Context: an optimization exercise on an open-source flow, tuned for small area. The choices shown serve that exercise and are no tape-out recipe.
Where RTL was checked, it was by simulation tests only, not by an equivalence proof against the original.
Some runs may be left out. An edit can pass the tests and still lose a function that they never use.
No functional check of the RTL was part of runs 9 and 10.
The clock cells of runs 8 to 11 come from the design's own scripts or RTL, not from TritonCTS.
The flow treats the clock pin as an ideal source. Dropping or thinning the clock tree relies on that and would not hold on a real chip.
Power figures rest on the tool's default switching activity, not on a simulated workload.

[config.mk]
export PLATFORM = sky130hd
export DESIGN_NAME = top
export DESIGN_NICKNAME = top
export VERILOG_FILES = /design/flow/design.v
export SDC_FILE = /design/flow/constraint.sdc
export NUM_CORES = 4
export LEC_CHECK = 0
export CAP_MARGIN = 20
export CORE_MARGIN = 2
export CORE_UTILIZATION = 40
export SLEW_MARGIN = 20
[constraint.sdc]
create_clock -name core_clock -period 20.0 [get_ports {CLOCK_50}]
set_input_delay 4.0000 -clock core_clock [delete_from_list [all_inputs] [get_ports {CLOCK_50}]]
set_output_delay 4.0000 -clock core_clock [all_outputs]
set_load 0.01 [all_outputs]
[design.v]
`timescale 1ns / 1ps
module ultrasonic(clk, rst, start, trigger, echo, distance_raw, new_measure, timeout);
	input clk, rst, start, echo;
	output trigger, new_measure, timeout;
	output reg [20:0] distance_raw;
	parameter 	CLK_MHZ = 50,			 
			TRIGGER_PULSE_US = 12,  	 
			TIMEOUT_MS = 25;		 
	localparam	COUNT_TRIGGER_PULSE = CLK_MHZ * TRIGGER_PULSE_US;
	localparam  	COUNT_TIMEOUT = CLK_MHZ * TIMEOUT_MS * 1000;
	reg [20:0] counter;
	reg[2:0]  state, state_next;
	localparam 	IDLE 		= 0,
			TRIG 		= 1,
			WAIT_ECHO_UP 	= 2,
			MEASUREMENT 	= 3,
			MEASURE_OK 	= 4;
	always @(posedge clk) state <= rst ? IDLE : state_next;
	wire measurement;
	assign measurement = (state == MEASUREMENT);
	assign new_measure = (state == MEASURE_OK);
	wire counter_timeout;
	assign counter_timeout = (counter >= COUNT_TIMEOUT);
	assign timeout = new_measure && counter_timeout;
	assign trigger = (state == TRIG);
	wire enable_counter;
	assign enable_counter = trigger || echo;	
	always @(posedge clk) begin
		if (rst)
			counter <= 21'b0;
		else if (enable_counter)
			counter <=  counter + 21'b1;
		else
			counter <= 21'b0;  
	end	
	always @(posedge clk) begin
		if (rst)
			distance_raw <= 21'b0;
		else if (enable_counter && measurement)
			distance_raw <= counter;
	end
	always @(*) begin
		state_next <= state;  
		case (state)
			IDLE: begin  
				if (start) state_next <= TRIG;
			end
			TRIG: begin  
				if (counter >= COUNT_TRIGGER_PULSE) state_next <= WAIT_ECHO_UP;
			end
			WAIT_ECHO_UP: begin
				if (echo) state_next <= MEASUREMENT;
			end
			MEASUREMENT: begin  
				if (counter_timeout || (~echo)) state_next <= MEASURE_OK;
			end
			MEASURE_OK: begin
				state_next <= IDLE;			
			end
			default: begin
				state_next <= IDLE;
			end	
		endcase
	end
endmodule
`timescale 1ns / 1ps
module vga(
    input clk_50,    
    input reset,         
    output video_on,     
    output hsync,        
    output vsync,        
    output p_tick,       
    output [9:0] x,      
    output [9:0] y       
    );
    parameter HD = 640;              
    parameter HF = 48;               
    parameter HB = 16;               
    parameter HR = 96;               
    parameter HMAX = HD+HF+HB+HR-1;  
    parameter VD = 480;              
    parameter VF = 10;               
    parameter VB = 33;               
    parameter VR = 2;                
    parameter VMAX = VD+VF+VB+VR-1;  
    reg clk_25;
	 always@(posedge clk_50)
    begin
    if(reset)
        clk_25<=1'b0;
    else
        clk_25<=~clk_25;  
    end
    reg [9:0] h_count_reg, h_count_next;
    reg [9:0] v_count_reg, v_count_next;
    reg v_sync_reg, h_sync_reg;
    wire v_sync_next, h_sync_next;
    always @(posedge clk_50)
        if(reset) begin
            v_count_reg <= 0;
            h_count_reg <= 0;
            v_sync_reg  <= 1'b0;
            h_sync_reg  <= 1'b0;
        end
        else begin
            v_count_reg <= v_count_next;
            h_count_reg <= h_count_next;
            v_sync_reg  <= v_sync_next;
            h_sync_reg  <= h_sync_next;
        end
    always @(posedge clk_50)       
        if(reset)
            h_count_next <= 0;
        else if(~clk_25)
            if(h_count_reg == HMAX)                  
                h_count_next <= 0;
            else
                h_count_next <= h_count_reg + 1;         
    always @(posedge clk_50)
        if(reset)
            v_count_next <= 0;
        else if(~clk_25)
            if(h_count_reg == HMAX)                  
                if((v_count_reg == VMAX))            
                    v_count_next <= 0;
                else
                    v_count_next <= v_count_reg + 1;
    assign h_sync_next = ~(h_count_reg >= (HD+HB) && h_count_reg <= (HD+HB+HR-1));
    assign v_sync_next = ~(v_count_reg >= (VD+VB) && v_count_reg <= (VD+VB+VR-1));
    assign video_on = (h_count_reg < HD) && (v_count_reg < VD);  
    assign hsync  = h_sync_reg;
    assign vsync  = v_sync_reg;
    assign x      = h_count_reg;
    assign y      = v_count_reg;
    assign p_tick = clk_25;
endmodule
`timescale 1ns / 1ps
`timescale 1ns / 1ps
module pixel_generation(
    input video_on,
    input [9:0] x, y,
    output reg [11:0] rgb
    );
    parameter RED    = 12'h00F;
    parameter GREEN  = 12'h0F0;
    parameter BLUE   = 12'hF00;
    parameter YELLOW = 12'h0FF;      
    parameter AQUA   = 12'hFF0;      
    parameter VIOLET = 12'hF0F;      
    parameter WHITE  = 12'hFFF;      
    parameter BLACK  = 12'h000;      
    parameter GRAY   = 12'hAAA;      
    wire u_white_on, u_yellow_on, u_aqua_on, u_green_on, u_violet_on, u_red_on, u_blue_on;
    wire l_blue_on, l_black1_on, l_violet_on, l_gray_on, l_aqua_on, l_black2_on, l_white_on;
    assign u_white_on  = ((x >= 0)   && (x < 91)   &&  (y >= 0) && (y < 412));
    assign u_yellow_on = ((x >= 91)  && (x < 182)  &&  (y >= 0) && (y < 412));
    assign u_aqua_on   = ((x >= 182) && (x < 273)  &&  (y >= 0) && (y < 412));
    assign u_green_on  = ((x >= 273) && (x < 364)  &&  (y >= 0) && (y < 412));
    assign u_violet_on = ((x >= 364) && (x < 455)  &&  (y >= 0) && (y < 412));
    assign u_red_on    = ((x >= 455) && (x < 546)  &&  (y >= 0) && (y < 412));
    assign u_blue_on   = ((x >= 546) && (x < 640)  &&  (y >= 0) && (y < 412));
    assign l_blue_on   = ((x >= 0)   && (x < 91)   &&  (y >= 412) && (y < 480));
    assign l_black1_on = ((x >= 91)  && (x < 182)  &&  (y >= 412) && (y < 480));
    assign l_violet_on = ((x >= 182) && (x < 273)  &&  (y >= 412) && (y < 480));
    assign l_gray_on   = ((x >= 273) && (x < 364)  &&  (y >= 412) && (y < 480));
    assign l_aqua_on   = ((x >= 364) && (x < 455)  &&  (y >= 412) && (y < 480));
    assign l_black2_on = ((x >= 455) && (x < 546)  &&  (y >= 412) && (y < 480));
    assign l_white_on  = ((x >= 546) && (x < 640)  &&  (y >= 412) && (y < 480));
    always @*
        if(~video_on)
            rgb = BLACK;
        else
            if(u_white_on)
                rgb = WHITE;
            else if(u_yellow_on)
                rgb = YELLOW;
            else if(u_aqua_on)
                rgb = AQUA;
            else if(u_green_on)
                rgb = GREEN;
            else if(u_violet_on)
                rgb = VIOLET;
            else if(u_red_on)
                rgb = RED;
            else if(u_blue_on)
                rgb = BLUE;
            else if(l_blue_on)
                rgb = BLUE;
            else if(l_black1_on)
                rgb = BLACK;
            else if(l_violet_on)
                rgb = VIOLET;
            else if(l_gray_on)
                rgb = GRAY;
            else if(l_aqua_on)
                rgb = AQUA;
            else if(l_black2_on)
                rgb = BLACK;
            else if(l_white_on)
                rgb = WHITE;
            else
                rgb = BLACK;
endmodule
`timescale 1ns / 1ps
`timescale 1ns / 1ps
module vga_top(
    input clk_50,        
    input rst,               
    input reset,             
    output hsync,            
    output vsync,            
    output [11:0] rgb        
    );
    wire w_video_on, w_p_tick;
    wire [9:0] w_x, w_y;
    reg [11:0] rgb_reg;
    wire [11:0] rgb_next;
    vga vc(.clk_50(clk_50), .reset(rst | reset), .video_on(w_video_on), 
                      .hsync(hsync), .vsync(vsync), .p_tick(w_p_tick), .x(w_x), .y(w_y));
    pixel_generation pg(.video_on(w_video_on), .x(w_x), .y(w_y), .rgb(rgb_next));
    always @(posedge clk_50)
        if(rst)
            rgb_reg <= 12'h000;
        else if(w_p_tick)
            rgb_reg <= rgb_next;
    assign rgb = rgb_reg;
endmodule
`timescale 1ns / 1ps
module top(CLOCK_50,rst,rgb,vsync,hsync, TRIG, ECHO, LED);
	input 		 CLOCK_50;
	input 		 rst;      
	output [11:0] rgb;
	output hsync,vsync;
	output 		 TRIG;
	input		 ECHO;   
	output [7:0] 	 LED;
	wire start, new_measure, timeout;
	wire [20:0] distance_raw;
	reg [24:0] counter_ping;
	localparam CLK_MHZ = 1;	  
	localparam PERIOD_PING_MS = 60;   
	localparam COUNTER_MAX_PING = CLK_MHZ * PERIOD_PING_MS * 1000;
	localparam D = 58 * CLK_MHZ;
	ultrasonic #(	.CLK_MHZ(CLK_MHZ), 
			.TRIGGER_PULSE_US(12), 
			.TIMEOUT_MS(3)
					) U1
						(	.clk(CLOCK_50),
							.trigger(TRIG),
							.echo(ECHO),
							.rst(rst),
							.start(start),
							.new_measure(new_measure),
							.timeout(timeout),
							.distance_raw(distance_raw)
						);
	reg reset;
	vga_top vgau(
    .clk_50(CLOCK_50),        
    .rst(rst),
    .reset(reset),             
    .hsync(hsync),            
    .vsync(vsync),            
    .rgb(rgb)        
    );
	reg [31:0] timer;
    localparam integer TEN_SECONDS = 32'd1000000;  
    always @(posedge CLOCK_50) begin
        if (rst) begin
            timer <= 0;
            reset <= 0;
        end else if (distance_raw < 50 * D) begin
            if (timer < TEN_SECONDS)
                timer <= timer + 1;
            else
                reset <= 1;
        end else begin
            timer <= 0;
            reset <= 0;
        end
    end    
	assign LED[6] = (distance_raw > 40*D);  
	assign LED[5] = (distance_raw > 30*D);
	assign LED[4] = (distance_raw > 25*D);
	assign LED[3] = (distance_raw > 20*D);
	assign LED[2] = (distance_raw > 15*D);
	assign LED[1] = (distance_raw > 10*D);
	assign LED[0] = (distance_raw >  5*D);  
	assign LED[7] = timeout;	 
	assign start = (counter_ping == COUNTER_MAX_PING - 1);
	always @(posedge CLOCK_50) begin
		if (rst || counter_ping == COUNTER_MAX_PING - 1)
			counter_ping <= 25'd0;
		else begin	
			counter_ping <= counter_ping + 25'd1;
		end
	end
endmodule
[run.sh]
#!/bin/bash
# synth_recipe.tcl (not shown) runs the flow's synth.tcl, then flattens the netlist and writes it again
# the make line also repeats each setting of config.mk as NAME=value (left out here)
make -C /OpenROAD-flow-scripts/flow DESIGN_CONFIG=/design/flow/config.mk WORK_HOME=/design/flow/orfs CLKGATE_MAP_FILE= SYNTH_SCRIPT=/design/flow/synth_recipe.tcl finish
Figure 1. Path with the least slack (run 1).
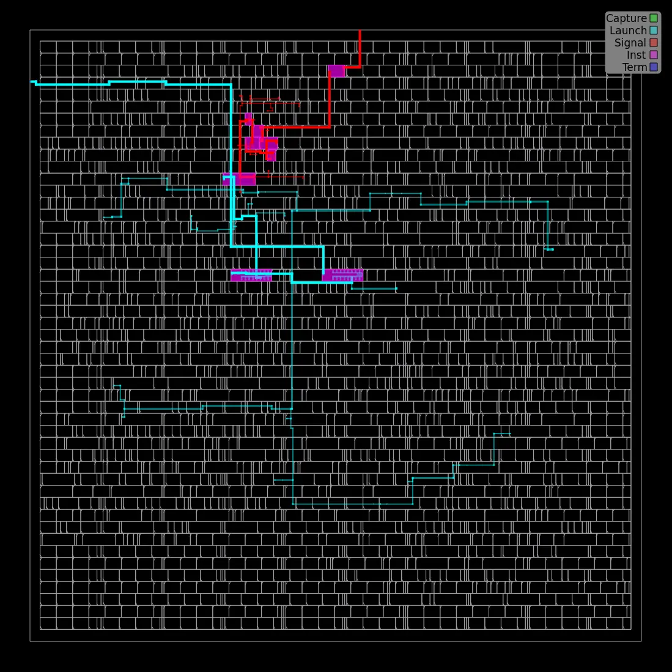
Tmin final: 6.65 ns
slack of the critical path: 13.35 ns
fin util: 0.457
setup_tns: 0 ns

Figure 2. A small window of the routed layout (run 1).
Window x 15 to 55, y 84 to 124 um. Cells in gray, sequential cells in the stronger gray; small squares are vias.
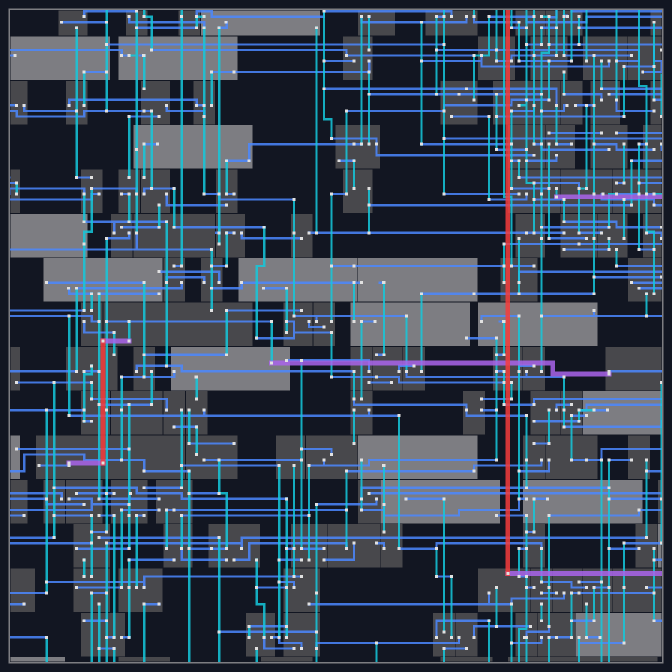
- red: metal 4
- purple: metal 3
- cyan: metal 2
- blue: metal 1
- most frequent: nand2_1 (25), dfxtp_1 (16), a21oi_1 (10)
- cells with their middle in the window: 115
- netlist names of flops here include: `U1.counter` (8), `U1.distance_raw` (8)
- sequential cells in the window: 16

Figure 3. Wires at chosen ports, followed through buffers (run 1).
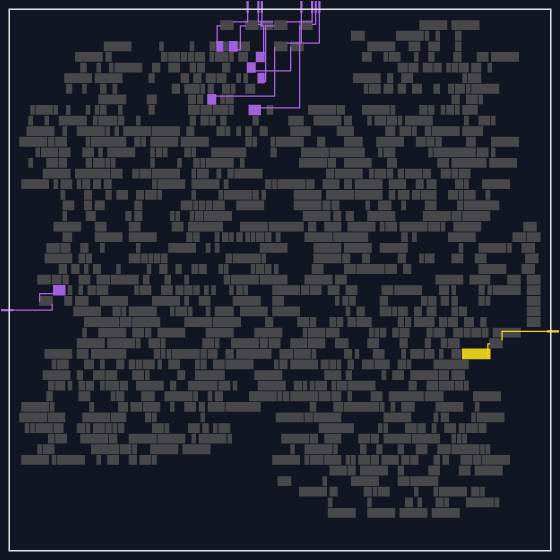
- yellow: `hsync` (direction output; end cells 1; buffers 1; wire 18.0 um)
- purple: `LED` (direction output; end cells 8; buffers 8; wire 192 um)

Figure 4. I/O pins on the die edge (run 1).
Scale bar: 50 um. Pins as bars across the die edge, other pins in gray.
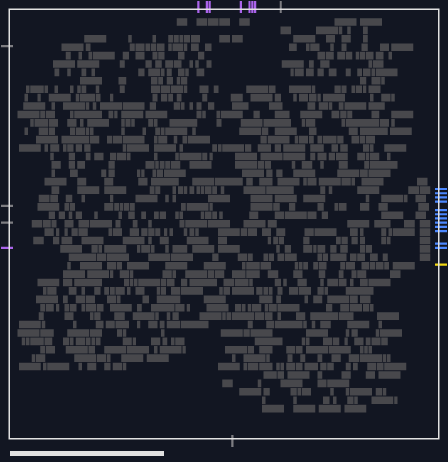
- yellow: `hsync` (pins 1; direction output; edge right)
- blue: `rgb` (pins 12; direction output; edge right)
- purple: `LED` (pins 8; direction output; edge 7 top, 1 left)

==> metrics.md, run 1 <==
| Metric | Value |
|---|---|
| Net Count, Synth | `~870` |
| Post-route DRC | `0` |
| Unrepaired setup endpoints after global routing | `no` |
| Die ar. | `approximately 0.019 mm^2` |
| Largest registers | `timer (32), counter_ping (25)` |
| Top cell category | `multi-input combinational cells` |
| CTS sink cnt | `~150` |
| Async SR Flop Fraction | `0` |
| CP Data Required Time | `between 15 and 20 ns` |
| Largest cells by area after synthesis | `dfxtp_1 42%, xnor2_1 5.9%, nor2_1 4.5%, nand2_1 4.5%, a21oi_1 3.4%` |
| Largest register by flop count | `timer` |
| Bufs and invs on worst path | `2` |
| Data buffer area share | `0.0344` |
| Sw frac | `0.225` |
| Seq pwr share | `0.480` |
| Area delta synth->final | `12.7%` |
| Placed Area | `roughly 0.0076 mm^2` |
| Router iterations before antenna repair | `5` |
| Total grt overflow | `0` |
| Outcome | `timing/DRC/antenna clean` |
| First DRT Iteration DRCs | `409` |
| Slew Viols, Final | `0` |
| Power share of the clock group | `0.487` |
| Comb group | `about 0.022 mW` |
| Max Clk Rate | `between 150 and 200 MHz` |
| Max-cap viol count | `0` |
| Max Root-Sink Buffers | `2` |
| Latest clock arrival within the worst-skew pair | `0.42 ns` |
| Setup violators final | `0` |
| Setup repair bufs after CTS | `0` |
| Crit path from | `U1.distance_raw[8]` |
| HPWL Detailed | `between 9 and 10 mm` |
| Num CTS Buffers | `17` |
| Pint | `~0.50 mW` |
| H-tree Lvls | `4` |
| First-pass GRT wire length | `approximately 25 mm` |
| Post-synth EDFFs | `0` |
| I/O pin cnt | `26` |
| Delay-heaviest family, CP | `buffers and inverters` |
| Heaviest power group | `the clock network` |
| Slowest CP cell | `clkdlybuf4s50_1` |
| Number of global-route vias before repair | `about 5,100` |
| Height of the die | `139 um` |
| Post-Syn Area per Cell | `approximately 8.5 um^2` |
-- run 1: placed cells by master, fill, tap and decap left out, types with 5 or more instances in the layout --
| cell type | instances |
|---|---|
| o22ai_1 | 12 |
| nor2_1 | 87 |
| clkdlybuf4s50_1 | 25 |
| clkbuf_16 | 17 |
| a21oi_1 | 49 |
| o31ai_1 | 5 |
| a211oi_1 | 12 |
| dfxtp_1 | 152 |
| nor3_1 | 22 |
| xnor2_1 | 49 |
| and3_1 | 13 |
| xor2_1 | 21 |
| mux2i_1 | 5 |
| ha_1 | 12 |
| or3_1 | 8 |
| and2_1 | 28 |
| o21ai_0 | 14 |
| o2bb2ai_1 | 6 |
| nor4_2 | 5 |
| nand4_1 | 15 |
| nand2_1 | 86 |
| a31oi_1 | 7 |
| or2_2 | 7 |
| nand3_1 | 39 |
| and4_1 | 6 |
| inv_1 | 39 |
| nor4_1 | 17 |
-- run 1: metal layers --
| layer | track usage | wire, um | vias up |
|---|---|---|---|
| met5 | 0 | 0 | - |
| met4 | 0.0354 | 99 | 0 |
| met3 | 0.0461 | 421 | 10 |
| met2 | 0.231 | 6170 | 76 |
| met1 | 0.217 | 7660 | 2708 |
| li1 | - | - | 2984 |
-- run 1: through the flow --
step | utilization | cells | setup WS, ns | total power [mW] | hold slack, ns
after floorplan | - | 852 | 14.34 | 0.332 | 0.404
after CTS | 0.457 | 1087 | 13.35 | 0.658 | 0.435
after global placement | 0.424 | 1055 | 13.76 | 0.340 | 0.408
after global routing | 0.457 | 1087 | 13.12 | 0.674 | 0.454
after detailed placement | 0.424 | 1055 | 13.80 | 0.340 | 0.421
final | 0.457 | 1087 | 13.35 | 0.648 | 0.431
-- run 1: cell families after synthesis --
kind of cell | share of synthesized area
xor gates and xnor gates | 0.0847
adders and majority gates | 0.0207
buffers and inverters | 0.0551
DFF | 0.420
AOI/OAI and AO/OA | 0.142
and+or+nand+nor | 0.270
muxes | 0.00691
-- run 1: how the worst max path moves through the flow --
stage,endpoint
floorplan,LED[2]
CTS,LED[0]
finish,LED[0]
global route,LED[0]
detailed placement,LED[0]
global placement,LED[0]
-- run 1: worst reg2reg max path, stage by stage (launching register included) --
cell	delay, ns
dfxtp_1	0.44
ha_1	0.29
and3_1	0.23
nand2_1	0.09
nor4_2	0.28
buf_4	0.24
nand3_1	0.32
o22ai_1	0.26
==> run 2: a larger rewrite; changed files in full <==
==> design.v <==
module ultrasonic(clk, rst, start, echo, trigger, timeout, led, far);
    input        clk, rst, start, echo;
    output       trigger, timeout;
    output [6:0] led;    
    output       far;    
    reg t, a, b;
    wire idle = ~t & ~a & ~b;
    wire wt   = ~a & b;
    wire meas = a & b;
    wire ok   = a & ~b;
    reg [20:0] counter;
    wire en      = t | echo;
    wire ge12    = (counter >= 21'd12);
    wire ge3000  = (counter >= 21'd3000);
    always @(posedge clk) begin
        if (rst | ~en) counter <= 21'd0;
        else           counter <= counter + 21'd1;
        t <= ~rst & ((idle & start) | (t & ~ge12));
        a <= ~rst & ((wt & echo) | meas);
        b <= ~rst & ((t & ge12) | wt | (meas & echo & ~ge3000));
    end
    assign trigger = t;
    assign timeout = ok & ge3000;
    wire [3:0] cls = (counter >= 21'd2900) ? 4'd8 :
                     (counter >  21'd2320) ? 4'd7 :
                     (counter >  21'd1740) ? 4'd6 :
                     (counter >  21'd1450) ? 4'd5 :
                     (counter >  21'd1160) ? 4'd4 :
                     (counter >  21'd870)  ? 4'd3 :
                     (counter >  21'd580)  ? 4'd2 :
                     (counter >  21'd290)  ? 4'd1 : 4'd0;
    reg [3:0] d;
    always @(posedge clk)
        if (rst)               d <= 4'd0;
        else if (meas & echo)  d <= cls;
    assign led[6] = (d > 4'd6);
    assign led[5] = (d > 4'd5);
    assign led[4] = (d > 4'd4);
    assign led[3] = (d > 4'd3);
    assign led[2] = (d > 4'd2);
    assign led[1] = (d > 4'd1);
    assign led[0] = (d > 4'd0);
    assign far    = d[3];
endmodule
module vga(
    input clk,
    input reset,
    output video_on,
    output upper,        
    output [2:0] col,    
    output hsync,
    output vsync,
    output p_tick
    );
    reg       ck;
    reg [9:0] h, v;
    reg       hs, vs;
    wire hend = (h == 10'd799);
    always @(posedge clk) begin
        ck <= ~reset & ~ck;
        if (reset)   h <= 10'd0;
        else if (ck) h <= hend ? 10'd0 : h + 10'd1;
        if (reset)   v <= 10'd0;
        else if (ck & hend) v <= (v == 10'd524) ? 10'd0 : v + 10'd1;
        hs <= ~reset & ~(h >= 10'd656 && h <= 10'd751);
        vs <= ~reset & ~(v >= 10'd513 && v <= 10'd514);
    end
    assign video_on = (h < 10'd640) && (v < 10'd480);
    assign upper = (v < 10'd412);
    assign col = (h < 10'd91)  ? 3'd0 :
                 (h < 10'd182) ? 3'd1 :
                 (h < 10'd273) ? 3'd2 :
                 (h < 10'd364) ? 3'd3 :
                 (h < 10'd455) ? 3'd4 :
                 (h < 10'd546) ? 3'd5 : 3'd6;
    assign hsync = hs;
    assign vsync = vs;
    assign p_tick = ck;
endmodule
module pixel_generation(
    input video_on,
    input upper,
    input [2:0] col,
    output [3:0] px
    );
    wire b2 = ~col[0];
    wire b1 = upper ? ~col[2] : (col[2] & ~col[0]);
    wire b0 = upper ? ~col[1] : (col[1] & ~col[0]);
    wire g  = ~upper & (col == 3'd3);
    assign px = video_on ? {b2, b1, b0, g} : 4'd0;
endmodule
module vga_top(
    input clk,
    input rst,
    input off,
    output hsync,
    output vsync,
    output [11:0] rgb
    );
    wire       ptick, video_on, upper;
    wire [2:0] col;
    vga vc(.clk(clk), .reset(rst | off), .video_on(video_on), .upper(upper),
           .col(col), .hsync(hsync), .vsync(vsync), .p_tick(ptick));
    wire [3:0] px;
    pixel_generation pg(.video_on(video_on), .upper(upper), .col(col), .px(px));
    reg [3:0] q;    
    always @(posedge clk)
        if (rst)        q <= 4'd0;
        else if (ptick) q <= px;
    wire a2 = q[3] | q[0], a1 = q[2] | q[0], a0 = q[1] | q[0];
    assign rgb = {a2, q[3], a2, q[3], a1, q[2], a1, q[2], a0, q[1], a0, q[1]};
endmodule
module top(CLOCK_50, rst, rgb, vsync, hsync, TRIG, ECHO, LED);
    input         CLOCK_50;
    input         rst;       
    output [11:0] rgb;
    output        hsync, vsync;
    output        TRIG;
    input         ECHO;
    output [7:0]  LED;
    localparam [15:0] PING_END = 16'hb4d2;
    reg  [15:0] ping;
    wire        start = (ping == PING_END);
    wire        ping_clr = rst | start;
    always @(posedge CLOCK_50) begin
        ping[0]    <= ~(ping_clr | (ping[15] ^ ping[13] ^ ping[12] ^ ping[10]));
        ping[15:1] <= ~({15{ping_clr}} | ping[14:0]);
    end
    wire far;
    ultrasonic U1(.clk(CLOCK_50), .rst(rst), .start(start), .echo(ECHO),
                  .trigger(TRIG), .timeout(LED[7]), .led(LED[6:0]), .far(far));
    localparam [19:0] TIMER_HIT = 20'hfa6b3;
    reg  [19:0] timer;
    reg         off;
    wire        timer_clr = rst | far;
    always @(posedge CLOCK_50) begin
        timer[0]    <= ~(timer_clr | ~(timer[19] ^ timer[16]));
        timer[19:1] <= ~({19{timer_clr}} | timer[18:0]);
        off         <= ~timer_clr & (off | (timer == TIMER_HIT));
    end
    vga_top vgau(.clk(CLOCK_50), .rst(rst), .off(off),
                 .hsync(hsync), .vsync(vsync), .rgb(rgb));
endmodule
==> config.mk <==
export PLATFORM = sky130hd
export DESIGN_NAME = top
export DESIGN_NICKNAME = top
export VERILOG_FILES = /design/flow/design.v
export SDC_FILE = /design/flow/constraint.sdc
export NUM_CORES = 4
export LEC_CHECK = 0
export ABC_AREA = 1
export CAP_MARGIN = 20
export CORE_MARGIN = 2
export CORE_UTILIZATION = 40
export SLEW_MARGIN = 20
==> run 2 against run 1 <==
  * Still clean
  * Clock power shrank 47%
  * Cell area shrank 35%
  * Global-route usage grew 2.6 points
  * Register-to-register slack gained 0.14 ns
  * Clock-buffer cell count shrank 12
  * Worst hold slack lost 0.022 ns
  * Highest routed layer unchanged
==> metrics.md, run 2 <==
| Metric | Value |
|---|---|
| Outcome | `timing/DRC/antenna clean` |
| Async SR Flop Fraction | `0 (unchanged)` |
| Latest clock arrival within the worst-skew pair | `0.35 ns (-0.07 ns)` |
| H-tree Lvls | `3 (-1)` |
| Max Clk Rate | `153 MHz (+1.4%)` |
| HPWL Detailed | `8.33 mm (-13%)` |
| Setup_tns | `0 ns (unchanged)` |
| Routed met3 length | `538 um (+28%)` |
| Post-route DRC | `0 (unchanged)` |
| Met2 WL | `4.84 mm (-22%)` |
| First DRT Iteration DRCs | `283 (-31%)` |
| Slowest CP cell | `clkdlybuf4s50_1` |
| Largest register by flop count | `U1.counter` |
| Post-Syn Area per Cell | `6.95 um^2 (-18%)` |
| Commonest non-fill, non-tap cells in the layout | `127 x nand2_1, 111 x nor2_1, 92 x dfxtp_1, 77 x inv_1, 38 x a21oi_1` |
| Router iterations before antenna repair | `5 (unchanged)` |
| Area delta synth->final | `11.2%` |
| Post-synth EDFFs | `0 (unchanged)` |
| Num CTS Buffers | `9 (-8)` |
| Most common cell after layout, fill and taps aside | `nand2_1` |
| DR top layer | `met4` |
| Slew Viols, Final | `0 (unchanged)` |
| CTS sink cnt | `92 (-39%)` |
| Tmin final | `6.55 ns (-0.0915 ns)` |
| Number of global-route vias before repair | `4,033 (-22%)` |
-- run 2: worst max path at each step --
stage | start | end | slack (ns)
floorplan | U1.counter[16] | LED[7] | 14.70
global placement | U1.counter[13] | LED[7] | 13.82
detailed placement | U1.counter[16] | LED[7] | 13.80
CTS | U1.counter[19] | LED[7] | 13.40
global route | U1.counter[15] | LED[7] | 13.25
finish | U1.counter[16] | LED[7] | 13.45
-- run 2: layout make-up --
cell class / instances / area (um^2) / share of cell area
multi-input combinational: 468 / 2360 / 0.448
sequential: 92 / 1840 / 0.350
inverter: 89 / 334 / 0.0634
timing repair buffer: 26 / 258 / 0.0489
clock buffer: 9 / 225 / 0.0428
tap: 143 / 179 / 0.0340
clock inverter: 7 / 70.1 / 0.0133
-- run 2: through the flow --
| stage | util | cells | power, mW | hold WS [ns] | cell area (um^2) |
|---|---|---|---|---|---|
| after floorplan | - | 682 | 0.212 | 0.392 | 4740 |
| after global placement | 0.433 | 818 | 0.217 | 0.394 | 4970 |
| after detailed placement | 0.433 | 818 | 0.218 | 0.400 | 4970 |
| after CTS | 0.459 | 834 | 0.387 | 0.410 | 5270 |
| after global routing | 0.459 | 834 | 0.398 | 0.428 | 5270 |
| final | 0.459 | 834 | 0.380 | 0.408 | 5270 |
-- run 2: logic make-up after synthesis --
logic type,after synthesis,synth area share
DFF,92,0.389
AOI/OAI and AO/OA,92,0.109
buffers and inverters,122,0.113
adders and majority gates,10,0.0264
and+or+nand+nor,359,0.350
xor gates and xnor gates,7,0.0129
-- run 2: per-layer routing --
layer  vias to the layer above  GRT usage
met3                        33     0.0407
met5                         -          0
met1                      1953      0.236
met2                       117      0.280
li1                       2219          -
met4                         0     0.0837
-- run 2: where the power goes --
| part | internal, mW | switching [mW] | total (mW) |
|---|---|---|---|
| Combinational | 0.00826 | 0.0101 | 0.0184 |
| Clock | 0.0879 | 0.0790 | 0.167 |
| Sequential | 0.190 | 0.00455 | 0.195 |
| Total | 0.286 | 0.0937 | 0.380 |
Figure 5. Path with the least slack (run 2).
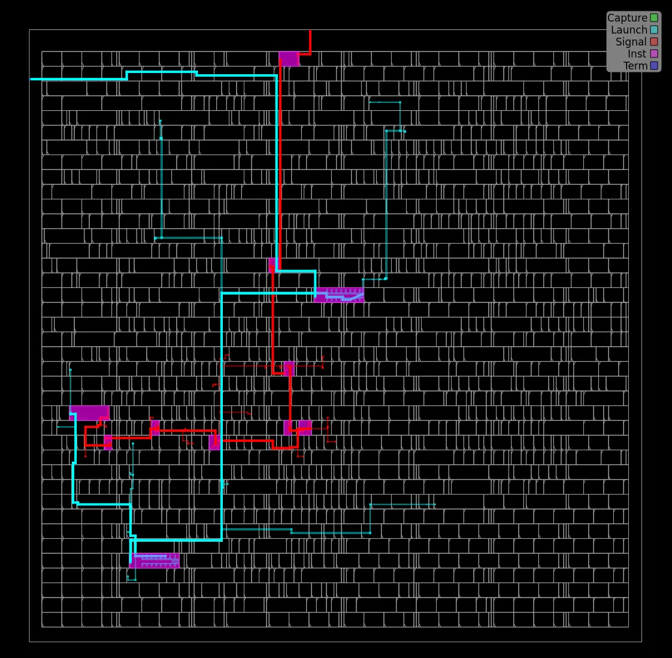
fin util: 0.459
slack of the critical path: 13.45 ns

Figure 6. I/O pins on the die edge (run 2).
Scale bar: 20 um. Pins as bars across the die edge, other pins in gray.
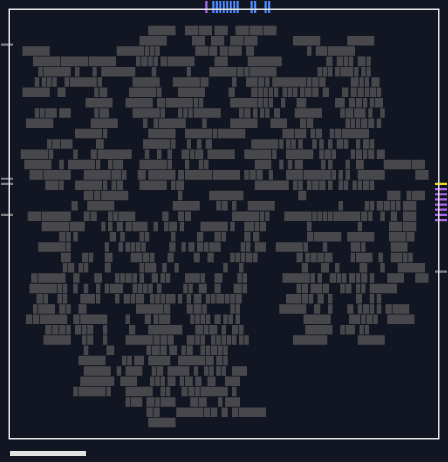
- blue: `rgb` (pins 12; direction output; edge top)
- purple: `LED` (pins 8; direction output; edge 7 right, 1 top)
- yellow: `hsync` (pins 1; direction output; edge right)
- all pins by edge: 13 top, 9 right, 4 left

Figure 7. Top view of the die (run 2).
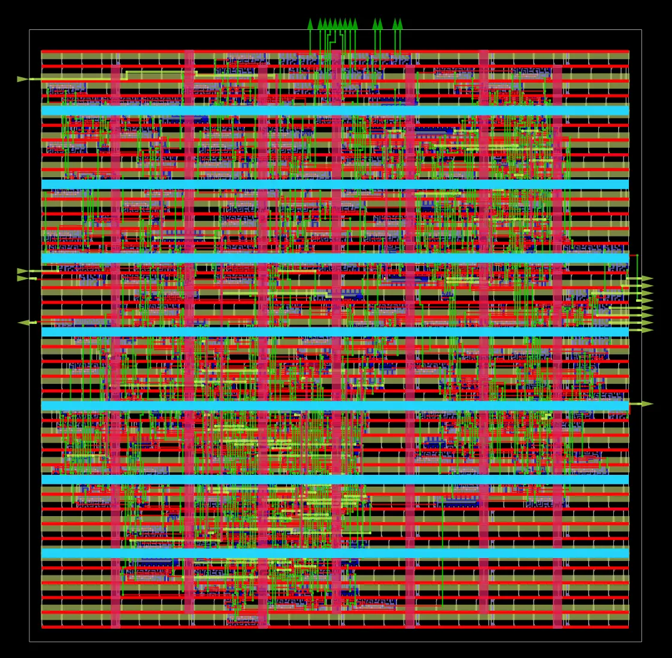
DRT Wirelength: 10.9 mm
Design Area, Final: 0.00527 mm^2
chip width: 113 um
Die ar.: 0.0127 mm^2

--- run 3 (diff from run 2) ---
--- a/config.mk
+++ b/config.mk
@@ -7,3 +7,2 @@
 export LEC_CHECK = 0
-export ABC_AREA = 1
 export CAP_MARGIN = 20
Figure 8. Placement by cell class (run 3).
Scale bar: 20 um.
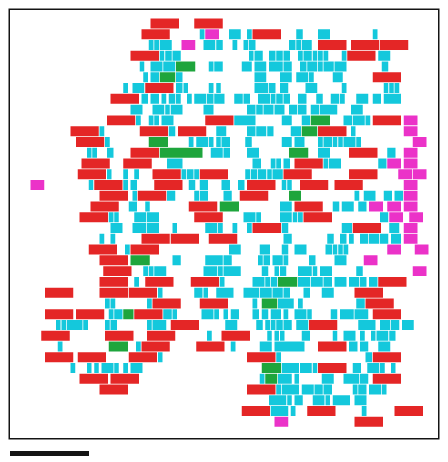
- green: clock drivers and dummy loads (cells 16; share of their area 4.6%)
- cyan: combinational and other logic (cells 377; share of their area 50%)
- magenta: remaining buffers and delay cells (cells 25; share of their area 5.5%)
- red: sequential cells (cells 92; share of their area 40%)

Figure 9. Wires at chosen ports, followed through buffers (run 3).
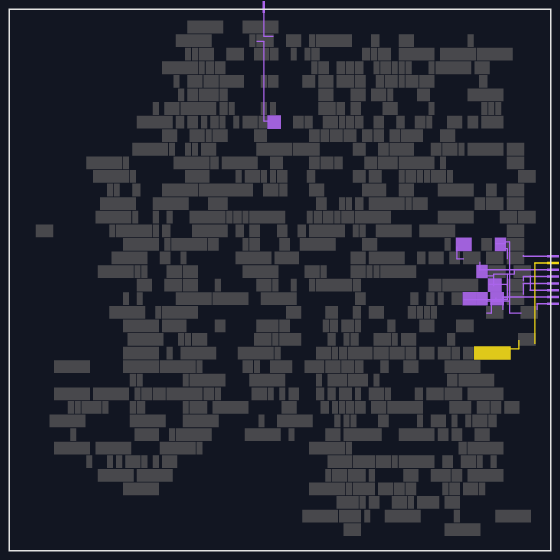
- purple: `LED` (direction output; end cells 8; buffers 8; wire 141 um)
- yellow: `hsync` (direction output; end cells 1; buffers 1; wire 22.3 um)

==> run 3 against run 2 <==
  * Power down 8.7%
  * Fmax increased by 0.72%
  * First-iteration DRC count decreased by 30%
  * Still clean on timing, DRC and antenna
  * Global-route usage is 2.5 points lower
  * Largest power group unchanged
==> metrics.md, run 3 <==
| Metric | Value |
|---|---|
| Outcome | `timing/DRC/antenna clean` |
| Chip width | `108 um (-4.2%)` |
| Die ar. | `0.0117 mm^2 (-8.2%)` |
| Most common cell after layout, fill and taps aside | `nor2_1` |
| Num CTS Buffers | `9 (unchanged)` |
| CTS sink cnt | `92 (unchanged)` |
| Largest register by flop count | `U1.counter` |
| Post-route DRC | `0 (unchanged)` |
| HPWL Detailed | `5.81 mm (-30%)` |
| Design Area, Final | `0.00477 mm^2 (-9.5%)` |
| Post-Syn Area per Cell | `8.47 um^2 (+22%)` |
| Slew Viols, Final | `0 (unchanged)` |
| DRT Wirelength | `8.48 mm (-22%)` |
| Pint | `0.260 mW (-9.2%)` |
| Multi-input logic area | `0.00225 mm^2 (-4.5%)` |
| Router iterations before antenna repair | `5 (unchanged)` |
| Crit path from | `U1.counter[13]` |
| Logic gate share of total power | `0.051 (+0.003)` |
| Seq pwr share | `0.563 (+0.051)` |
| Post-synth EDFFs | `0 (unchanged)` |
| First DRT Iteration DRCs | `197 (-30%)` |
| Latest clock arrival within the worst-skew pair | `0.37 ns (+0.02 ns)` |
| Tmin final | `6.51 ns (-0.0471 ns)` |
| Commonest non-fill, non-tap cells in the layout | `102 x nor2_1, 92 x dfxtp_1, 32 x nand2_1, 25 x clkdlybuf4s50_1, 23 x xor2_1` |
| Setup_tns | `0 ns (unchanged)` |
| Worst setup path endpoint | `LED[7]` |
| Max Clk Rate | `154 MHz (+0.72%)` |
| Power share of the clock group | `0.386 (-0.053)` |
Figure 10. A small window of the routed layout (run 3).
Window x 7 to 47, y 61 to 101 um. Cells in gray, sequential cells in the stronger gray; small squares are vias.
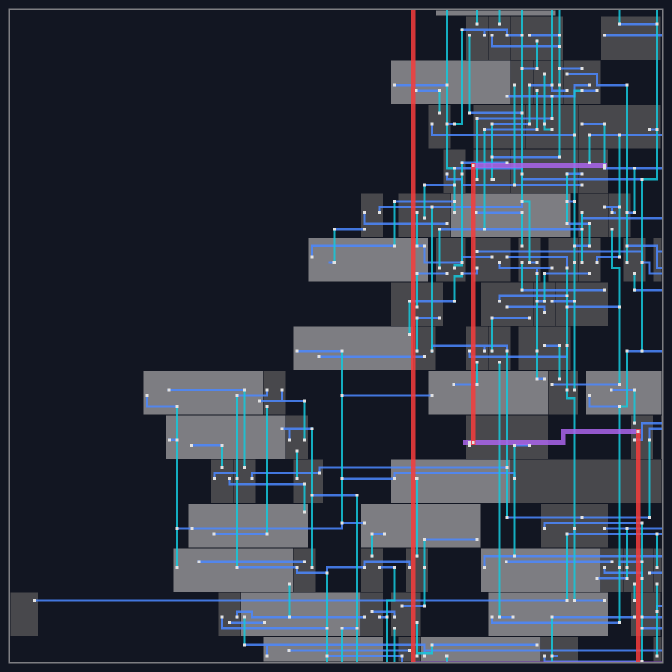
- purple: metal 3
- cyan: metal 2
- blue: metal 1
- red: metal 4
- cells with their middle in the window: 71
- netlist names of flops here include: `ping` (9), `U1.counter` (7)
- most frequent: nor2_1 (20), dfxtp_1 (17)
- sequential cells in the window: 17

-- run 3: changes by cell type after synthesis, moves of 9 or more --
| cell | delta |
|---|---|
| nand2_1 | -95 |
| inv_1 | -68 |
| o21ai_0 | -25 |
| nand3_1 | -24 |
| clkbuf_1 | +22 |
| xor2_1 | +20 |
| a21oi_1 | -19 |
| xnor2_1 | +15 |
| inv_2 | -11 |
| nor2_1 | -9 |
-- run 3: worst min-delay path by stage --
stage	startpoint	end	cells past startpoint
final	timer[15]	timer[16]	1
after global routing	timer[2]	timer[3]	1
after CTS	timer[13]	timer[14]	1
after detailed placement	timer[15]	timer[16]	1
after global placement	timer[6]	timer[7]	1
after floorplan	timer[2]	timer[3]	1
-- run 3: layout make-up --
type	instances	area share
Clock buffer	9	0.0260
Tap cell	140	0.0368
Inverter	9	0.00709
Timing Repair Buffer	25	0.0525
Sequential cell	92	0.386
Multi-Input combinational cell	368	0.473
Clock inverter	7	0.0186
-- run 3: worst max-delay path, stage by stage (launching register included) --
cell and delay (ns):
dfxtp_1 0.36, nor4_1 0.53, nand2_1 0.23, or2_0 0.27, a21oi_1 0.18, nor3b_1 0.08
clkdlybuf4s50_1 0.48
-- run 3: kinds of logic (layout without fill, tap and decap cells) --
family,after synthesis,after routing,synth area share
and+or+nand+nor,236,236,0.275
xor gates and xnor gates,42,42,0.0848
AOI/OAI and AO/OA,78,78,0.125
DFF,92,92,0.425
muxes,2,2,0.00462
adders and majority gates,10,10,0.0289
buffers and inverters,52,50,0.0571
-- run 3: metal layers --
layer	vias up	wire, um
met1	1591	4240
met4	0	121
met5	-	0
met2	62	3750
li1	1737	-
met3	11	361
-- run 3: through the flow --
stage	total power, mW	worst slack, ns	instances
final	0.347	13.49	650
after global routing	0.362	13.42	650
after CTS	0.353	13.52	650
after detailed placement	0.218	13.98	634
after global placement	0.217	14.01	634
after floorplan	0.212	14.53	512
-- run 3: power groups by stage --
| stage | sequential, mW | combinational [mW] | clock, mW |
|---|---|---|---|
| 3_3_place_gp | 0.200 | 0.0175 | 0 |
| 5_1_grt | 0.197 | 0.0201 | 0.145 |
| 6_report | 0.195 | 0.0177 | 0.134 |
| 3_5_place_dp | 0.200 | 0.0179 | 0 |
| 2_1_floorplan | 0.198 | 0.0145 | 0 |
| 4_1_cts | 0.196 | 0.0181 | 0.139 |
--- run 4 (diff from run 3) ---
==> flow/run.sh (new file) <==
#!/bin/bash
# Layout flow: the standard ORFS flow (standard.sh) with three changes
#  - port buffers use the smallest buffer (buf_1) instead of clkdlybuf4s50_1,
#  - the clock tree uses clkbuf_8 with larger sink clusters and no dummy loads,
#  - power recovery (downsizing on paths with slack) after global routing.
# The whole make output goes to flow_make.log in the work folder.
set -euo pipefail
bash standard.sh \
  "BUFFER_PORTS_ARGS=-buffer_cell sky130_fd_sc_hd__buf_1" \
  "CTS_ARGS=-sink_clustering_enable -repair_clock_nets -buf_list sky130_fd_sc_hd__clkbuf_8 -sink_clustering_size 30 -dont_use_dummy_load" \
  "RECOVER_POWER=100" \
  finish > flow_make.log 2>&1
==> standard.sh (new file) <==
#!/bin/bash
# synth_recipe.tcl (not shown) runs the flow's synth.tcl, then flattens the netlist and writes it again
# the make line also repeats each setting of config.mk as NAME=value (left out here)
make -C /OpenROAD-flow-scripts/flow DESIGN_CONFIG=/design/flow/config.mk WORK_HOME=/design/flow/orfs CLKGATE_MAP_FILE= SYNTH_SCRIPT=/design/flow/synth_recipe.tcl "${@:-finish}"
removed: run.sh
Figure 11. Path with the least slack (run 4).
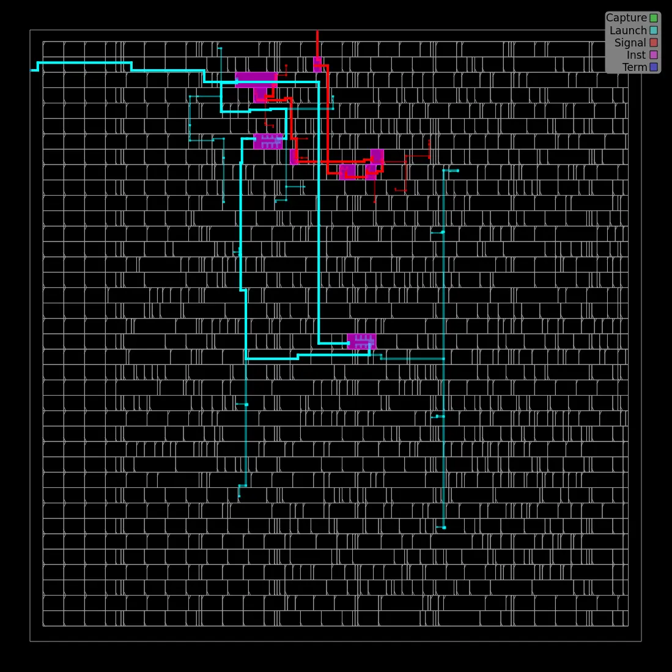
Tmin final: 6.06 ns
slack of the critical path: 13.94 ns
Layout Cells excl Fill: 643

Figure 12. I/O pins on the die edge (run 4).
Scale bar: 20 um. Pins as bars across the die edge, other pins in gray.
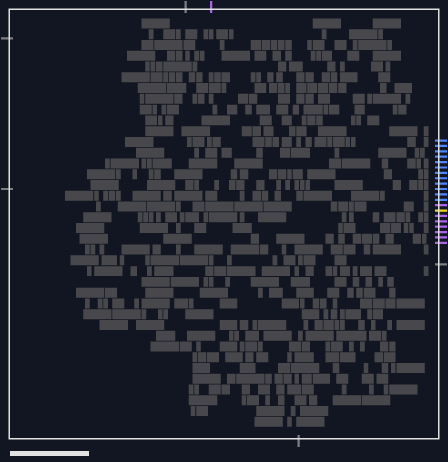
- yellow: `hsync` (pins 1; direction output; edge right)
- purple: `LED` (pins 8; direction output; edge 7 right, 1 top)
- blue: `rgb` (pins 12; direction output; edge right)
- all pins by edge: 21 right, 2 left, 2 top, 1 bottom

Figure 13. Top view of the die (run 4).
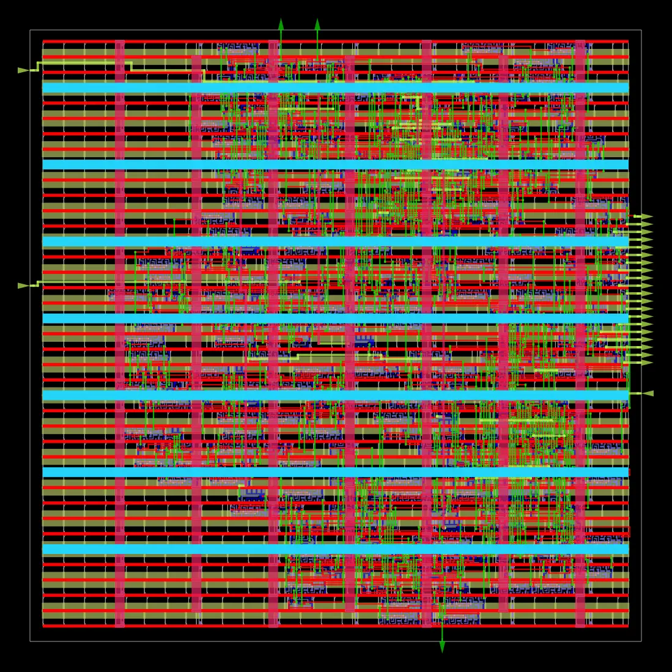
chip width: 108 um
Design Area, Final: 0.00451 mm^2

==> run 4 against run 3 <==
  * Utilization shrank 2.4 points
  * Now fails the layout checks on max-capacitance violations, max-slew violations
  * Synthesized cell count unchanged
  * Highest routed layer unchanged
  * Clock-buffer cell count unchanged
==> metrics.md, run 4 <==
| Metric | Value |
|---|---|
| I/O pin cnt | `26` |
| Die ar. | `0.0117 mm^2 (unchanged)` |
| Critical Path Fanout Max | `4` |
| Setup repair bufs after CTS | `0` |
| Antenna diodes | `0` |
| Setup_tns | `0 ns (unchanged)` |
| Blocking Checks | `max-capacitance violations, max-slew violations` |
| Ys flop type | `dfxtp_1` |
| Worst slack at placement | `14.31 ns (+0.333 ns)` |
| DRT Wirelength | `8.58 mm (+1.2%)` |
| Clock slew seen by the registers of the worst setup and hold paths | `~0.090 ns` |
| CTS root buf | `clkbuf_8` |
| Syn. warnings | `4` |
| Max-cap viol count | `1` |
| Post-Syn Area per Cell | `8.47 um^2 (unchanged)` |
| Final #Nets | `518` |
| Max Clk Rate | `165 MHz (+7.4%)` |
| Pleak | `around 1.7 nW` |
| Commonest non-fill, non-tap cells in the layout | `102 x nor2_1, 92 x dfxtp_1, 32 x nand2_1, 23 x xor2_1, 23 x buf_1` |
| Post-synth EDFFs | `0 (unchanged)` |
| Largest register by flop count | `U1.counter` |
| Largest cells by area after synthesis | `dfxtp_1 42%, nor2_1 8.8%, xor2_1 4.6%, xnor2_1 3.8%, ha_1 2.9%` |
| First DRT Iteration DRCs | `204 (+3.6%)` |
| Router iterations before antenna repair | `4 (-1)` |
| Initial antenna violation count | `0` |
| CTS sink cnt | `92 (unchanged)` |
| Most common cell after layout, fill and taps aside | `nor2_1` |
| Peak VDD IR | `0.0278 mV` |
| Via/cell ratio | `between 5 and 6` |
| Outcome | `complete, but fails checks` |
| Num CTS Buffers | `9 (unchanged)` |
| Total grt overflow | `0` |
| Slew Viols, Final | `22 (+22)` |
| Global placer's final weighted congestion | `a little under 0.9` |
| Row Count | `38` |
| CORE AREA | `roughly 0.011 mm^2` |
| Total GRT Usage | `0.155` |
| Post-route DRC | `0 (unchanged)` |
| DRT antenna net count | `0` |
| Largest registers | `U1.counter (21), timer (20), ping (16)` |
| Total number of vias | `3,438` |
| Area share of the largest cell type after synthesis | `0.425` |
| Latest clock arrival within the worst-skew pair | `0.35 ns (-0.02 ns)` |
| Pwr Density | `between 60 and 70 mW/mm^2` |
| Tcrit/Tclk final | `0.303` |
| Area leader, netlist | `dfxtp_1` |
| HPWL Detailed | `5.89 mm (+1.3%)` |
| Unrepaired setup endpoints after global routing | `no` |
| Placed Area | `around 0.0044 mm^2` |
| CTS tree | `built` |
| Hold Path Class | `reg2reg` |
| Nature of the critical path endpoint | `output port` |
## run 4: critical path: stages, from the launching register on
cell and delay (ns):
dfxtp_1 0.34, nor4_1 0.49, nand2_1 0.22, or2_0 0.27, a21oi_1 0.18, nor3b_1 0.09
buf_1 0.13
## run 4: final timing paths
kind	start	to	slack [ns]	cells past startpoint
worst max register to register	U1.counter[6]	U1.counter[20]	17.61	6
worst max-delay path	U1.counter[14]	LED[7]	13.94	6
worst min register to register	timer[3]	timer[4]	0.41	1
worst min-delay path	timer[3]	timer[4]	0.41	1
## run 4: cells by family after synthesis
group                      Yosys count  synth area share
AOI/OAI and AO/OA                   78             0.125
xor gates and xnor gates            42            0.0848
adders and majority gates           10            0.0289
buffers and inverters               52            0.0571
DFF                                 92             0.425
muxes                                2           0.00462
and+or+nand+nor                    236             0.275
## run 4: cell type report
| class | count | area, um^2 | share of cell area |
|---|---|---|---|
| Timing Repair Buffer | 25 | 93.8 | 0.0208 |
| Inverter | 9 | 33.8 | 0.00749 |
| Sequential cell | 92 | 1840 | 0.408 |
| Multi-Input combinational cell | 368 | 2240 | 0.497 |
| Clock buffer | 9 | 124 | 0.0275 |
| Tap cell | 140 | 175 | 0.0388 |
## run 4: per-stage QoR
stage               total power [mW]  hold slack, ns  cells
floorplan                      0.212           0.383    512
global placement               0.214           0.393    634
detailed placement             0.215           0.396    634
CTS                            0.311           0.401    643
global route                   0.320           0.419    643
finish                         0.306           0.406    643
## run 4: layer usage
layer | part of all wire | up-vias | track usage
li1 | - | 1742 | -
met1 | 0.52 | 1608 | 0.221
met2 | 0.42 | 74 | 0.225
met3 | 0.043 | 14 | 0.0271
met4 | 0.020 | 0 | 0.0760
met5 | 0 | - | 0
## run 4: power by group
group / switching (mW) / internal [mW]
sequential: 0.00514 / 0.190
clock: 0.0553 / 0.0404
combinational: 0.00888 / 0.00615
total: 0.0693 / 0.237
--- run 5 (diff from run 4) ---
==> flow/run.sh (replaced) <==
#!/bin/bash
# Layout flow: the standard ORFS flow (standard.sh) with two changes
#  - port buffers use the smallest buffer (buf_1) instead of clkdlybuf4s50_1,
#  - the clock tree uses clkbuf_8 with larger sink clusters and no dummy loads,

# The whole make output goes to flow_make.log in the work folder.
set -euo pipefail
bash standard.sh \
  "BUFFER_PORTS_ARGS=-buffer_cell sky130_fd_sc_hd__buf_1" \
  "CTS_ARGS=-sink_clustering_enable -repair_clock_nets -buf_list sky130_fd_sc_hd__clkbuf_8 -sink_clustering_size 30 -dont_use_dummy_load" \
  finish > flow_make.log 2>&1
==> run 5 against run 4 <==
  * Sequential power about the same
  * The run now finishes clean
  * Fmax fell by 0.55%
  * Clock skew is essentially flat
  * Register-to-register slack better by 0.04 ns
  * Cell area up 0.22%
  * Global-route usage is the same
  * Sequential cell count is the same
  * Critical path type unchanged
  * Combinational power about the same
  * Largest cell class unchanged
  * Power up 0.19%
==> metrics.md, run 5 <==
| Metric | Value |
|---|---|
| Outcome | `timing/DRC/antenna clean` |
| Bufs and invs on worst path | `1 (unchanged)` |
| Delay-heaviest family, CP | `simple AND/OR/NAND/NOR gates` |
| Antenna diodes | `0 (unchanged)` |
| Hold Path Class | `reg2reg` |
| Register area | `0.00184 mm^2 (unchanged)` |
| Setup_tns | `0 ns (unchanged)` |
| Chip width | `108 um (unchanged)` |
| DRT antenna net count | `0 (unchanged)` |
| Area share of the largest cell type after synthesis | `0.425 (unchanged)` |
| HPWL Detailed | `5.89 mm (unchanged)` |
| CTS root buf | `clkbuf_8` |
| Pleak | `1.67 nW (+0.48%)` |
| Commonest non-fill, non-tap cells in the layout | `102 x nor2_1, 92 x dfxtp_1, 32 x nand2_1, 25 x buf_1, 23 x xor2_1` |
| Num CTS Buffers | `9 (unchanged)` |
| Hold path start | `timer[3]` |
| Row Count | `38 (unchanged)` |
| Syn. warnings | `4 (unchanged)` |
| Placed cell count | `634 (unchanged)` |
| Ys flop type | `dfxtp_1` |
| Reg2Reg Depth | `6 (unchanged)` |
| Critical Path Fanout Max | `4 (unchanged)` |
| Post-synth EDFFs | `0 (unchanged)` |
| Most common cell after layout, fill and taps aside | `nor2_1` |
| Critical path's largest stage delay | `0.49 ns (about the same)` |
| Reg2reg end | `U1.counter[20]` |
| Layout Cells excl Fill | `643 (unchanged)` |
| Via/cell ratio | `5.36 (+0.17%)` |
| R2r setup slk | `17.65 ns (+0.04 ns)` |
| Slew Viols, Final | `0 (-100%)` |
-- run 5: area by class of cell --
cell class / count / share of cell area
Clock buffer: 9 / 0.0274
Inverter: 9 / 0.00748
Multi-Input combinational cell: 368 / 0.498
Sequential cell: 92 / 0.408
Tap cell: 140 / 0.0388
Timing Repair Buffer: 25 / 0.0208
-- run 5: worst max path at each step --
stage	cells past startpoint	slack, ns	startpoint	end
6_report	6	13.91	U1.counter[14]	LED[7]
2_1_floorplan	6	14.53	U1.counter[13]	LED[7]
3_3_place_gp	6	14.36	U1.counter[14]	LED[7]
5_1_grt	6	13.71	U1.counter[14]	LED[7]
3_5_place_dp	6	14.31	U1.counter[14]	LED[7]
4_1_cts	6	13.91	U1.counter[14]	LED[7]
-- run 5: kinds of logic after synthesis --
kind of cell | count (synthesis) | synth area share
XOR/XNOR | 42 | 0.0848
buffers and inverters | 52 | 0.0571
adder cells (fa/ha/maj) | 10 | 0.0289
multiplexers | 2 | 0.00462
AO/OA/AOI/OAI | 78 | 0.125
flip-flops | 92 | 0.425
AND/OR/NAND/NOR | 236 | 0.275
-- run 5: metrics by stage --
step | hold slack, ns | worst slack (ns) | cell area, um^2 | total power [mW] | util
floorplan | 0.383 | 14.53 | 4340 | 0.212 | -
global placement | 0.393 | 14.36 | 4400 | 0.214 | 0.411
detailed placement | 0.396 | 14.31 | 4400 | 0.215 | 0.411
CTS | 0.401 | 13.91 | 4520 | 0.311 | 0.422
global route | 0.419 | 13.71 | 4520 | 0.320 | 0.422
finish | 0.406 | 13.91 | 4520 | 0.307 | 0.422
-- run 5: power breakdown --
group	internal, mW	switching, mW
registers	0.190	0.00512
logic	0.00617	0.00891
clock network	0.0404	0.0558
-- run 5: per-layer routing --
layer	global-route usage	share of wire	wire length, um
met4	0.0760	0.020	169
met5	0	0	0
met2	0.225	0.42	3610
met3	0.0271	0.041	350
met1	0.221	0.52	4460
Figure 14. A small window of the routed layout (run 5).
Window x 7 to 47, y 61 to 101 um. Cells in gray, sequential cells in the stronger gray; small squares are vias.
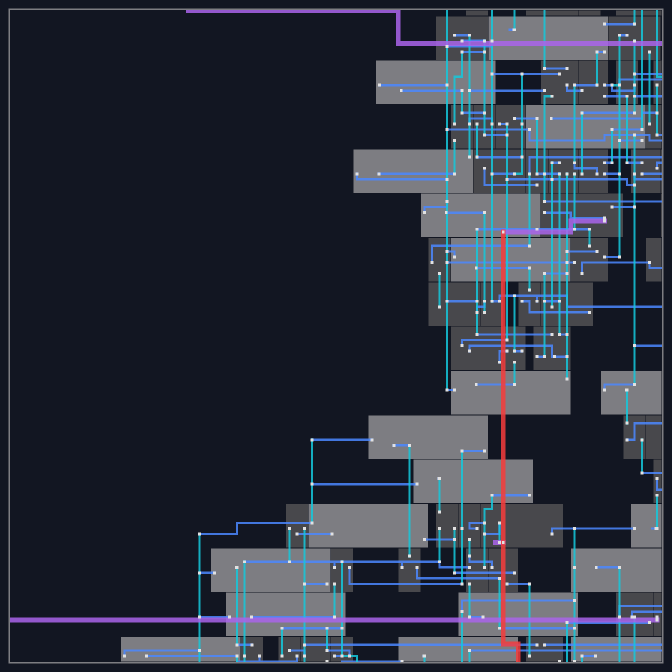
- red: metal 4
- blue: metal 1
- cyan: metal 2
- purple: metal 3
- cells with their middle in the window: 58
- netlist names of flops here include: `ping` (10), `U1.counter` (8)
- most frequent: dfxtp_1 (18), nor2_1 (14), nand2_1 (6)
- sequential cells in the window: 18

Figure 15. Top view of the die (run 5).
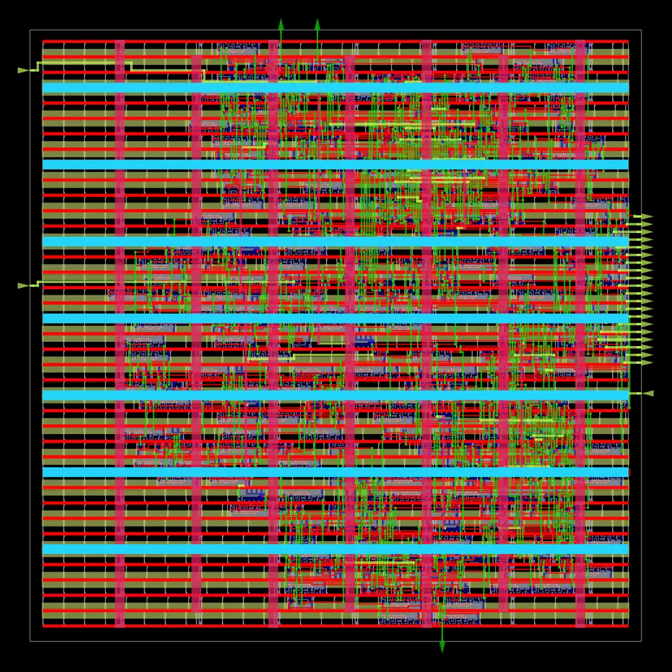
Design Area, Final: 0.00452 mm^2
Die ar.: 0.0117 mm^2
DRT Wirelength: 8.59 mm
I/O pin cnt: 26

Figure 16. I/O pins on the die edge (run 5).
Scale bar: 20 um. Pins as bars across the die edge, other pins in gray.
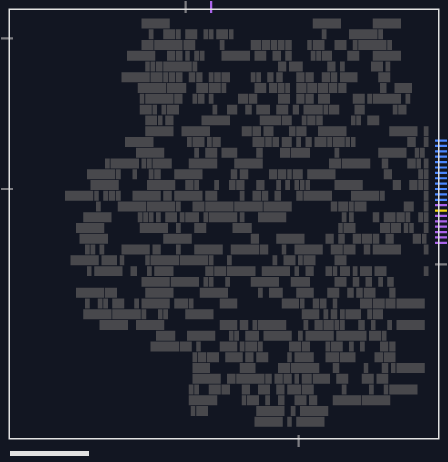
- blue: `rgb` (pins 12; direction output; edge right)
- purple: `LED` (pins 8; direction output; edge 7 right, 1 top)
- yellow: `hsync` (pins 1; direction output; edge right)
- all pins by edge: 21 right, 2 left, 2 top, 1 bottom

--- run 6 (changed files replaced; the others as in run 5) ---
removed: flow/run.sh
removed: standard.sh
==> design.v <==
module ultrasonic(clk, rst, start, echo, trigger, timeout, led, far);
    input        clk, rst, start, echo;
    output       trigger, timeout;
    output [6:0] led;    
    output       far;    
    function ge12c;
        input [11:0] x;
        input [11:0] k;
        integer i;
        reg r;
        begin
            r = 1'b1;
            for (i = 0; i < 12; i = i + 1)
                r = k[i] ? (x[i] & r) : (x[i] | r);
            ge12c = r;
        end
    endfunction
    function gt12c;
        input [11:0] x;
        input [11:0] k;
        integer i;
        reg r;
        begin
            r = 1'b0;
            for (i = 0; i < 12; i = i + 1)
                r = k[i] ? (x[i] & r) : (x[i] | r);
            gt12c = r;
        end
    endfunction
    reg t, a, b;
    wire idle = ~t & ~a & ~b;
    wire wt   = ~a & b;
    wire meas = a & b;
    wire ok   = a & ~b;
    reg  [20:0] counter;
    wire [11:0] lo = counter[11:0];
    wire        hi = |counter[20:12];
    wire en      = t | echo;
    wire ge12    = hi | ge12c(lo, 12'd12);
    wire ge3000  = hi | ge12c(lo, 12'd3000);
    reg [20:0] counter_inc;
    reg        cy;
    integer    i;
    always @(*) begin
        cy = 1'b1;
        for (i = 0; i < 21; i = i + 1) begin
            counter_inc[i] = counter[i] ^ cy;
            cy = cy & counter[i];
        end
    end
    always @(posedge clk) begin
        if (rst | ~en) counter <= 21'd0;
        else           counter <= counter_inc;
        t <= ~rst & ((idle & start) | (t & ~ge12));
        a <= ~rst & ((wt & echo) | meas);
        b <= ~rst & ((t & ge12) | wt | (meas & echo & ~ge3000));
    end
    assign trigger = t;
    assign timeout = ok & ge3000;
    wire [3:0] cls = ge3000 ? 4'd8 :
                     (lo[11] & lo[9] & lo[8] & ge12c({4'd0, lo[7:0]}, 12'h54)) ? 4'd8 :
                     gt12c(lo, 12'd2320) ? 4'd7 :
                     gt12c(lo, 12'd1740) ? 4'd6 :
                     gt12c(lo, 12'd1450) ? 4'd5 :
                     gt12c(lo, 12'd1160) ? 4'd4 :
                     gt12c(lo, 12'd870)  ? 4'd3 :
                     gt12c(lo, 12'd580)  ? 4'd2 :
                     gt12c(lo, 12'd290)  ? 4'd1 : 4'd0;
    reg [3:0] d;
    always @(posedge clk)
        if (rst)               d <= 4'd0;
        else if (meas & echo)  d <= cls;
    assign led[6] = (d == 4'd7) | d[3];
    assign led[5] = (d[2] & d[1]) | d[3];
    assign led[4] = (d[2] & (d[1] | d[0])) | d[3];
    assign led[3] = d[2] | d[3];
    assign led[2] = d[2] | (d[1] & d[0]) | d[3];
    assign led[1] = d[2] | d[1] | d[3];
    assign led[0] = (d != 4'd0);
    assign far    = d[3];
endmodule
module vga(
    input clk,
    input reset,
    output video_on,
    output upper,        
    output [2:0] col,    
    output hsync,
    output vsync,
    output p_tick
    );
    function ge10c;
        input [9:0] x;
        input [9:0] k;
        integer i;
        reg r;
        begin
            r = 1'b1;
            for (i = 0; i < 10; i = i + 1)
                r = k[i] ? (x[i] & r) : (x[i] | r);
            ge10c = r;
        end
    endfunction
    reg [2:0] c;
    reg [8:0] o;
    reg [9:0] v;
    reg       hs, vs;
    wire [7:0] p = o[8:1];    
    wire cend = o[0] & ((c != 3'd7) ? ((c == 3'd6) ? (p[6] & p[4] & p[3] & p[2] & p[0])
                                                   : (p[6] & p[4] & p[3] & p[1]))
                                    : (p[7] & p[4] & p[3] & p[2] & p[1] & p[0]));
    wire hend = (c == 3'd7) & cend;
    wire vend = v[9] & v[3] & v[2];    
    reg [8:0] o_inc;
    reg [2:0] c_inc;
    reg [9:0] v_inc;
    reg       cy;
    integer   i;
    always @(*) begin
        cy = 1'b1;
        for (i = 0; i < 9; i = i + 1) begin
            o_inc[i] = o[i] ^ cy;
            cy = cy & o[i];
        end
        cy = cend;
        for (i = 0; i < 3; i = i + 1) begin
            c_inc[i] = c[i] ^ cy;
            cy = cy & c[i];
        end
        cy = hend;
        for (i = 0; i < 10; i = i + 1) begin
            v_inc[i] = v[i] ^ cy;
            cy = cy & v[i];
        end
    end
    always @(posedge clk) begin
        if (reset | cend) o <= 9'd0;
        else              o <= o_inc;
        if (reset) c <= 3'd0;
        else       c <= c_inc;
        if (reset | (hend & vend)) v <= 10'd0;
        else                       v <= v_inc;
        hs <= ~reset & ~((c == 3'd7) & ge10c({2'b0, p}, 10'd16) & ~ge10c({2'b0, p}, 10'd112));
        vs <= ~reset & ~(ge10c(v, 10'd513) & ~ge10c(v, 10'd515));
    end
    assign video_on = (c != 3'd7) & ~ge10c(v, 10'd480);
    assign upper = ~ge10c(v, 10'd412);
    assign col = c;
    assign hsync = hs;
    assign vsync = vs;
    assign p_tick = o[0];
endmodule
module pixel_generation(
    input video_on,
    input upper,
    input [2:0] col,
    output [3:0] px
    );
    wire b2 = ~col[0];
    wire b1 = upper ? ~col[2] : (col[2] & ~col[0]);
    wire b0 = upper ? ~col[1] : (col[1] & ~col[0]);
    wire g  = ~upper & (col == 3'd3);
    assign px = video_on ? {b2, b1, b0, g} : 4'd0;
endmodule
module vga_top(
    input clk,
    input rst,
    input off,
    output hsync,
    output vsync,
    output [11:0] rgb
    );
    wire       ptick, video_on, upper;
    wire [2:0] col;
    vga vc(.clk(clk), .reset(rst | off), .video_on(video_on), .upper(upper),
           .col(col), .hsync(hsync), .vsync(vsync), .p_tick(ptick));
    wire [3:0] px;
    pixel_generation pg(.video_on(video_on), .upper(upper), .col(col), .px(px));
    reg [3:0] q;    
    always @(posedge clk)
        if (rst)        q <= 4'd0;
        else if (ptick) q <= px;
    wire a2 = q[3] | q[0], a1 = q[2] | q[0], a0 = q[1] | q[0];
    assign rgb = {a2, q[3], a2, q[3], a1, q[2], a1, q[2], a0, q[1], a0, q[1]};
endmodule
module top(CLOCK_50, rst, rgb, vsync, hsync, TRIG, ECHO, LED);
    input         CLOCK_50;
    input         rst;       
    output [11:0] rgb;
    output        hsync, vsync;
    output        TRIG;
    input         ECHO;
    output [7:0]  LED;
    localparam [15:0] PING_END = 16'hb4d2;
    reg  [15:0] ping;
    wire        start = (ping == PING_END);
    wire        ping_clr = rst | start;
    always @(posedge CLOCK_50) begin
        ping[0]    <= ~(ping_clr | (ping[15] ^ ping[13] ^ ping[12] ^ ping[10]));
        ping[15:1] <= ~({15{ping_clr}} | ping[14:0]);
    end
    wire far;
    ultrasonic U1(.clk(CLOCK_50), .rst(rst), .start(start), .echo(ECHO),
                  .trigger(TRIG), .timeout(LED[7]), .led(LED[6:0]), .far(far));
    localparam [19:0] TIMER_HIT = 20'hfa6b3;
    reg  [19:0] timer;
    reg         off;
    wire        timer_clr = rst | far;
    always @(posedge CLOCK_50) begin
        timer[0]    <= ~(timer_clr | ~(timer[19] ^ timer[16]));
        timer[19:1] <= ~({19{timer_clr}} | timer[18:0]);
        off         <= ~timer_clr & (off | (timer == TIMER_HIT));
    end
    vga_top vgau(.clk(CLOCK_50), .rst(rst), .off(off),
                 .hsync(hsync), .vsync(vsync), .rgb(rgb));
endmodule
==> run.sh <==
#!/bin/bash
# synth_recipe.tcl (not shown) runs the flow's synth.tcl, then flattens the netlist and writes it again
# the make line also repeats each setting of config.mk as NAME=value (left out here)
make -C /OpenROAD-flow-scripts/flow DESIGN_CONFIG=/design/flow/config.mk WORK_HOME=/design/flow/orfs CLKGATE_MAP_FILE= SYNTH_SCRIPT=/design/flow/synth_recipe.tcl finish
Figure 17. Wires at chosen ports, followed through buffers (run 6).
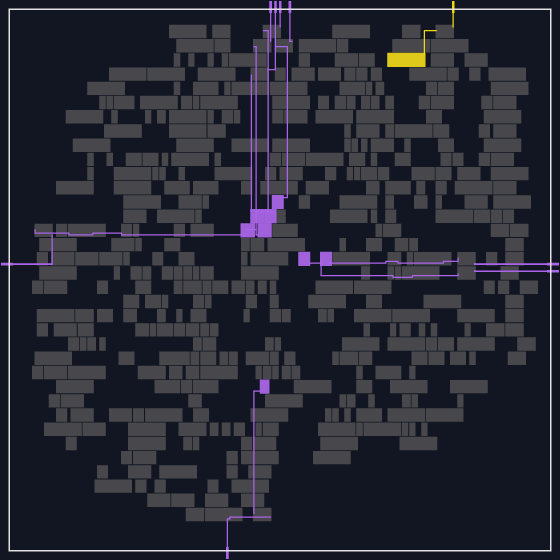
- yellow: `hsync` (direction output; end cells 1; buffers 1; wire 9.90 um)
- purple: `LED` (direction output; end cells 8; buffers 8; wire 345 um)

Figure 18. Placement by cell class (run 6).
Scale bar: 20 um.
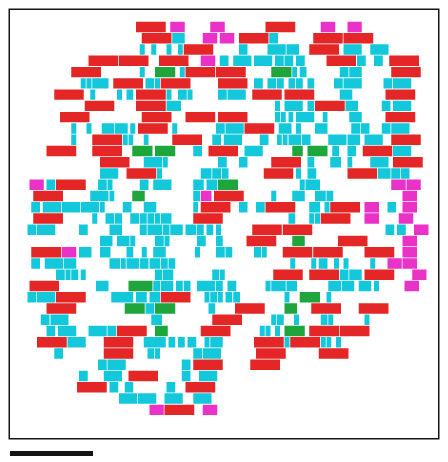
- red: sequential cells (cells 93; share of their area 44%)
- magenta: remaining buffers and delay cells (cells 26; share of their area 6.1%)
- green: clock drivers and dummy loads (cells 16; share of their area 4.6%)
- cyan: combinational and other logic (cells 286; share of their area 46%)

==> run 6 against run 5 <==
  * Critical path type unchanged
  * Combinational power increased by 9%
  * Largest cell class unchanged
  * Worst hold slack got worse by 0.00052 ns
  * Cell area decreased by 2.3%
  * Sequential power about the same
  * Non-clock buffer count increased by 1
  * Clock-buffer cell count increased by 1
  * Final cell count decreased by 14%
  * Die area decreased by 8.5%
  * Highest routed layer unchanged
  * Sequential cell count increased by 1
==> metrics.md, run 6 <==
| Metric | Value |
|---|---|
| Design Area, Final | `0.00442 mm^2 (-2.3%)` |
| Row Count | `36 (-5.3%)` |
| Die ar. | `0.0107 mm^2 (-8.5%)` |
| Via/cell ratio | `4.95 (-7.6%)` |
| Chip width | `103 um (-4.4%)` |
| Commonest non-fill, non-tap cells in the layout | `93 x dfxtp_1, 53 x nor2_1, 40 x ha_1, 36 x and2_1, 25 x clkdlybuf4s50_1` |
| Critical path's largest stage delay | `0.58 ns (+0.09 ns)` |
| Area share of the largest cell type after synthesis | `0.471 (+0.0463)` |
| Syn. warnings | `4 (unchanged)` |
| Ys flop type | `dfxtp_1` |
| Worst slack at placement | `13.87 ns (-0.446 ns)` |
| Outcome | `timing/DRC/antenna clean` |
| CTS root buf | `clkbuf_8` |
| DRT Wirelength | `7.05 mm (-18%)` |
| Num CTS Buffers | `9 (unchanged)` |
| Slew Viols, Final | `0 (unchanged)` |
| Pwr Total | `0.334 mW (+8.9%)` |
| Port Buf Inserts | `25` |
| Hold Path Class | `reg2reg` |
| Setup_tns | `0 ns (unchanged)` |
| Bufs and invs on worst path | `1 (unchanged)` |
| Latest clock arrival within the worst-skew pair | `roughly 0.37 ns` |
| HPWL Detailed | `5.14 mm (-13%)` |
| Most common cell after layout, fill and taps aside | `dfxtp_1` |
| Post-synth EDFFs | `0 (unchanged)` |
| Critical Path Fanout Max | `13 (+9)` |
| Placed cell count | `537 (-15%)` |
| Layout Cells excl Fill | `554 (-14%)` |
| Post-cts sizing count | `0` |
| Slack of the critical path | `13.62 ns (-0.293 ns)` |
| Register area | `0.00186 mm^2 (+1.1%)` |
| Cell Chain, Critical Path | `nand3_1 -> nor3b_1 -> nor2_1 -> nor3_1 -> clkdlybuf4s50_1` |
| Sequential share of the synthesized area | `0.471` |
| Antenna diodes | `0 (unchanged)` |
| Pleak | `1.96 nW (+17%)` |
| Delay-heaviest family, CP | `simple AND/OR/NAND/NOR gates` |
| Yosys reg bits | `93` |
| Fin Hold WS | `0.406 ns (-0.000524 ns)` |
Figure 19. I/O pins on the die edge (run 6).
Scale bar: 20 um. Pins as bars across the die edge, other pins in gray.
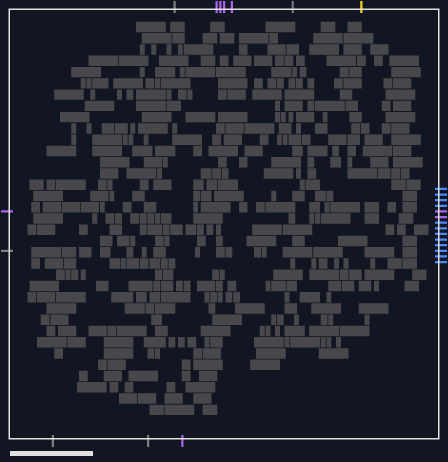
- blue: `rgb` (pins 12; direction output; edge right)
- purple: `LED` (pins 8; direction output; edge 4 top, 2 right, 1 left, 1 bottom)
- yellow: `hsync` (pins 1; direction output; edge top)
- all pins by edge: 14 right, 7 top, 3 bottom, 2 left

run 6: changes by cell type after synthesis, moves of 6 or more:
cell	before	now
xor2_1	23	3
ha_1	10	40
nand2_1	32	12
clkbuf_1	27	13
xnor2_1	19	6
nand4_1	16	3
and2_1	1	36
nor2_1	102	53
nand3_1	13	7
run 6: path summary, 6_finish.rpt:
kind | slack [ns] | end | cells after the start | startpoint
setup / recovery | 13.62 | LED[7] | 5 | U1.counter[8]
hold / removal | 0.41 | timer[9] | 1 | timer[8]
setup reg to reg | 15.50 | U1.counter[20] | 21 | U1.counter[0]
hold reg to reg | 0.41 | timer[9] | 1 | timer[8]
run 6: area by class of cell:
type	count	share of cell area
Tap cell	133	0.0377
Clock buffer	10	0.0312
Clock inverter	6	0.0133
Inverter	14	0.0119
Sequential cell	93	0.422
Timing Repair Buffer	26	0.0584
Multi-Input combinational cell	272	0.426
run 6: routing by layer:
metal | GRT usage | routed length (um) | part of all wire | up-vias
met5 | 0 | 0 | 0 | -
met3 | 0.0383 | 303 | 0.043 | 8
li1 | - | - | - | 1415
met2 | 0.232 | 3240 | 0.46 | 47
met4 | 0.0668 | 110 | 0.016 | 0
met1 | 0.190 | 3390 | 0.48 | 1271
run 6: where the power goes:
group	total (mW)	switching, mW	leakage, nW	internal, mW
combinational	0.0165	0.00808	1.10	0.00837
sequential	0.196	0.00422	0.763	0.192
clock	0.121	0.0706	0.0958	0.0507
total	0.334	0.0829	1.96	0.251
run 6: kinds of logic (layout without fill, tap and decap cells):
family | Yosys count | after routing | synth area share
XOR/XNOR | 9 | 9 | 0.0199
AND/OR/NAND/NOR | 165 | 165 | 0.227
adder cells (fa/ha/maj) | 40 | 40 | 0.127
AO/OA/AOI/OAI | 57 | 57 | 0.100
buffers and inverters | 42 | 56 | 0.0529
multiplexers | 1 | 1 | 0.00253
flip-flops | 93 | 93 | 0.471
Figure 20. Path with the least slack (run 6).
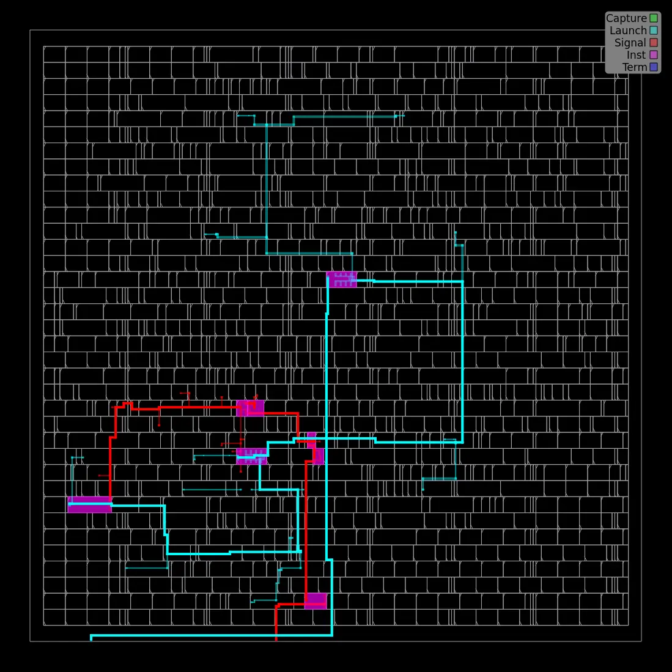

--- run 7 (diff from run 6) ---
==> flow/run.sh (new file) <==
#!/bin/bash
# Layout flow: the standard ORFS flow (standard.sh) with these changes
#  - synthesis maps the logic with an area-oriented ABC script
#    (flow/abc_area.script, used in place of ORFS's abc_speed.script in a
#    copy of ORFS's scripts folder) and without ORFS's half/full-adder
#    extraction; everything else in synthesis is the standard script,
#  - port buffers use the smallest buffer (buf_1) instead of clkdlybuf4s50_1,
#  - the clock tree uses clkbuf_8 with larger sink clusters and no dummy loads.
# Each make run writes its whole output to its own log in the work folder.
set -euo pipefail
W=$(pwd)
rm -rf "$W/scripts_area"
cp -r "$FLOW_HOME/scripts" "$W/scripts_area"
cp "$W/flow/abc_area.script" "$W/scripts_area/abc_speed.script"
bash standard.sh "SCRIPTS_DIR=$W/scripts_area" "ADDER_MAP_FILE=" synth > synth_make.log 2>&1
bash standard.sh \
  "BUFFER_PORTS_ARGS=-buffer_cell sky130_fd_sc_hd__buf_1" \
  "CTS_ARGS=-sink_clustering_enable -repair_clock_nets -buf_list sky130_fd_sc_hd__clkbuf_8 -sink_clustering_size 30 -dont_use_dummy_load" \
  finish > layout_make.log 2>&1
==> flow/abc_area.script (new file) <==
&get -n
&st
&deepsyn -T 20
&st
&dch -f
&nf -R 1000 -p -a -F 10 -A 10
&put
topo
stime -c
==> standard.sh (new file) <==
#!/bin/bash
# synth_recipe.tcl (not shown) runs the flow's synth.tcl, then flattens the netlist and writes it again
# the make line also repeats each setting of config.mk as NAME=value (left out here)
make -C /OpenROAD-flow-scripts/flow DESIGN_CONFIG=/design/flow/config.mk WORK_HOME=/design/flow/orfs CLKGATE_MAP_FILE= SYNTH_SCRIPT=/design/flow/synth_recipe.tcl "${@:-finish}"
removed: run.sh
Figure 21. Path with the least slack (run 7).
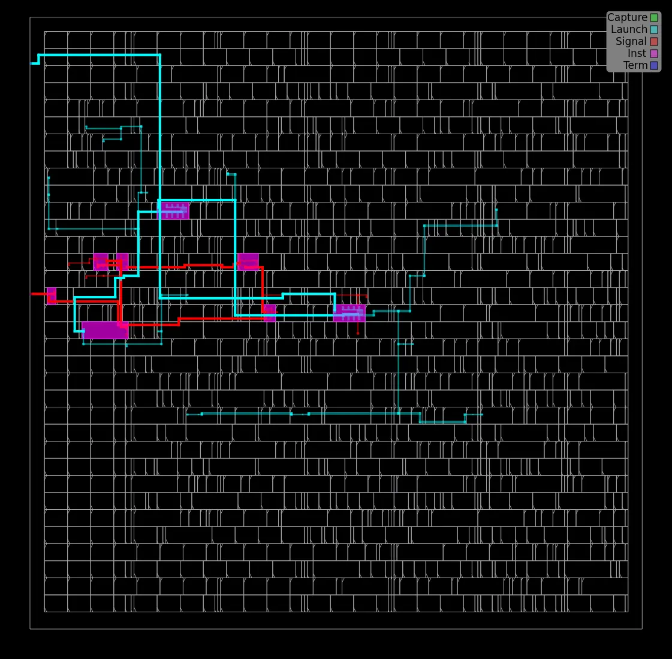
Layout Cells excl Fill: 525
Tmin final: 5.90 ns

Figure 22. A small window of the routed layout (run 7).
Window x 4 to 44, y 53 to 93 um. Cells in gray, sequential cells in the stronger gray; small squares are vias.
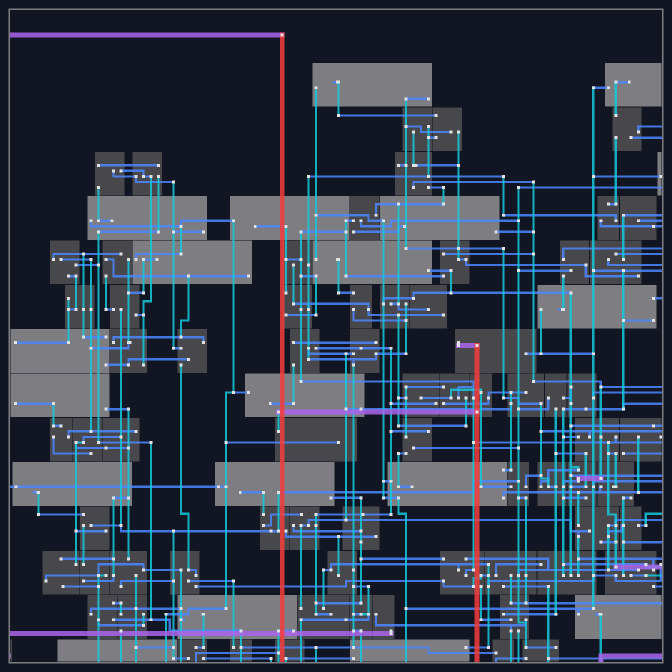
- blue: metal 1
- cyan: metal 2
- purple: metal 3
- red: metal 4
- sequential cells in the window: 17
- cells with their middle in the window: 86
- most frequent: dfxtp_1 (17), a21oi_1 (16), o21ai_0 (10)
- netlist names of flops here include: `U1.counter` (16), `U1.b` (1)

Figure 23. Top view of the die (run 7).
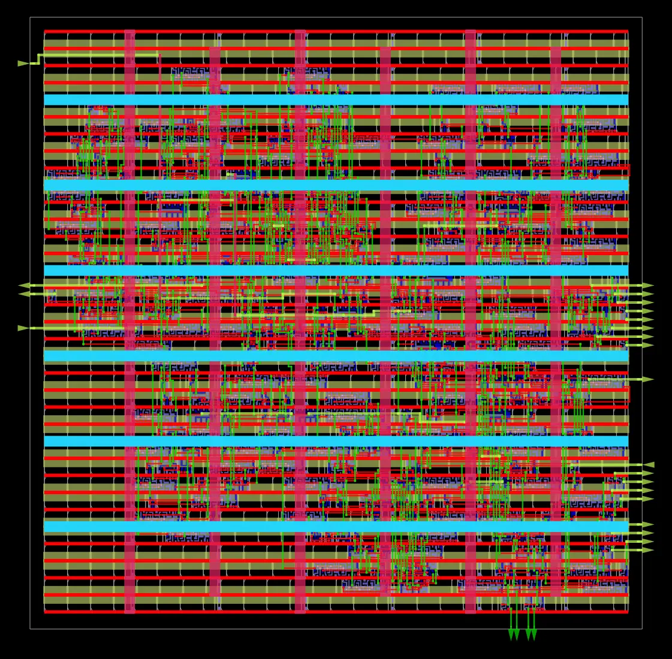
Row Count: 34
fin util: 0.437

==> run 7 against run 6 <==
  * Register-to-register slack better by 1.1 ns
  * Routed wire length down 11%
  * First-iteration DRC count up 54%
  * Via count down 0.44%
  * Power down 8.9%
  * Clock power down 22%
  * Final cell count down 5.2%
  * Sequential cell count unchanged
  * Clock skew up 0.013 ns
  * Fmax up 8.1%
  * Non-clock buffer count unchanged
  * Largest cell class is now sequential cells
  * Worst setup slack better by 0.48 ns
==> metrics.md, run 7 <==
| Metric | Value |
|---|---|
| Outcome | `timing/DRC/antenna clean` |
| Post-cts sizing count | `0 (unchanged)` |
| Heaviest power group | `registers` |
| GR peak layer | `met2` |
| Seq pwr share | `0.646 (+0.058)` |
| Latest clock arrival within the worst-skew pair | `0.35 ns (-0.02 ns)` |
| Num CTS Buffers | `9 (unchanged)` |
| Syn. warnings | `4 (unchanged)` |
| Comb group | `0.0132 mW (-20%)` |
| Post-synth EDFFs | `0 (unchanged)` |
| Power share of the clock group | `0.310 (-0.053)` |
| Slack of the critical path | `14.10 ns (+0.479 ns)` |
| Yosys reg bits | `93 (unchanged)` |
| Setup_tns | `0 ns (unchanged)` |
| Antenna diodes | `0 (unchanged)` |
| Switching pwr | `0.0665 mW (-20%)` |
| Pint | `0.238 mW (-5.3%)` |
| Chip width | `97.5 um (-5.7%)` |
| Reg2reg end | `U1.counter[20]` |
| Pleak | `1.44 nW (-27%)` |
| Port Buf Inserts | `25 (unchanged)` |
| Commonest non-fill, non-tap cells in the layout | `93 x dfxtp_1, 79 x nor2_1, 35 x a21oi_1, 25 x buf_1, 24 x nor3_1` |
| DRT Wirelength | `6.27 mm (-11%)` |
| Slew Viols, Final | `0 (unchanged)` |
| Most common cell after layout, fill and taps aside | `dfxtp_1` |
| Placed cell count | `515 (-4.1%)` |
| Worst slack at placement | `14.28 ns (+0.414 ns)` |
| Met1 usage in global routing | `0.183 (-0.00717)` |
| CTS root buf | `clkbuf_8` |
| Via/cell ratio | `5.20 (+5.1%)` |
| Clock network power | `0.0945 mW (-22%)` |
| Met3 Usage GRT | `0.0554 (+0.0171)` |
| Area share of the largest cell type after synthesis | `0.533 (+0.0617)` |
| Reg2reg start | `U1.counter[3]` |
| R2r setup slk | `16.61 ns (+1.11 ns)` |
| Sequential share of the synthesized area | `0.533 (+0.0617)` |
==> run 7: cell types whose count changed after synthesis, moves of 4 or more <==
| cell | previous run | this run |
|---|---|---|
| ha_1 | 40 | 0 |
| and2_1 | 36 | 0 |
| nor2_1 | 53 | 79 |
| a21oi_1 | 15 | 35 |
| o21ai_0 | 6 | 22 |
| inv_1 | 14 | 0 |
| clkbuf_1 | 13 | 0 |
| nor3_1 | 12 | 24 |
| and3_1 | 2 | 13 |
| or2_0 | 0 | 8 |
| or2_2 | 8 | 0 |
| and2_0 | 1 | 6 |
| nor4_1 | 3 | 8 |
| clkinv_1 | 0 | 4 |
==> run 7: per-stage QoR <==
| step | total power, mW | area (um^2) | utilization |
|---|---|---|---|
| after floorplan | 0.212 | 3490 | - |
| after global placement | 0.214 | 3630 | 0.422 |
| after detailed placement | 0.215 | 3630 | 0.422 |
| after CTS | 0.310 | 3750 | 0.436 |
| after global routing | 0.320 | 3750 | 0.437 |
| final | 0.304 | 3750 | 0.437 |
==> run 7: routing by layer <==
| metal | vias up | routed length (um) |
|---|---|---|
| li1 | 1437 | - |
| met1 | 1245 | 3240 |
| met2 | 42 | 2690 |
| met3 | 5 | 282 |
| met4 | 0 | 61 |
| met5 | - | 0 |
==> run 7: kinds of logic (layout without fill, tap and decap cells) <==
kind of cell              Yosys count  in the layout  share of synthesized area
AOI/OAI and AO/OA                  86             86                      0.145
buffers and inverters              17             39                     0.0322
and+or+nand+nor                   190            190                      0.267
xor gates and xnor gates            9              9                     0.0226
DFF                                93             93                      0.533
==> run 7: worst max-delay path, cell delays in order (launching register included) <==
cell	delay, ns
dfxtp_1	0.35
nor4_1	0.28
nand3_1	0.14
a221oi_1	0.48
nor3_1	0.16
buf_1	0.16
==> run 7: worst max-delay path by stage <==
stage	from	to	slack (ns)
global placement	rst	timer[0]	14.33
detailed placement	rst	off	14.28
CTS	U1.counter[15]	LED[7]	14.06
finish	U1.counter[15]	LED[7]	14.10
floorplan	U1.counter[15]	LED[7]	14.74
global route	U1.counter[15]	LED[7]	13.89
==> run 7: cell type report <==
type / instances / area [um^2]
flip-flops and latches: 93 / 1860
clock buffers: 9 / 124
repair buffers: 26 / 98.8
well taps: 108 / 135
multi-input cells: 285 / 1520
inverters: 4 / 15.0
fillers: 889 / 4840
--- run 8 (diff from run 7) ---
--- a/flow/run.sh
+++ b/flow/run.sh
@@ -7,3 +7,4 @@
 #  - port buffers use the smallest buffer (buf_1) instead of clkdlybuf4s50_1,
-#  - the clock tree uses clkbuf_8 with larger sink clusters and no dummy loads.
+#  - the clock tree is one level of four buffers, one per cluster of
+#    registers (flow/cts_manual.tcl, in place of TritonCTS's H-tree).
 # Each make run writes its whole output to its own log in the work folder.
@@ -17,3 +18,3 @@
   "BUFFER_PORTS_ARGS=-buffer_cell sky130_fd_sc_hd__buf_1" \
-  "CTS_ARGS=-sink_clustering_enable -repair_clock_nets -buf_list sky130_fd_sc_hd__clkbuf_8 -sink_clustering_size 30 -dont_use_dummy_load" \
+  "PRE_CTS_TCL=$W/flow/cts_manual.tcl" \
   finish > layout_make.log 2>&1
==> flow/cts_manual.tcl (new file) <==
# Sourced by ORFS's cts.tcl (PRE_CTS_TCL) just before it calls
# clock_tree_synthesis. Replaces that command for this small design: the
# clock sinks are split into four clusters (k-means on their placed
# positions) and each cluster gets one buffer at its centre, driven by the
# clock port. One buffer level for every register, so the clock arrives at
# all registers through the same kind of path.
proc clock_tree_synthesis { args } {
  set K 4
  set bufcell sky130_fd_sc_hd__buf_12
  set block [ord::get_db_block]
  set clknet [$block findNet CLOCK_50]
  set pins {}
  set xs {}
  set ys {}
  foreach it [$clknet getITerms] {
    set inst [$it getInst]
    set bb [$inst getBBox]
    lappend pins [get_pins "[$inst getName]/[[$it getMTerm] getName]"]
    lappend xs [expr {([$bb xMin] + [$bb xMax]) / 2000.0}]
    lappend ys [expr {([$bb yMin] + [$bb yMax]) / 2000.0}]
  }
  set n [llength $pins]
  set cx 0.0
  set cy 0.0
  foreach x $xs y $ys {
    set cx [expr {$cx + $x}]
    set cy [expr {$cy + $y}]
  }
  set cx [expr {$cx / $n}]
  set cy [expr {$cy / $n}]
  set mx {}
  set my {}
  for {set k 0} {$k < $K} {incr k} {
    set a [expr {2 * 3.14159265 * ($k + 0.5) / $K}]
    lappend mx [expr {$cx + 20 * cos($a)}]
    lappend my [expr {$cy + 20 * sin($a)}]
  }
  for {set it 0} {$it < 50} {incr it} {
    set asg {}
    foreach x $xs y $ys {
      set best 0
      set bd 1e18
      for {set k 0} {$k < $K} {incr k} {
        set d [expr {abs($x - [lindex $mx $k]) + abs($y - [lindex $my $k])}]
        if {$d < $bd} {
          set bd $d
          set best $k
        }
      }
      lappend asg $best
    }
    set nmx {}
    set nmy {}
    for {set k 0} {$k < $K} {incr k} {
      set sx 0.0
      set sy 0.0
      set c 0
      foreach x $xs y $ys a $asg {
        if {$a == $k} {
          set sx [expr {$sx + $x}]
          set sy [expr {$sy + $y}]
          incr c
        }
      }
      if {$c > 0} {
        lappend nmx [expr {$sx / $c}]
        lappend nmy [expr {$sy / $c}]
      } else {
        lappend nmx [lindex $mx $k]
        lappend nmy [lindex $my $k]
      }
    }
    set mx $nmx
    set my $nmy
  }
  for {set k 0} {$k < $K} {incr k} {
    set lp {}
    foreach p $pins a $asg {
      if {$a == $k} { lappend lp $p }
    }
    if {[llength $lp] == 0} { continue }
    puts "clock cluster $k: [llength $lp] sinks, buffer at [lindex $mx $k] [lindex $my $k]"
    insert_buffer -buffer_cell $bufcell -net CLOCK_50 -load_pins $lp \
      -location [list [lindex $mx $k] [lindex $my $k]] \
      -buffer_name clkbuf_leaf_$k -net_name clk_leaf_$k
    set nt [$block findNet clk_leaf_$k]
    if {$nt ne "NULL"} { $nt setSigType CLOCK }
  }
  set_propagated_clock [all_clocks]
}
==> run 8 against run 7 <==
  * Register-to-register slack gained 0.13 ns
  * Cell area fell by 1.3%
  * Final cell count shrank 1.3%
  * Worst hold slack worse by 0.014 ns
  * Power down 6.1%
  * Highest routed layer unchanged
==> metrics.md, run 8 <==
| Metric | Value |
|---|---|
| Outcome | `timing/DRC/antenna clean` |
| Post-synth EDFFs | `0 (unchanged)` |
| Reg2reg start | `U1.counter[0]` |
| Tcrit/Tclk final | `0.283` |
| Setup_tns | `0 ns (unchanged)` |
| Syn. warnings | `4 (unchanged)` |
| Slowest CP cell | `or2_0` |
| Final #Nets | `415` |
| Post-cts sizing count | `0 (unchanged)` |
| CP Data Required Time | `between 20 and 25 ns` |
| Slew headroom | `0.349` |
| Port Buf Inserts | `25 (unchanged)` |
| R2r setup slk | `16.74 ns (+0.13 ns)` |
| Critical path's largest stage delay | `0.82 ns (+0.34 ns)` |
| Row Count | `34 (unchanged)` |
| Slew Viols, Final | `0 (unchanged)` |
| Yosys reg bits | `93 (unchanged)` |
| Pleak | `1.40 nW (-2.7%)` |
| Via/cell ratio | `5.11 (-1.6%)` |
| Synth unique cells | `40` |
| Clock Skew | `roughly 0.022 ns` |
| Antenna diodes | `0 (unchanged)` |
| Max-cap viol count | `0` |
| Latest clock arrival within the worst-skew pair | `0.14 ns (-0.21 ns)` |
| Sequential share of the synthesized area | `0.534 (+0.000955)` |
| Bufs and invs on worst path | `1 (unchanged)` |
| Cell Chain, Critical Path | `buf_1 -> or2_0 -> nor2_1 -> a32o_1` |
| Chip width | `97.4 um (about the same)` |
| Placed cell count | `514 (-0.19%)` |
| Post-route DRC | `0` |
| Commonest non-fill, non-tap cells in the layout | `93 x dfxtp_1, 88 x nor2_1, 30 x nor3_1, 25 x a21oi_1, 25 x buf_1` |
| Area share of the largest cell type after synthesis | `0.534 (+0.000955)` |
| Clock slew seen by the registers of the worst setup and hold paths | `0.11 ns` |
| Delay-heaviest family, CP | `simple AND/OR/NAND/NOR gates` |
| DRT Wirelength | `6.03 mm (-3.8%)` |
run 8: changes by cell type in the layout (fill, tap and decap cells not counted), moves of 3 or more:
cell,delta
clkinv_1,-3
nor2_1,+9
o21a_1,+3
a21oi_1,-10
and3_1,+6
clkbuf_8,-9
o21ai_0,-8
nor3_1,+6
buf_12,+4
run 8: layout make-up, clock buffers not listed:
type / instances / area (um^2)
tap: 108 / 135
fill: 865 / 4890
inverter: 1 / 3.75
multi-input combinational: 286 / 1530
timing repair buffer: 26 / 101
sequential: 93 / 1860
run 8: power by group:
part	internal, mW	leakage (nW)	total [mW]	switching (mW)
clock network	0.0325	0.0376	0.0759	0.0434
logic	0.00533	0.597	0.0132	0.00791
registers	0.192	0.763	0.197	0.00439
run 8: cells by family (layout without fill, tap and decap cells):
kind of cell	after synthesis	after routing	share of synthesized area
xor gates and xnor gates	11	11	0.0276
and+or+nand+nor	204	204	0.282
DFF	93	93	0.534
AOI/OAI and AO/OA	71	71	0.128
buffers and inverters	14	31	0.0291
run 8: worst max path at each step:
stage / from / end / depth (start not counted)
final: rst / off / 4
after global routing: rst / off / 4
after CTS: rst / off / 4
after detailed placement: rst / off / 4
after global placement: rst / off / 4
after floorplan: U1.counter[14] / LED[7] / 6
run 8: through the flow:
step	setup WS, ns	cell area (um^2)	power (mW)	utilization	hold WS (ns)
CTS	14.33	3710	0.290	0.431	0.384
floorplan	14.77	3490	0.212	-	0.380
global placement	14.23	3630	0.214	0.422	0.384
global route	14.16	3710	0.299	0.431	0.394
detailed placement	14.16	3630	0.214	0.422	0.385
finish	14.35	3710	0.286	0.431	0.379
run 8: worst reg2reg max path: cells and delay by family (launching register included):
family / cells / cell delay [ns]
flops: 1 / 0.41
simple gates: 12 / 2.61
xor+xnor: 1 / 0.14
run 8: layer usage:
layer	vias to the layer above	part of all wire	track usage
li1	1413	-	-
met1	1171	0.53	0.183
met2	59	0.41	0.206
met3	6	0.047	0.00791
met4	0	0.016	0.0150
met5	-	0	0
Figure 24. Path with the least slack (run 8).
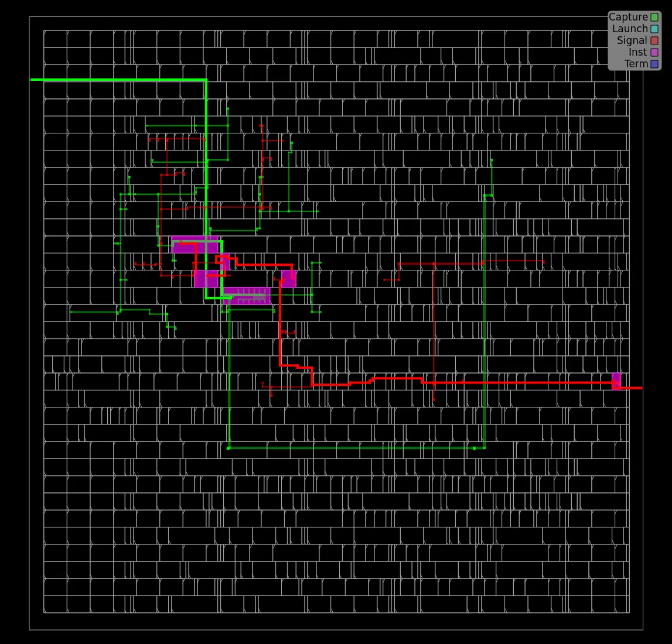
Layout Cells excl Fill: 518
fin util: 0.431
Tmin final: 5.65 ns
slack of the critical path: 14.35 ns

Figure 25. Wires at chosen ports, followed through buffers (run 8).
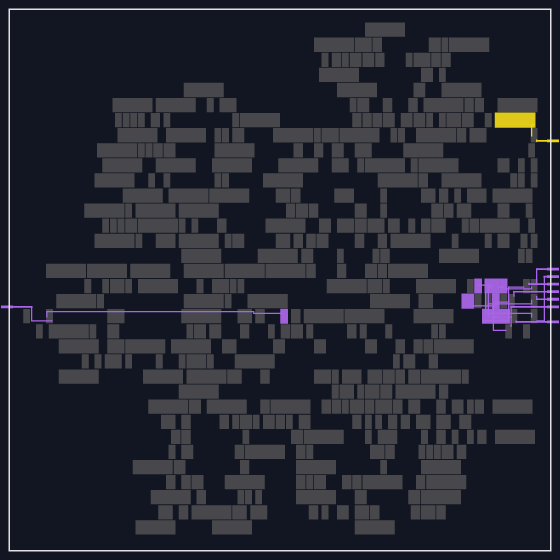
- yellow: `hsync` (direction output; end cells 1; buffers 1; wire 4.70 um)
- purple: `LED` (direction output; end cells 8; buffers 8; wire 161 um)

Figure 26. A small window of the routed layout (run 8).
Window x 4 to 44, y 53 to 93 um. Cells in gray, sequential cells in the stronger gray; small squares are vias.
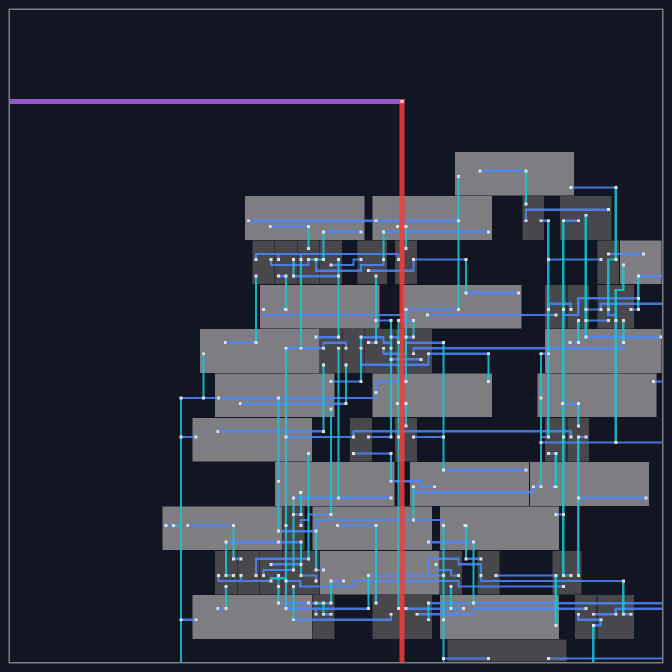
- blue: metal 1
- red: metal 4
- cyan: metal 2
- purple: metal 3
- most frequent: nor2_1 (21), dfxtp_1 (20)
- netlist names of flops here include: `timer` (19), `off` (1)
- sequential cells in the window: 20
- cells with their middle in the window: 53

Figure 27. Top view of the die (run 8).
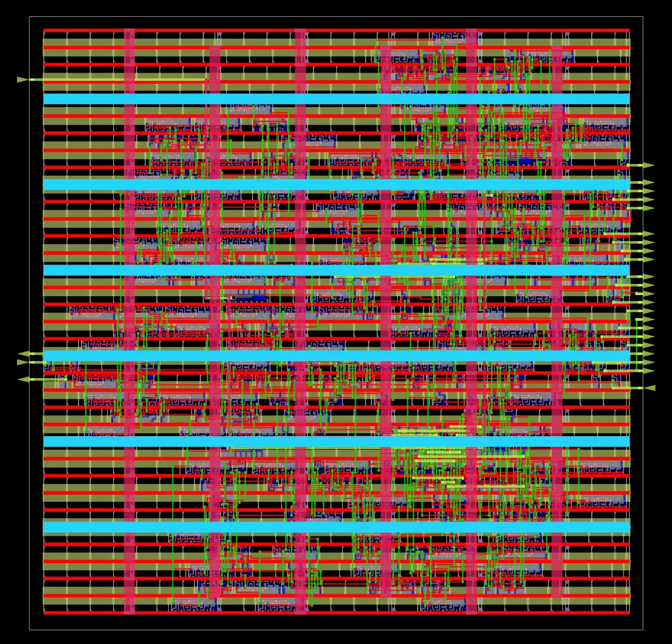

--- run 9 (diff from run 8) ---
--- a/design.v
+++ b/design.v
@@ -5,5 +5,5 @@
     output       far;    
-    function ge12c;
-        input [11:0] x;
-        input [11:0] k;
+    function ge9c;
+        input [8:0] x;
+        input [8:0] k;
         integer i;
@@ -12,17 +12,5 @@
             r = 1'b1;
-            for (i = 0; i < 12; i = i + 1)
+            for (i = 0; i < 9; i = i + 1)
                 r = k[i] ? (x[i] & r) : (x[i] | r);
-            ge12c = r;
-        end
-    endfunction
-    function gt12c;
-        input [11:0] x;
-        input [11:0] k;
-        integer i;
-        reg r;
-        begin
-            r = 1'b0;
-            for (i = 0; i < 12; i = i + 1)
-                r = k[i] ? (x[i] & r) : (x[i] | r);
-            gt12c = r;
+            ge9c = r;
         end
@@ -34,9 +22,10 @@
     wire ok   = a & ~b;
-    reg  [20:0] counter;
-    wire [11:0] lo = counter[11:0];
-    wire        hi = |counter[20:12];
-    wire en      = t | echo;
-    wire ge12    = hi | ge12c(lo, 12'd12);
-    wire ge3000  = hi | ge12c(lo, 12'd3000);
-    reg [20:0] counter_inc;
+    reg  [12:0] q;
+    reg  [8:0]  r;
+    wire en    = t | echo;
+    wire rwrap = r[8] & r[5] & r[0];                           
+    wire cwrap = q[12] & q[11] & q[10] & q[6] & r[7] & r[5];   
+    wire clr   = rst | ~en | cwrap;
+    reg [8:0]  r_inc;
+    reg [12:0] q_inc;
     reg        cy;
@@ -45,10 +34,29 @@
         cy = 1'b1;
-        for (i = 0; i < 21; i = i + 1) begin
-            counter_inc[i] = counter[i] ^ cy;
-            cy = cy & counter[i];
-        end
-    end
+        for (i = 0; i < 9; i = i + 1) begin
+            r_inc[i] = (r[i] ^ cy) & ~rwrap;
+            cy = cy & r[i];
+        end
+        cy = rwrap;
+        for (i = 0; i < 13; i = i + 1) begin
+            q_inc[i] = q[i] ^ cy;
+            cy = cy & q[i];
+        end
+    end
+    wire       qhi  = |q[12:4];
+    wire [3:0] ql   = q[3:0];
+    wire       q1   = ~qhi & (ql == 4'd1);
+    wire       q10  = ~qhi & (ql == 4'd10);
+    wire       q11  = ~qhi & (ql == 4'd11);
+    wire       ge12   = qhi | (ql >= 4'd2) | (q1 & ge9c(r, 9'd11));     
+    wire       ge3000 = qhi | (ql >= 4'd12) | (q11 & ge9c(r, 9'd99));  
+    wire       ge2900 = qhi | (ql >= 4'd11) | (q10 & rwrap);           
+    wire       q9     = qhi | (ql >= 4'd9);
     always @(posedge clk) begin
-        if (rst | ~en) counter <= 21'd0;
-        else           counter <= counter_inc;
+        if (clr) begin
+            q <= 13'd0;
+            r <= 9'd289;
+        end else begin
+            q <= q_inc;
+            r <= r_inc;
+        end
         t <= ~rst & ((idle & start) | (t & ~ge12));
@@ -59,23 +67,15 @@
     assign timeout = ok & ge3000;
-    wire [3:0] cls = ge3000 ? 4'd8 :
-                     (lo[11] & lo[9] & lo[8] & ge12c({4'd0, lo[7:0]}, 12'h54)) ? 4'd8 :
-                     gt12c(lo, 12'd2320) ? 4'd7 :
-                     gt12c(lo, 12'd1740) ? 4'd6 :
-                     gt12c(lo, 12'd1450) ? 4'd5 :
-                     gt12c(lo, 12'd1160) ? 4'd4 :
-                     gt12c(lo, 12'd870)  ? 4'd3 :
-                     gt12c(lo, 12'd580)  ? 4'd2 :
-                     gt12c(lo, 12'd290)  ? 4'd1 : 4'd0;
-    reg [3:0] d;
+    wire [3:0] dn = ge2900 ? 4'd10 : (q9 ? 4'd9 : ql);
+    reg  [3:0] d;
     always @(posedge clk)
         if (rst)               d <= 4'd0;
-        else if (meas & echo)  d <= cls;
-    assign led[6] = (d == 4'd7) | d[3];
-    assign led[5] = (d[2] & d[1]) | d[3];
-    assign led[4] = (d[2] & (d[1] | d[0])) | d[3];
-    assign led[3] = d[2] | d[3];
-    assign led[2] = d[2] | (d[1] & d[0]) | d[3];
-    assign led[1] = d[2] | d[1] | d[3];
-    assign led[0] = (d != 4'd0);
-    assign far    = d[3];
+        else if (meas & echo)  d <= dn;
+    assign led[6] = d[3] & (d[1] | d[0]);             
+    assign led[5] = d[3] | (d[2] & d[1] & d[0]);      
+    assign led[4] = d[3] | (d[2] & d[1]);             
+    assign led[3] = d[3] | (d[2] & (d[1] | d[0]));    
+    assign led[2] = d[3] | d[2];                      
+    assign led[1] = d[3] | d[2] | (d[1] & d[0]);      
+    assign led[0] = d[3] | d[2] | d[1];               
+    assign far    = d[3] & d[1];                      
 endmodule
@@ -143,3 +143,3 @@
         hs <= ~reset & ~((c == 3'd7) & ge10c({2'b0, p}, 10'd16) & ~ge10c({2'b0, p}, 10'd112));
-        vs <= ~reset & ~(ge10c(v, 10'd513) & ~ge10c(v, 10'd515));
+        vs <= ~reset & ~(v[9] & ~v[3] & ~v[2] & (v[1] ^ v[0]));    
     end
@@ -177,7 +177,6 @@
     wire [3:0] px;
-    pixel_generation pg(.video_on(video_on), .upper(upper), .col(col), .px(px));
+    pixel_generation pg(.video_on(video_on & ~rst), .upper(upper), .col(col), .px(px));
     reg [3:0] q;    
     always @(posedge clk)
-        if (rst)        q <= 4'd0;
-        else if (ptick) q <= px;
+        if (ptick | rst) q <= px;
     wire a2 = q[3] | q[0], a1 = q[2] | q[0], a0 = q[1] | q[0];
--- a/config.mk
+++ b/config.mk
@@ -9,3 +9,4 @@
 export CORE_MARGIN = 2
-export CORE_UTILIZATION = 40
+export CORE_UTILIZATION = 70
+export PLACE_DENSITY = 0.85
 export SLEW_MARGIN = 20
Figure 28. Top view of the die (run 9).
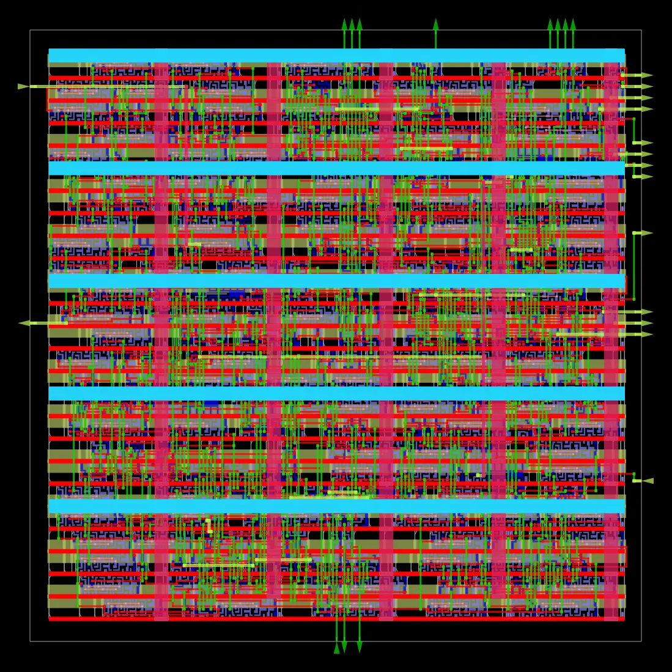
Layout Cells excl Fill: 454
DRT Wirelength: 5.69 mm
Die ar.: 0.00545 mm^2

Figure 29. Wires at chosen ports, followed through buffers (run 9).
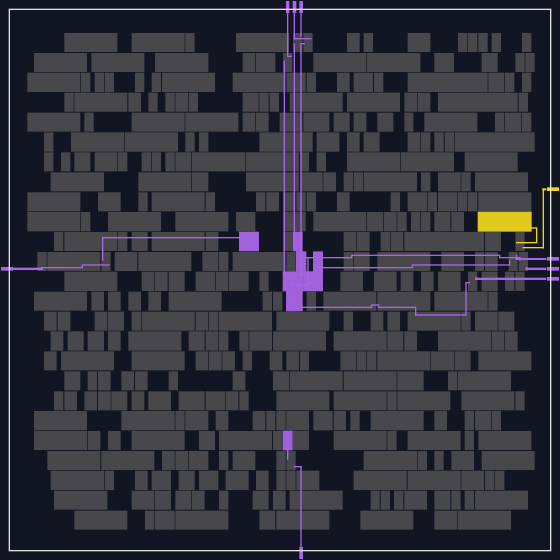
- purple: `LED` (direction output; end cells 8; buffers 8; wire 268 um)
- yellow: `hsync` (direction output; end cells 1; buffers 1; wire 16.7 um)

==> run 9 against run 8 <==
  * Worst hold slack improved by 0.028 ns
  * Utilization up 33 points
  * Synthesized cell count decreased by 5.9%
  * Sequential cell count increased by 1
  * Clock power about the same
  * Worst setup slack better by 0.060 ns
  * Fmax grew 1.1%
  * Cell area fell by 3.5%
  * First-iteration DRC count rose by 59%
  * Area after synthesis down 2.2%
  * Sequential power grew 2%
  * Power grew 2.1%
  * Critical endpoint is now LED[7]
  * Largest power group unchanged
  * Highest routed layer unchanged
==> metrics.md, run 9 <==
| Metric | Value |
|---|---|
| CP Data Required Time | `16.00 ns (-4.04 ns)` |
| Final #Nets | `392 (-5.5%)` |
| CORE AREA | `around 0.0047 mm^2` |
| DR top layer | `met4` |
| Latest clock arrival within the worst-skew pair | `0.14 ns (about the same)` |
| Met2 WL | `2.71 mm (+9.0%)` |
| Worst Tran Pin Value | `roughly 0.85 ns` |
| Post-cts sizing count | `0 (unchanged)` |
| Final Hold Vio Count | `0` |
| Syn. warnings | `4 (unchanged)` |
| Slowest CP cell | `dfxtp_1` |
| R2r setup slk | `17.20 ns (+0.46 ns)` |
| Port Buf Inserts | `25 (unchanged)` |
| Tcrit/Tclk final | `0.280 (-0.00298)` |
| Setup violators final | `0` |
| Layout cell share with drive strength beyond 1 | `0.0129` |
| Slack of the critical path | `14.41 ns (+0.0596 ns)` |
| Tmin final | `5.59 ns (-0.0596 ns)` |
| Register area | `0.00192 mm^2 (+3.2%)` |
| Routed met3 length | `153 um (-46%)` |
| Area share of the largest cell type after synthesis | `0.528 (-0.00547)` |
| Synth unique cells | `37 (-7.5%)` |
| Setup_tns | `0 ns (unchanged)` |
| Crit path arrival time | `1.59 ns` |
| Chip width | `73.8 um (-24%)` |
| Cell Chain, Critical Path | `nor4_1 -> nand2_1 -> nor3_1 -> nand2_1 -> o21ai_0 -> nor2_1 -> buf_1` |
| Most common cell after layout, fill and taps aside | `dfxtp_1` |
| Mapped cell area | `approximately 0.0034 mm^2` |
| Row Count | `25 (-26%)` |
| Async SR Flop Fraction | `0` |
| Fin util | `0.758 (+0.326)` |
| Multi-input logic area | `0.00138 mm^2 (-9.3%)` |
| Max-cap viol count | `0 (unchanged)` |
| HPWL Detailed | `approximately 4.1 mm` |
| Post-synth EDFFs | `4 (+4)` |
| Slew Viols, Final | `0 (unchanged)` |
| Via/cell ratio | `5.56 (+8.8%)` |
| Largest net degree at the start of global routing | `31` |
| Clock slew seen by the registers of the worst setup and hold paths | `0.10 ns (about the same)` |
| Post-route DRC | `0 (unchanged)` |
| Worst Hold Path EP | `ping[6]` |
| Yosys reg bits | `94 (+1.1%)` |
| Worst slack at placement | `14.43 ns (+0.272 ns)` |
| Delay-heaviest family, CP | `simple AND/OR/NAND/NOR gates` |
| Hold Path Class | `reg2reg` |
| Sequential share of the synthesized area | `0.563 (+0.0297)` |
| Antenna diodes | `0 (unchanged)` |
| Number of fill cells | `359 (-58%)` |
| Slew headroom | `0.431 (+0.0822)` |
| Pleak | `1.37 nW (-1.7%)` |
| Synthesized instance count | `between 300 and 400` |
| DRT met1 WL | `2.78 mm (-12%)` |
| Reg2reg start | `U1.r[5]` |
| Commonest non-fill, non-tap cells in the layout | `90 x dfxtp_1, 84 x nor2_1, 26 x nor3_1, 25 x buf_1, 22 x a21oi_1` |
| Clock Skew | `0.0258 ns (+0.00344 ns)` |
| Outcome | `timing/DRC/antenna clean` |
| Bufs and invs on worst path | `1 (unchanged)` |
| Critical path's largest stage delay | `0.34 ns (-0.48 ns)` |
Figure 30. A small window of the routed layout (run 9).
Window x 0 to 40, y 34 to 74 um. Cells in gray, sequential cells in the stronger gray; small squares are vias.
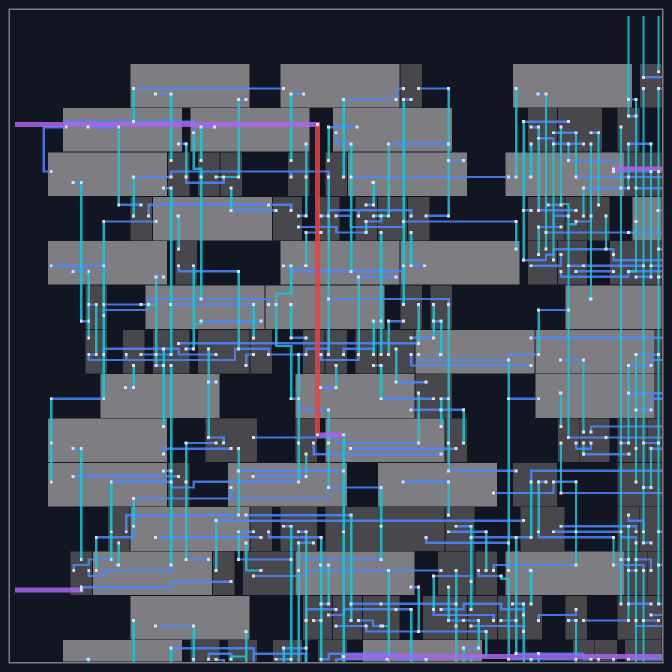
- red: metal 4
- purple: metal 3
- cyan: metal 2
- blue: metal 1
- netlist names of flops here include: `timer` (20), `U1.q` (5), `vgau.vc.v` (5)
- most frequent: dfxtp_1 (33), nor2_1 (32), nor3_1 (7)
- sequential cells in the window: 33
- cells with their middle in the window: 110

run 9: changes by cell type after synthesis, sizes merged, moves of 3 or more:
cell    previous run  this run
nor2b              4         1
dfxtp             93        90
nor2              88        84
and3              19        14
a311oi             1         4
o21a               8         5
edfxtp             0         4
nor3              30        26
a211oi             1         4
nand2             15        20
or2                8         4
a21oi             25        22
run 9: worst max-delay path by stage:
stage | from | end | slack (ns) | cells after the start
after global routing | U1.q[4] | LED[7] | 14.22 | 7
after floorplan | U1.q[4] | LED[7] | 14.70 | 7
after detailed placement | rst | vgau.vc.v[3] | 14.43 | 4
final | U1.q[4] | LED[7] | 14.41 | 7
after CTS | U1.q[4] | LED[7] | 14.38 | 7
after global placement | rst | vgau.vc.v[3] | 14.52 | 4
run 9: routing by layer:
| layer | GRT usage | up-vias |
|---|---|---|
| li1 | - | 1321 |
| met1 | 0.293 | 1158 |
| met2 | 0.361 | 41 |
| met3 | 0.0178 | 5 |
| met4 | 0.0162 | 0 |
| met5 | 0 | - |
run 9: layout make-up, clock buffers not listed:
cell class                      count  area share
Timing Repair Buffer               26      0.0283
Tap cell                           67      0.0234
Multi-Input combinational cell    261       0.387
Inverter                            2     0.00210
Sequential cell                    94       0.537
run 9: metrics by stage:
stage,instance area [um^2],hold WS [ns],total power [mW],instances
3_3_place_gp,3500,0.389,0.220,450
5_1_grt,3580,0.428,0.303,454
6_report,3580,0.407,0.292,454
4_1_cts,3580,0.411,0.294,454
2_1_floorplan,3410,0.382,0.218,370
3_5_place_dp,3500,0.396,0.221,450
run 9: worst reg2reg max path, stage by stage, from the launching register on:
cell	delay, ns
dfxtp_1	0.41
and3_1	0.33
and3_1	0.27
nor2b_1	0.31
and3_1	0.25
and2_0	0.27
and3_1	0.23
and2_0	0.24
and3_1	0.23
o21ai_0	0.08
a21oi_1	0.12
run 9: power breakdown:
part           total (mW)  switching (mW)  internal, mW
clock network      0.0756          0.0431        0.0325
registers           0.201         0.00493         0.196
logic              0.0152         0.00910       0.00615
run 9: cells by family after synthesis:
group	Yosys count	synth area share
buffers and inverters	15	0.0308
XOR/XNOR	13	0.0334
flip-flops	94	0.563
AO/OA/AOI/OAI	63	0.116
AND/OR/NAND/NOR	185	0.256
Figure 31. I/O pins on the die edge (run 9).
Scale bar: 20 um. Pins as bars across the die edge, other pins in gray.
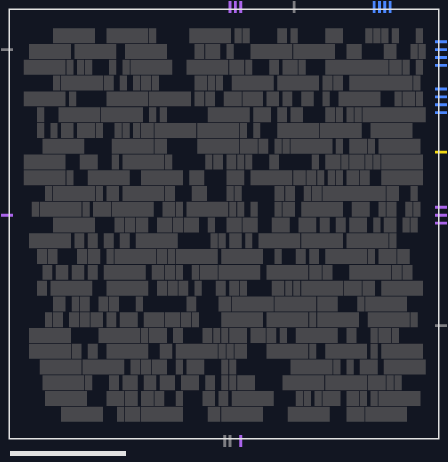

--- run 10 (diff from run 9) ---
--- a/config.mk
+++ b/config.mk
@@ -9,4 +9,3 @@
 export CORE_MARGIN = 2
-export CORE_UTILIZATION = 70
-export PLACE_DENSITY = 0.85
+export CORE_UTILIZATION = 40
 export SLEW_MARGIN = 20
Figure 32. I/O pins on the die edge (run 10).
Scale bar: 20 um. Pins as bars across the die edge, other pins in gray.
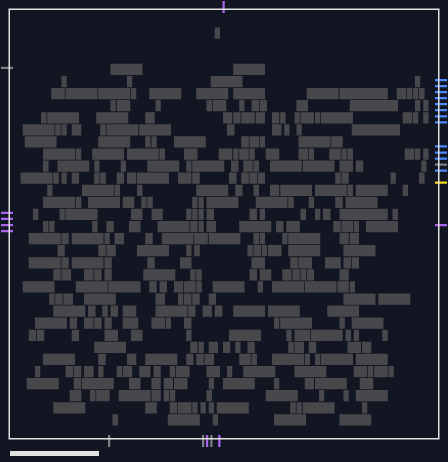
- blue: `rgb` (pins 12; direction output; edge right)
- yellow: `hsync` (pins 1; direction output; edge right)
- purple: `LED` (pins 8; direction output; edge 4 left, 2 bottom, 1 top, 1 right)

Figure 33. Top view of the die (run 10).
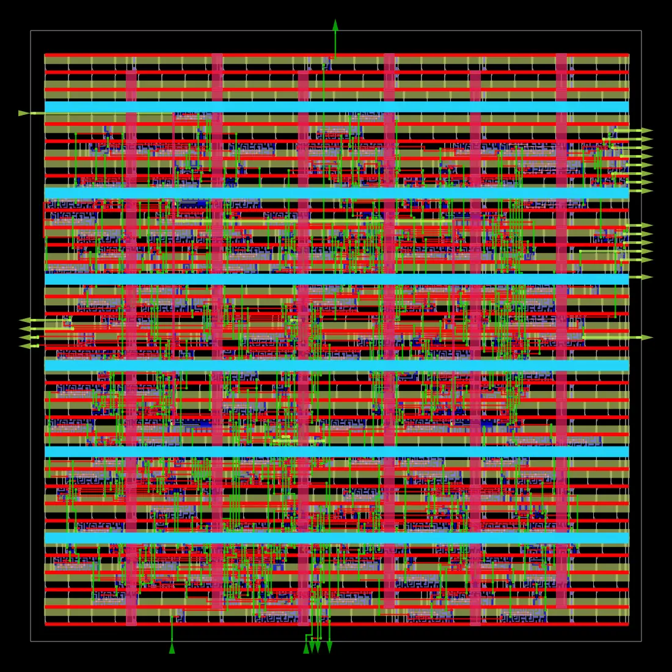
Die ar.: 0.00928 mm^2
Design Area, Final: 0.00363 mm^2
Layout Cells excl Fill: 492
chip width: 96.3 um
DRT Wirelength: 5.98 mm

==> run 10 against run 9 <==
  * Area after synthesis unchanged
  * Largest cell class unchanged
  * Critical path depth unchanged
  * Worst setup slack worse by 0.064 ns
  * Sequential share of layout area decreased by 0.70 points
  * Utilization down 32 points
  * Still clean on timing, DRC and antenna
  * Routed wire length is 5.0% higher
==> metrics.md, run 10 <==
| Metric | Value |
|---|---|
| Outcome | `timing/DRC/antenna clean` |
| Startpoint types | `flop` |
| Async SR Flop Fraction | `0 (unchanged)` |
| Final Hold Vio Count | `0 (unchanged)` |
| Hold Path Class | `reg2reg` |
| Row Count | `33 (+32%)` |
| Pleak | `1.37 nW (unchanged)` |
| Post-synth EDFFs | `4 (unchanged)` |
| Synth unique cells | `37 (unchanged)` |
| Commonest non-fill, non-tap cells in the layout | `90 x dfxtp_1, 84 x nor2_1, 26 x nor3_1, 25 x buf_1, 22 x a21oi_1` |
| Sequential share of the synthesized area | `0.563 (unchanged)` |
| Fin Hold WS | `0.408 ns (+0.00144 ns)` |
| Crit path from | `U1.q[4]` |
| HPWL Detailed | `4.38 mm (+5.9%)` |
| Largest net degree at the start of global routing | `27 (-13%)` |
| Antenna diodes | `0 (unchanged)` |
| CORE AREA | `0.00826 mm^2 (+75%)` |
| Port Buf Inserts | `25 (unchanged)` |
| Slew headroom | `0.428 (-0.00311)` |
| Post-route DRC | `0 (unchanged)` |
| Reg2reg start | `U1.r[0]` |
| Area share of the largest cell type after synthesis | `0.528 (unchanged)` |
| Register area | `0.00192 mm^2 (unchanged)` |
| Slew Viols, Final | `0 (unchanged)` |
| Latest clock arrival within the worst-skew pair | `0.13 ns (about the same)` |
| Number of fill cells | `855 (+140%)` |
| Most common cell after layout, fill and taps aside | `dfxtp_1` |
| Clock slew seen by the registers of the worst setup and hold paths | `0.09 ns (about the same)` |
| Max-cap viol count | `0 (unchanged)` |
| Multi-input logic area | `0.00138 mm^2 (unchanged)` |
| Crit path arrival time | `1.66 ns (+0.07 ns)` |
| Synthesized instance count | `370 (unchanged)` |
| Post-cts sizing count | `0 (unchanged)` |
| Mapped cell area | `0.00341 mm^2 (unchanged)` |
| Pwr Total | `0.295 mW (+0.83%)` |
| Yosys reg bits | `94 (unchanged)` |
| CP Data Required Time | `16.00 ns (about the same)` |
| Final #Nets | `392 (unchanged)` |
| Via/cell ratio | `5.17 (-7.0%)` |
| Setup_tns | `0 ns (unchanged)` |
| Tcrit/Tclk final | `0.283 (+0.00322)` |
| Syn. warnings | `4 (unchanged)` |
| Critical Path Fanout Max | `5` |
Figure 34. Wires at chosen ports, followed through buffers (run 10).
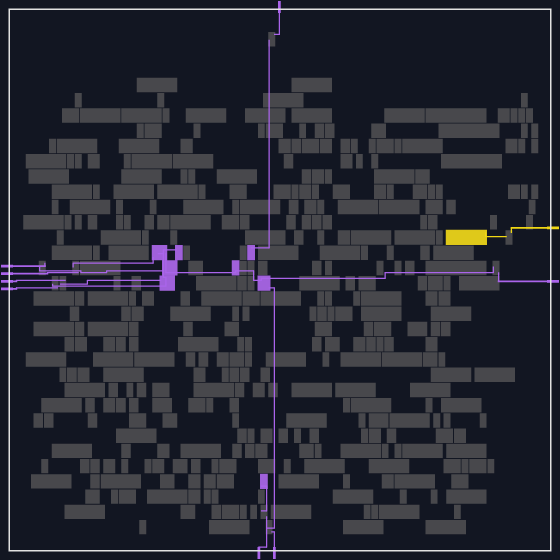
- yellow: `hsync` (direction output; end cells 1; buffers 1; wire 11.9 um)
- purple: `LED` (direction output; end cells 8; buffers 8; wire 309 um)

## run 10: logic make-up (layout without fill, tap and decap cells)
| family | Yosys count | in the layout | synth area share |
|---|---|---|---|
| buf+inv | 15 | 32 | 0.0308 |
| simple gates | 185 | 185 | 0.256 |
| flops | 94 | 94 | 0.563 |
| compound gates | 63 | 63 | 0.116 |
| xor+xnor | 13 | 13 | 0.0334 |
## run 10: worst paths after layout
kind              end  cells past startpoint
max reg2reg  U1.q[12]                     10
min reg2reg   ping[6]                      1
max            LED[7]                      7
min           ping[6]                      1
## run 10: final cells by class, clock buffers not listed
| cell class | instances | area share |
|---|---|---|
| inverter | 2 | 0.00207 |
| tap | 105 | 0.0362 |
| multi-input combinational | 261 | 0.382 |
| timing repair buffer | 26 | 0.0280 |
| sequential | 94 | 0.530 |
## run 10: metal layers
metal / GRT usage / vias up / routed length, um
met4: 0.0153 / 0 / 80
met5: 0 / - / 0
met2: 0.223 / 29 / 2590
li1: - / 1319 / -
met1: 0.197 / 1191 / 3150
met3: 0.00705 / 6 / 155
## run 10: where the power goes
part / total (mW) / leakage (nW) / switching, mW / internal [mW]
sequential: 0.201 / 0.780 / 0.00492 / 0.196
combinational: 0.0154 / 0.557 / 0.00921 / 0.00615
clock: 0.0779 / 0.0376 / 0.0454 / 0.0326
total: 0.295 / 1.37 / 0.0595 / 0.235
## run 10: metrics by stage
stage               area, um^2  cells   util  worst slack, ns
floorplan                 3410    370      -            14.70
global placement          3550    488  0.429            14.46
detailed placement        3550    488  0.429            14.40
CTS                       3630    492  0.439            14.32
global route              3630    492  0.439            14.07
finish                    3630    492  0.439            14.34
## run 10: critical path: stages, from the launching register on
cell and delay, ns:
dfxtp_1 0.34, nor4_1 0.29, nand2_1 0.08, nor3_1 0.30, nand2_1 0.09, o21ai_0 0.24
nor2_1 0.07, buf_1 0.13
Figure 35. Placement by cell class (run 10).
Scale bar: 20 um.
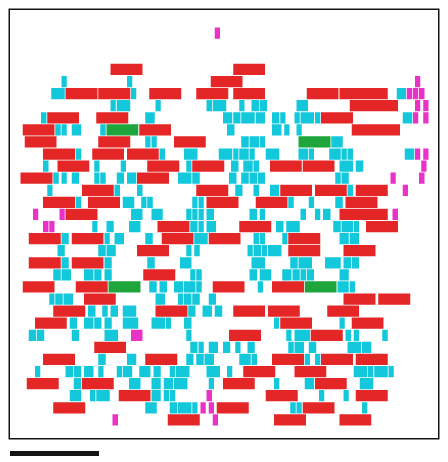

--- run 11 (diff from run 10) ---
--- a/design.v
+++ b/design.v
@@ -143,3 +143,3 @@
         hs <= ~reset & ~((c == 3'd7) & ge10c({2'b0, p}, 10'd16) & ~ge10c({2'b0, p}, 10'd112));
-        vs <= ~reset & ~(v[9] & ~v[3] & ~v[2] & (v[1] ^ v[0]));    
+        vs <= ~reset & ~(ge10c(v, 10'd513) & ~ge10c(v, 10'd515));
     end
@@ -177,6 +177,7 @@
     wire [3:0] px;
-    pixel_generation pg(.video_on(video_on & ~rst), .upper(upper), .col(col), .px(px));
+    pixel_generation pg(.video_on(video_on), .upper(upper), .col(col), .px(px));
     reg [3:0] q;    
     always @(posedge clk)
-        if (ptick | rst) q <= px;
+        if (rst)        q <= 4'd0;
+        else if (ptick) q <= px;
     wire a2 = q[3] | q[0], a1 = q[2] | q[0], a0 = q[1] | q[0];
Figure 36. Placement by cell class (run 11).
Scale bar: 20 um.
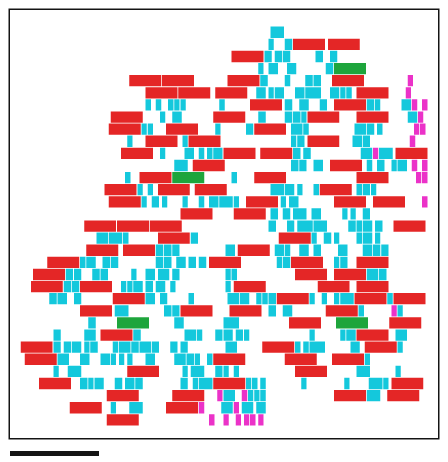
- red: sequential cells (cells 94; share of their area 54%)
- cyan: combinational and other logic (cells 271; share of their area 41%)
- green: clock drivers (cells 4; share of their area 2.3%)
- magenta: remaining buffers and delay cells (cells 25; share of their area 2.7%)

Figure 37. A small window of the routed layout (run 11).
Window x 4 to 44, y 52 to 92 um. Cells in gray, sequential cells in the stronger gray; small squares are vias.
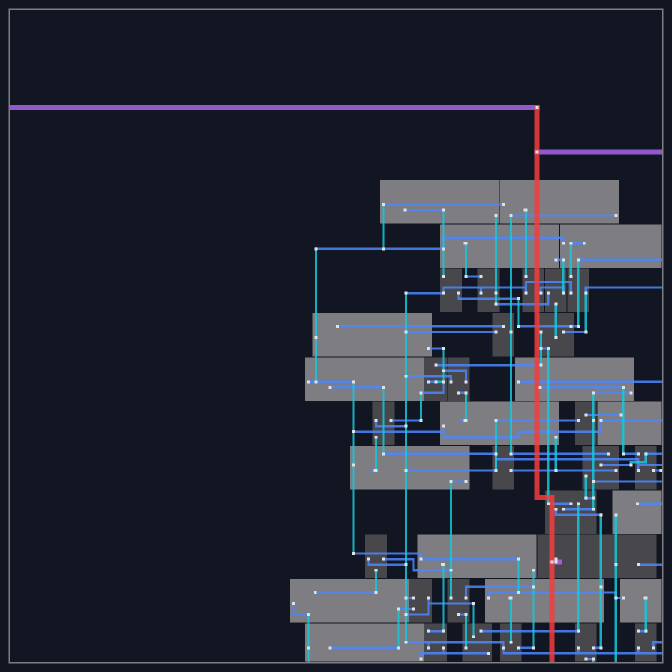
- blue: metal 1
- cyan: metal 2
- purple: metal 3
- red: metal 4
- most frequent: nor2_1 (16), dfxtp_1 (14), nand2_1 (3)
- sequential cells in the window: 14
- netlist names of flops here include: `timer` (14)
- cells with their middle in the window: 38

==> run 11 against run 10 <==
  * Combinational power about the same
  * Highest routed layer unchanged
  * First-iteration DRC count down 16%
  * Fmax up 1.8%
  * Final cell count up 1.4%
  * Utilization down 0.069 points
  * Via count down 0.51%
  * Critical path type unchanged
  * Worst hold slack worse by 0.0010 ns
  * Power down 0.35%
  * Synthesized cell count up 2.2%
  * Largest power group unchanged
  * Sequential cell count unchanged
  * Largest cell class unchanged
  * Still clean
  * Routed wire length down 3.1%
==> metrics.md, run 11 <==
| Metric | Value |
|---|---|
| Area share of the largest cell type after synthesis | `0.554 (+0.0261)` |
| Yosys reg bits | `94 (unchanged)` |
| Commonest non-fill, non-tap cells in the layout | `94 x dfxtp_1, 79 x nor2_1, 28 x nor3_1, 27 x a21oi_1, 25 x buf_1` |
| CORE AREA | `0.00822 mm^2 (-0.50%)` |
| Port Buf Inserts | `25 (unchanged)` |
| Outcome | `timing/DRC/antenna clean` |
| Post-cts sizing count | `0 (unchanged)` |
| HPWL Detailed | `4.25 mm (-3.1%)` |
| Area leader, netlist | `dfxtp_1` |
| Post-synth EDFFs | `0 (-4)` |
| Largest net degree at the start of global routing | `28 (+3.7%)` |
| Sequential share of the synthesized area | `0.554 (-0.00910)` |
| Peak VDD IR | `~0.038 mV` |
| Crit path arrival time | `1.55 ns (-0.11 ns)` |
| Clock slew seen by the registers of the worst setup and hold paths | `0.10 ns (about the same)` |
| Reg2Reg Depth | `10 (unchanged)` |
| Layout cell share with drive strength beyond 1 | `0.0102` |
| Most common cell after layout, fill and taps aside | `dfxtp_1` |
| Latest clock arrival within the worst-skew pair | `0.14 ns (about the same)` |
| Mapped cell area | `0.00339 mm^2 (-0.48%)` |
| Startpoint types | `flop` |
| DRT Wirelength | `5.79 mm (-3.1%)` |
| Die ar. | `0.00924 mm^2 (-0.46%)` |
| Hold Path Class | `reg2reg` |
| Hold path cells | `1 (unchanged)` |
| Syn. warnings | `4 (unchanged)` |
| Post-route DRC | `0 (unchanged)` |
| Setup_tns | `0 ns (unchanged)` |
| Mux cell area share after synthesis | `0 (unchanged)` |
| Worst Tran Pin Value | `about 0.82 ns` |
| Unrepaired setup endpoints after global routing | `no` |
| Largest family of logic cells by synthesized area | `simple AND/OR/NAND/NOR gates` |
| Adder-cell share of the synthesized area | `0 (unchanged)` |
| Critical Path Fanout Max | `5 (unchanged)` |
| Xor/xnor share of the synthesized area | `0.0284 (-0.00500)` |
| Synth unique cells | `36 (-2.7%)` |
| I/O pin cnt | `26` |
| Via/cell ratio | `5.07 (-1.9%)` |
| Pleak | `1.37 nW (about the same)` |
| Row Count | `33 (unchanged)` |
| Chip width | `96.1 um (-0.23%)` |
| Simple-gate share of the synthesized area | `0.259 (+0.00344)` |
| Async SR Flop Fraction | `0 (unchanged)` |
| Slew Viols, Final | `0 (unchanged)` |
| Global placer's final weighted congestion | `around 0.75` |
| Final #Nets | `399 (+1.8%)` |
| Clock Skew | `between 0.02 and 0.025 ns` |
| Tcrit/Tclk final | `0.278 (-0.00514)` |
| Synthesized instance count | `378 (+2.2%)` |
| Antenna diodes | `0 (unchanged)` |
| Post-Syn Area per Cell | `between 8 and 9 um^2` |
| Number of global-route vias before repair | `2,277` |
| Max-cap viol count | `0 (unchanged)` |
| Fin Hold WS | `0.407 ns (-0.000999 ns)` |
| CP Data Required Time | `16.00 ns (about the same)` |
| Slew headroom | `0.448 (+0.0200)` |
| Final Hold Vio Count | `0 (unchanged)` |
| Synth Area in Compound Gates | `0.126 (+0.00940)` |
Figure 38. I/O pins on the die edge (run 11).
Scale bar: 20 um. Pins as bars across the die edge, other pins in gray.
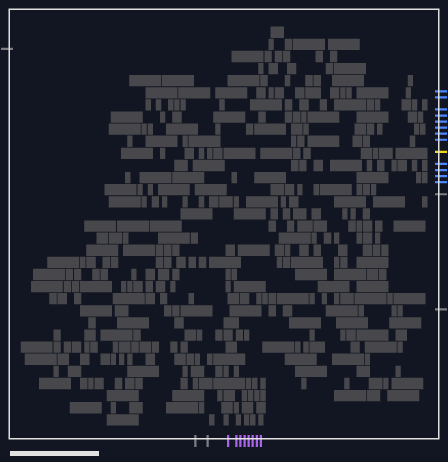
- purple: `LED` (pins 8; direction output; edge bottom)
- yellow: `hsync` (pins 1; direction output; edge right)
- blue: `rgb` (pins 12; direction output; edge right)

run 11: cell types whose count changed in the layout (fill, tap and decap cells not counted), sizes merged, moves of 3 or more:
cell / delta
o21ai: +7
a21oi: +5
nor2: -5
a311oi: -4
dfxtp: +4
edfxtp: -4
a211oi: -3
o21a: +3
run 11: final cells by class, clock buffers not listed:
type	count	area (um^2)
timing repair buffer	25	93.8
inverter	3	11.3
multi-input combinational	268	1400
tap	105	131
sequential	94	1880
fill	794	4610
run 11: metrics by stage:
step                      cell area [um^2]   util  cells  setup WS [ns]  power (mW)
after global routing                  3600  0.438    499          14.27       0.306
after detailed placement              3520  0.429    495          14.53       0.220
final                                 3600  0.438    499          14.45       0.293
after global placement                3520  0.429    495          14.60       0.219
after floorplan                       3390      -    378          14.77       0.217
after CTS                             3600  0.438    499          14.45       0.296
run 11: cells by family after synthesis:
kind of cell / count (synthesis)
and+or+nand+nor: 185
AOI/OAI and AO/OA: 72
buffers and inverters: 16
DFF: 94
xor gates and xnor gates: 11
run 11: worst max-delay path: stages, from the launching register on:
cell and delay, ns:
dfxtp_1 0.35, nor4_1 0.31, nand3_1 0.15, a21o_1 0.18
o21ai_0 0.23, nor2_1 0.08, buf_1 0.13
run 11: final timing paths:
check,endpoint,start,slack (ns)
max,LED[7],U1.q[4],14.45
min,ping[2],ping[1],0.41
max reg2reg,vgau.vc.v[8],vgau.vc.o[0],17.34
min reg2reg,ping[2],ping[1],0.41
run 11: layer usage:
| metal | wire, um | vias to the layer above | global-route usage |
|---|---|---|---|
| met1 | 2990 | 1161 | 0.178 |
| li1 | - | 1340 | - |
| met5 | 0 | - | 0 |
| met3 | 217 | 4 | 0.0141 |
| met2 | 2520 | 27 | 0.212 |
| met4 | 60 | 0 | 0.0155 |
run 11: report_power, final:
group	total [mW]	switching (mW)	internal (mW)
registers	0.200	0.00507	0.195
logic	0.0152	0.00926	0.00597
clock network	0.0783	0.0458	0.0326

==> re-timing with driven ports <==
The flow's constraints put no driver on any port. The routed layouts listed below were extracted and timed again, unchanged, in two steps.
Step 1, drivers: a clkbuf_16 drives CLOCK_50 and a buf_2 each remaining input, both assumed.
Step 2 times the ports against the registers' clock, not the clock port: input delays grow and output delays shrink by t, the midpoint of the rising clock arrivals with the driver on.
Three values: no drivers, after step 1, after step 2; two values: the first two.
| run | t, ns | setup slack, ns |
|---|---|---|
| run 1 | 0.459 | 13.354 / 13.312 / 13.771 |
| run 2 | 0.382 | 13.446 / 13.409 / 13.791 |
| run 3 | 0.402 | 13.493 / 13.460 / 13.862 |
| run 4 | 0.377 | 13.943 / 13.908 / 14.285 |
| run 5 | 0.379 | 13.909 / 13.875 / 14.254 |
| run 6 | 0.395 | 13.616 / 13.585 / 13.947 |
| run 7 | 0.369 | 14.095 / 14.064 / 14.338 |
| run 8 | 0.213 | 14.347 / 14.335 / 14.197 |
| run 9 | 0.203 | 14.407 / 14.328 / 14.468 |
| run 10 | 0.201 | 14.343 / 14.264 / 14.464 |
| run 11 | 0.210 | 14.445 / 14.361 / 14.564 |
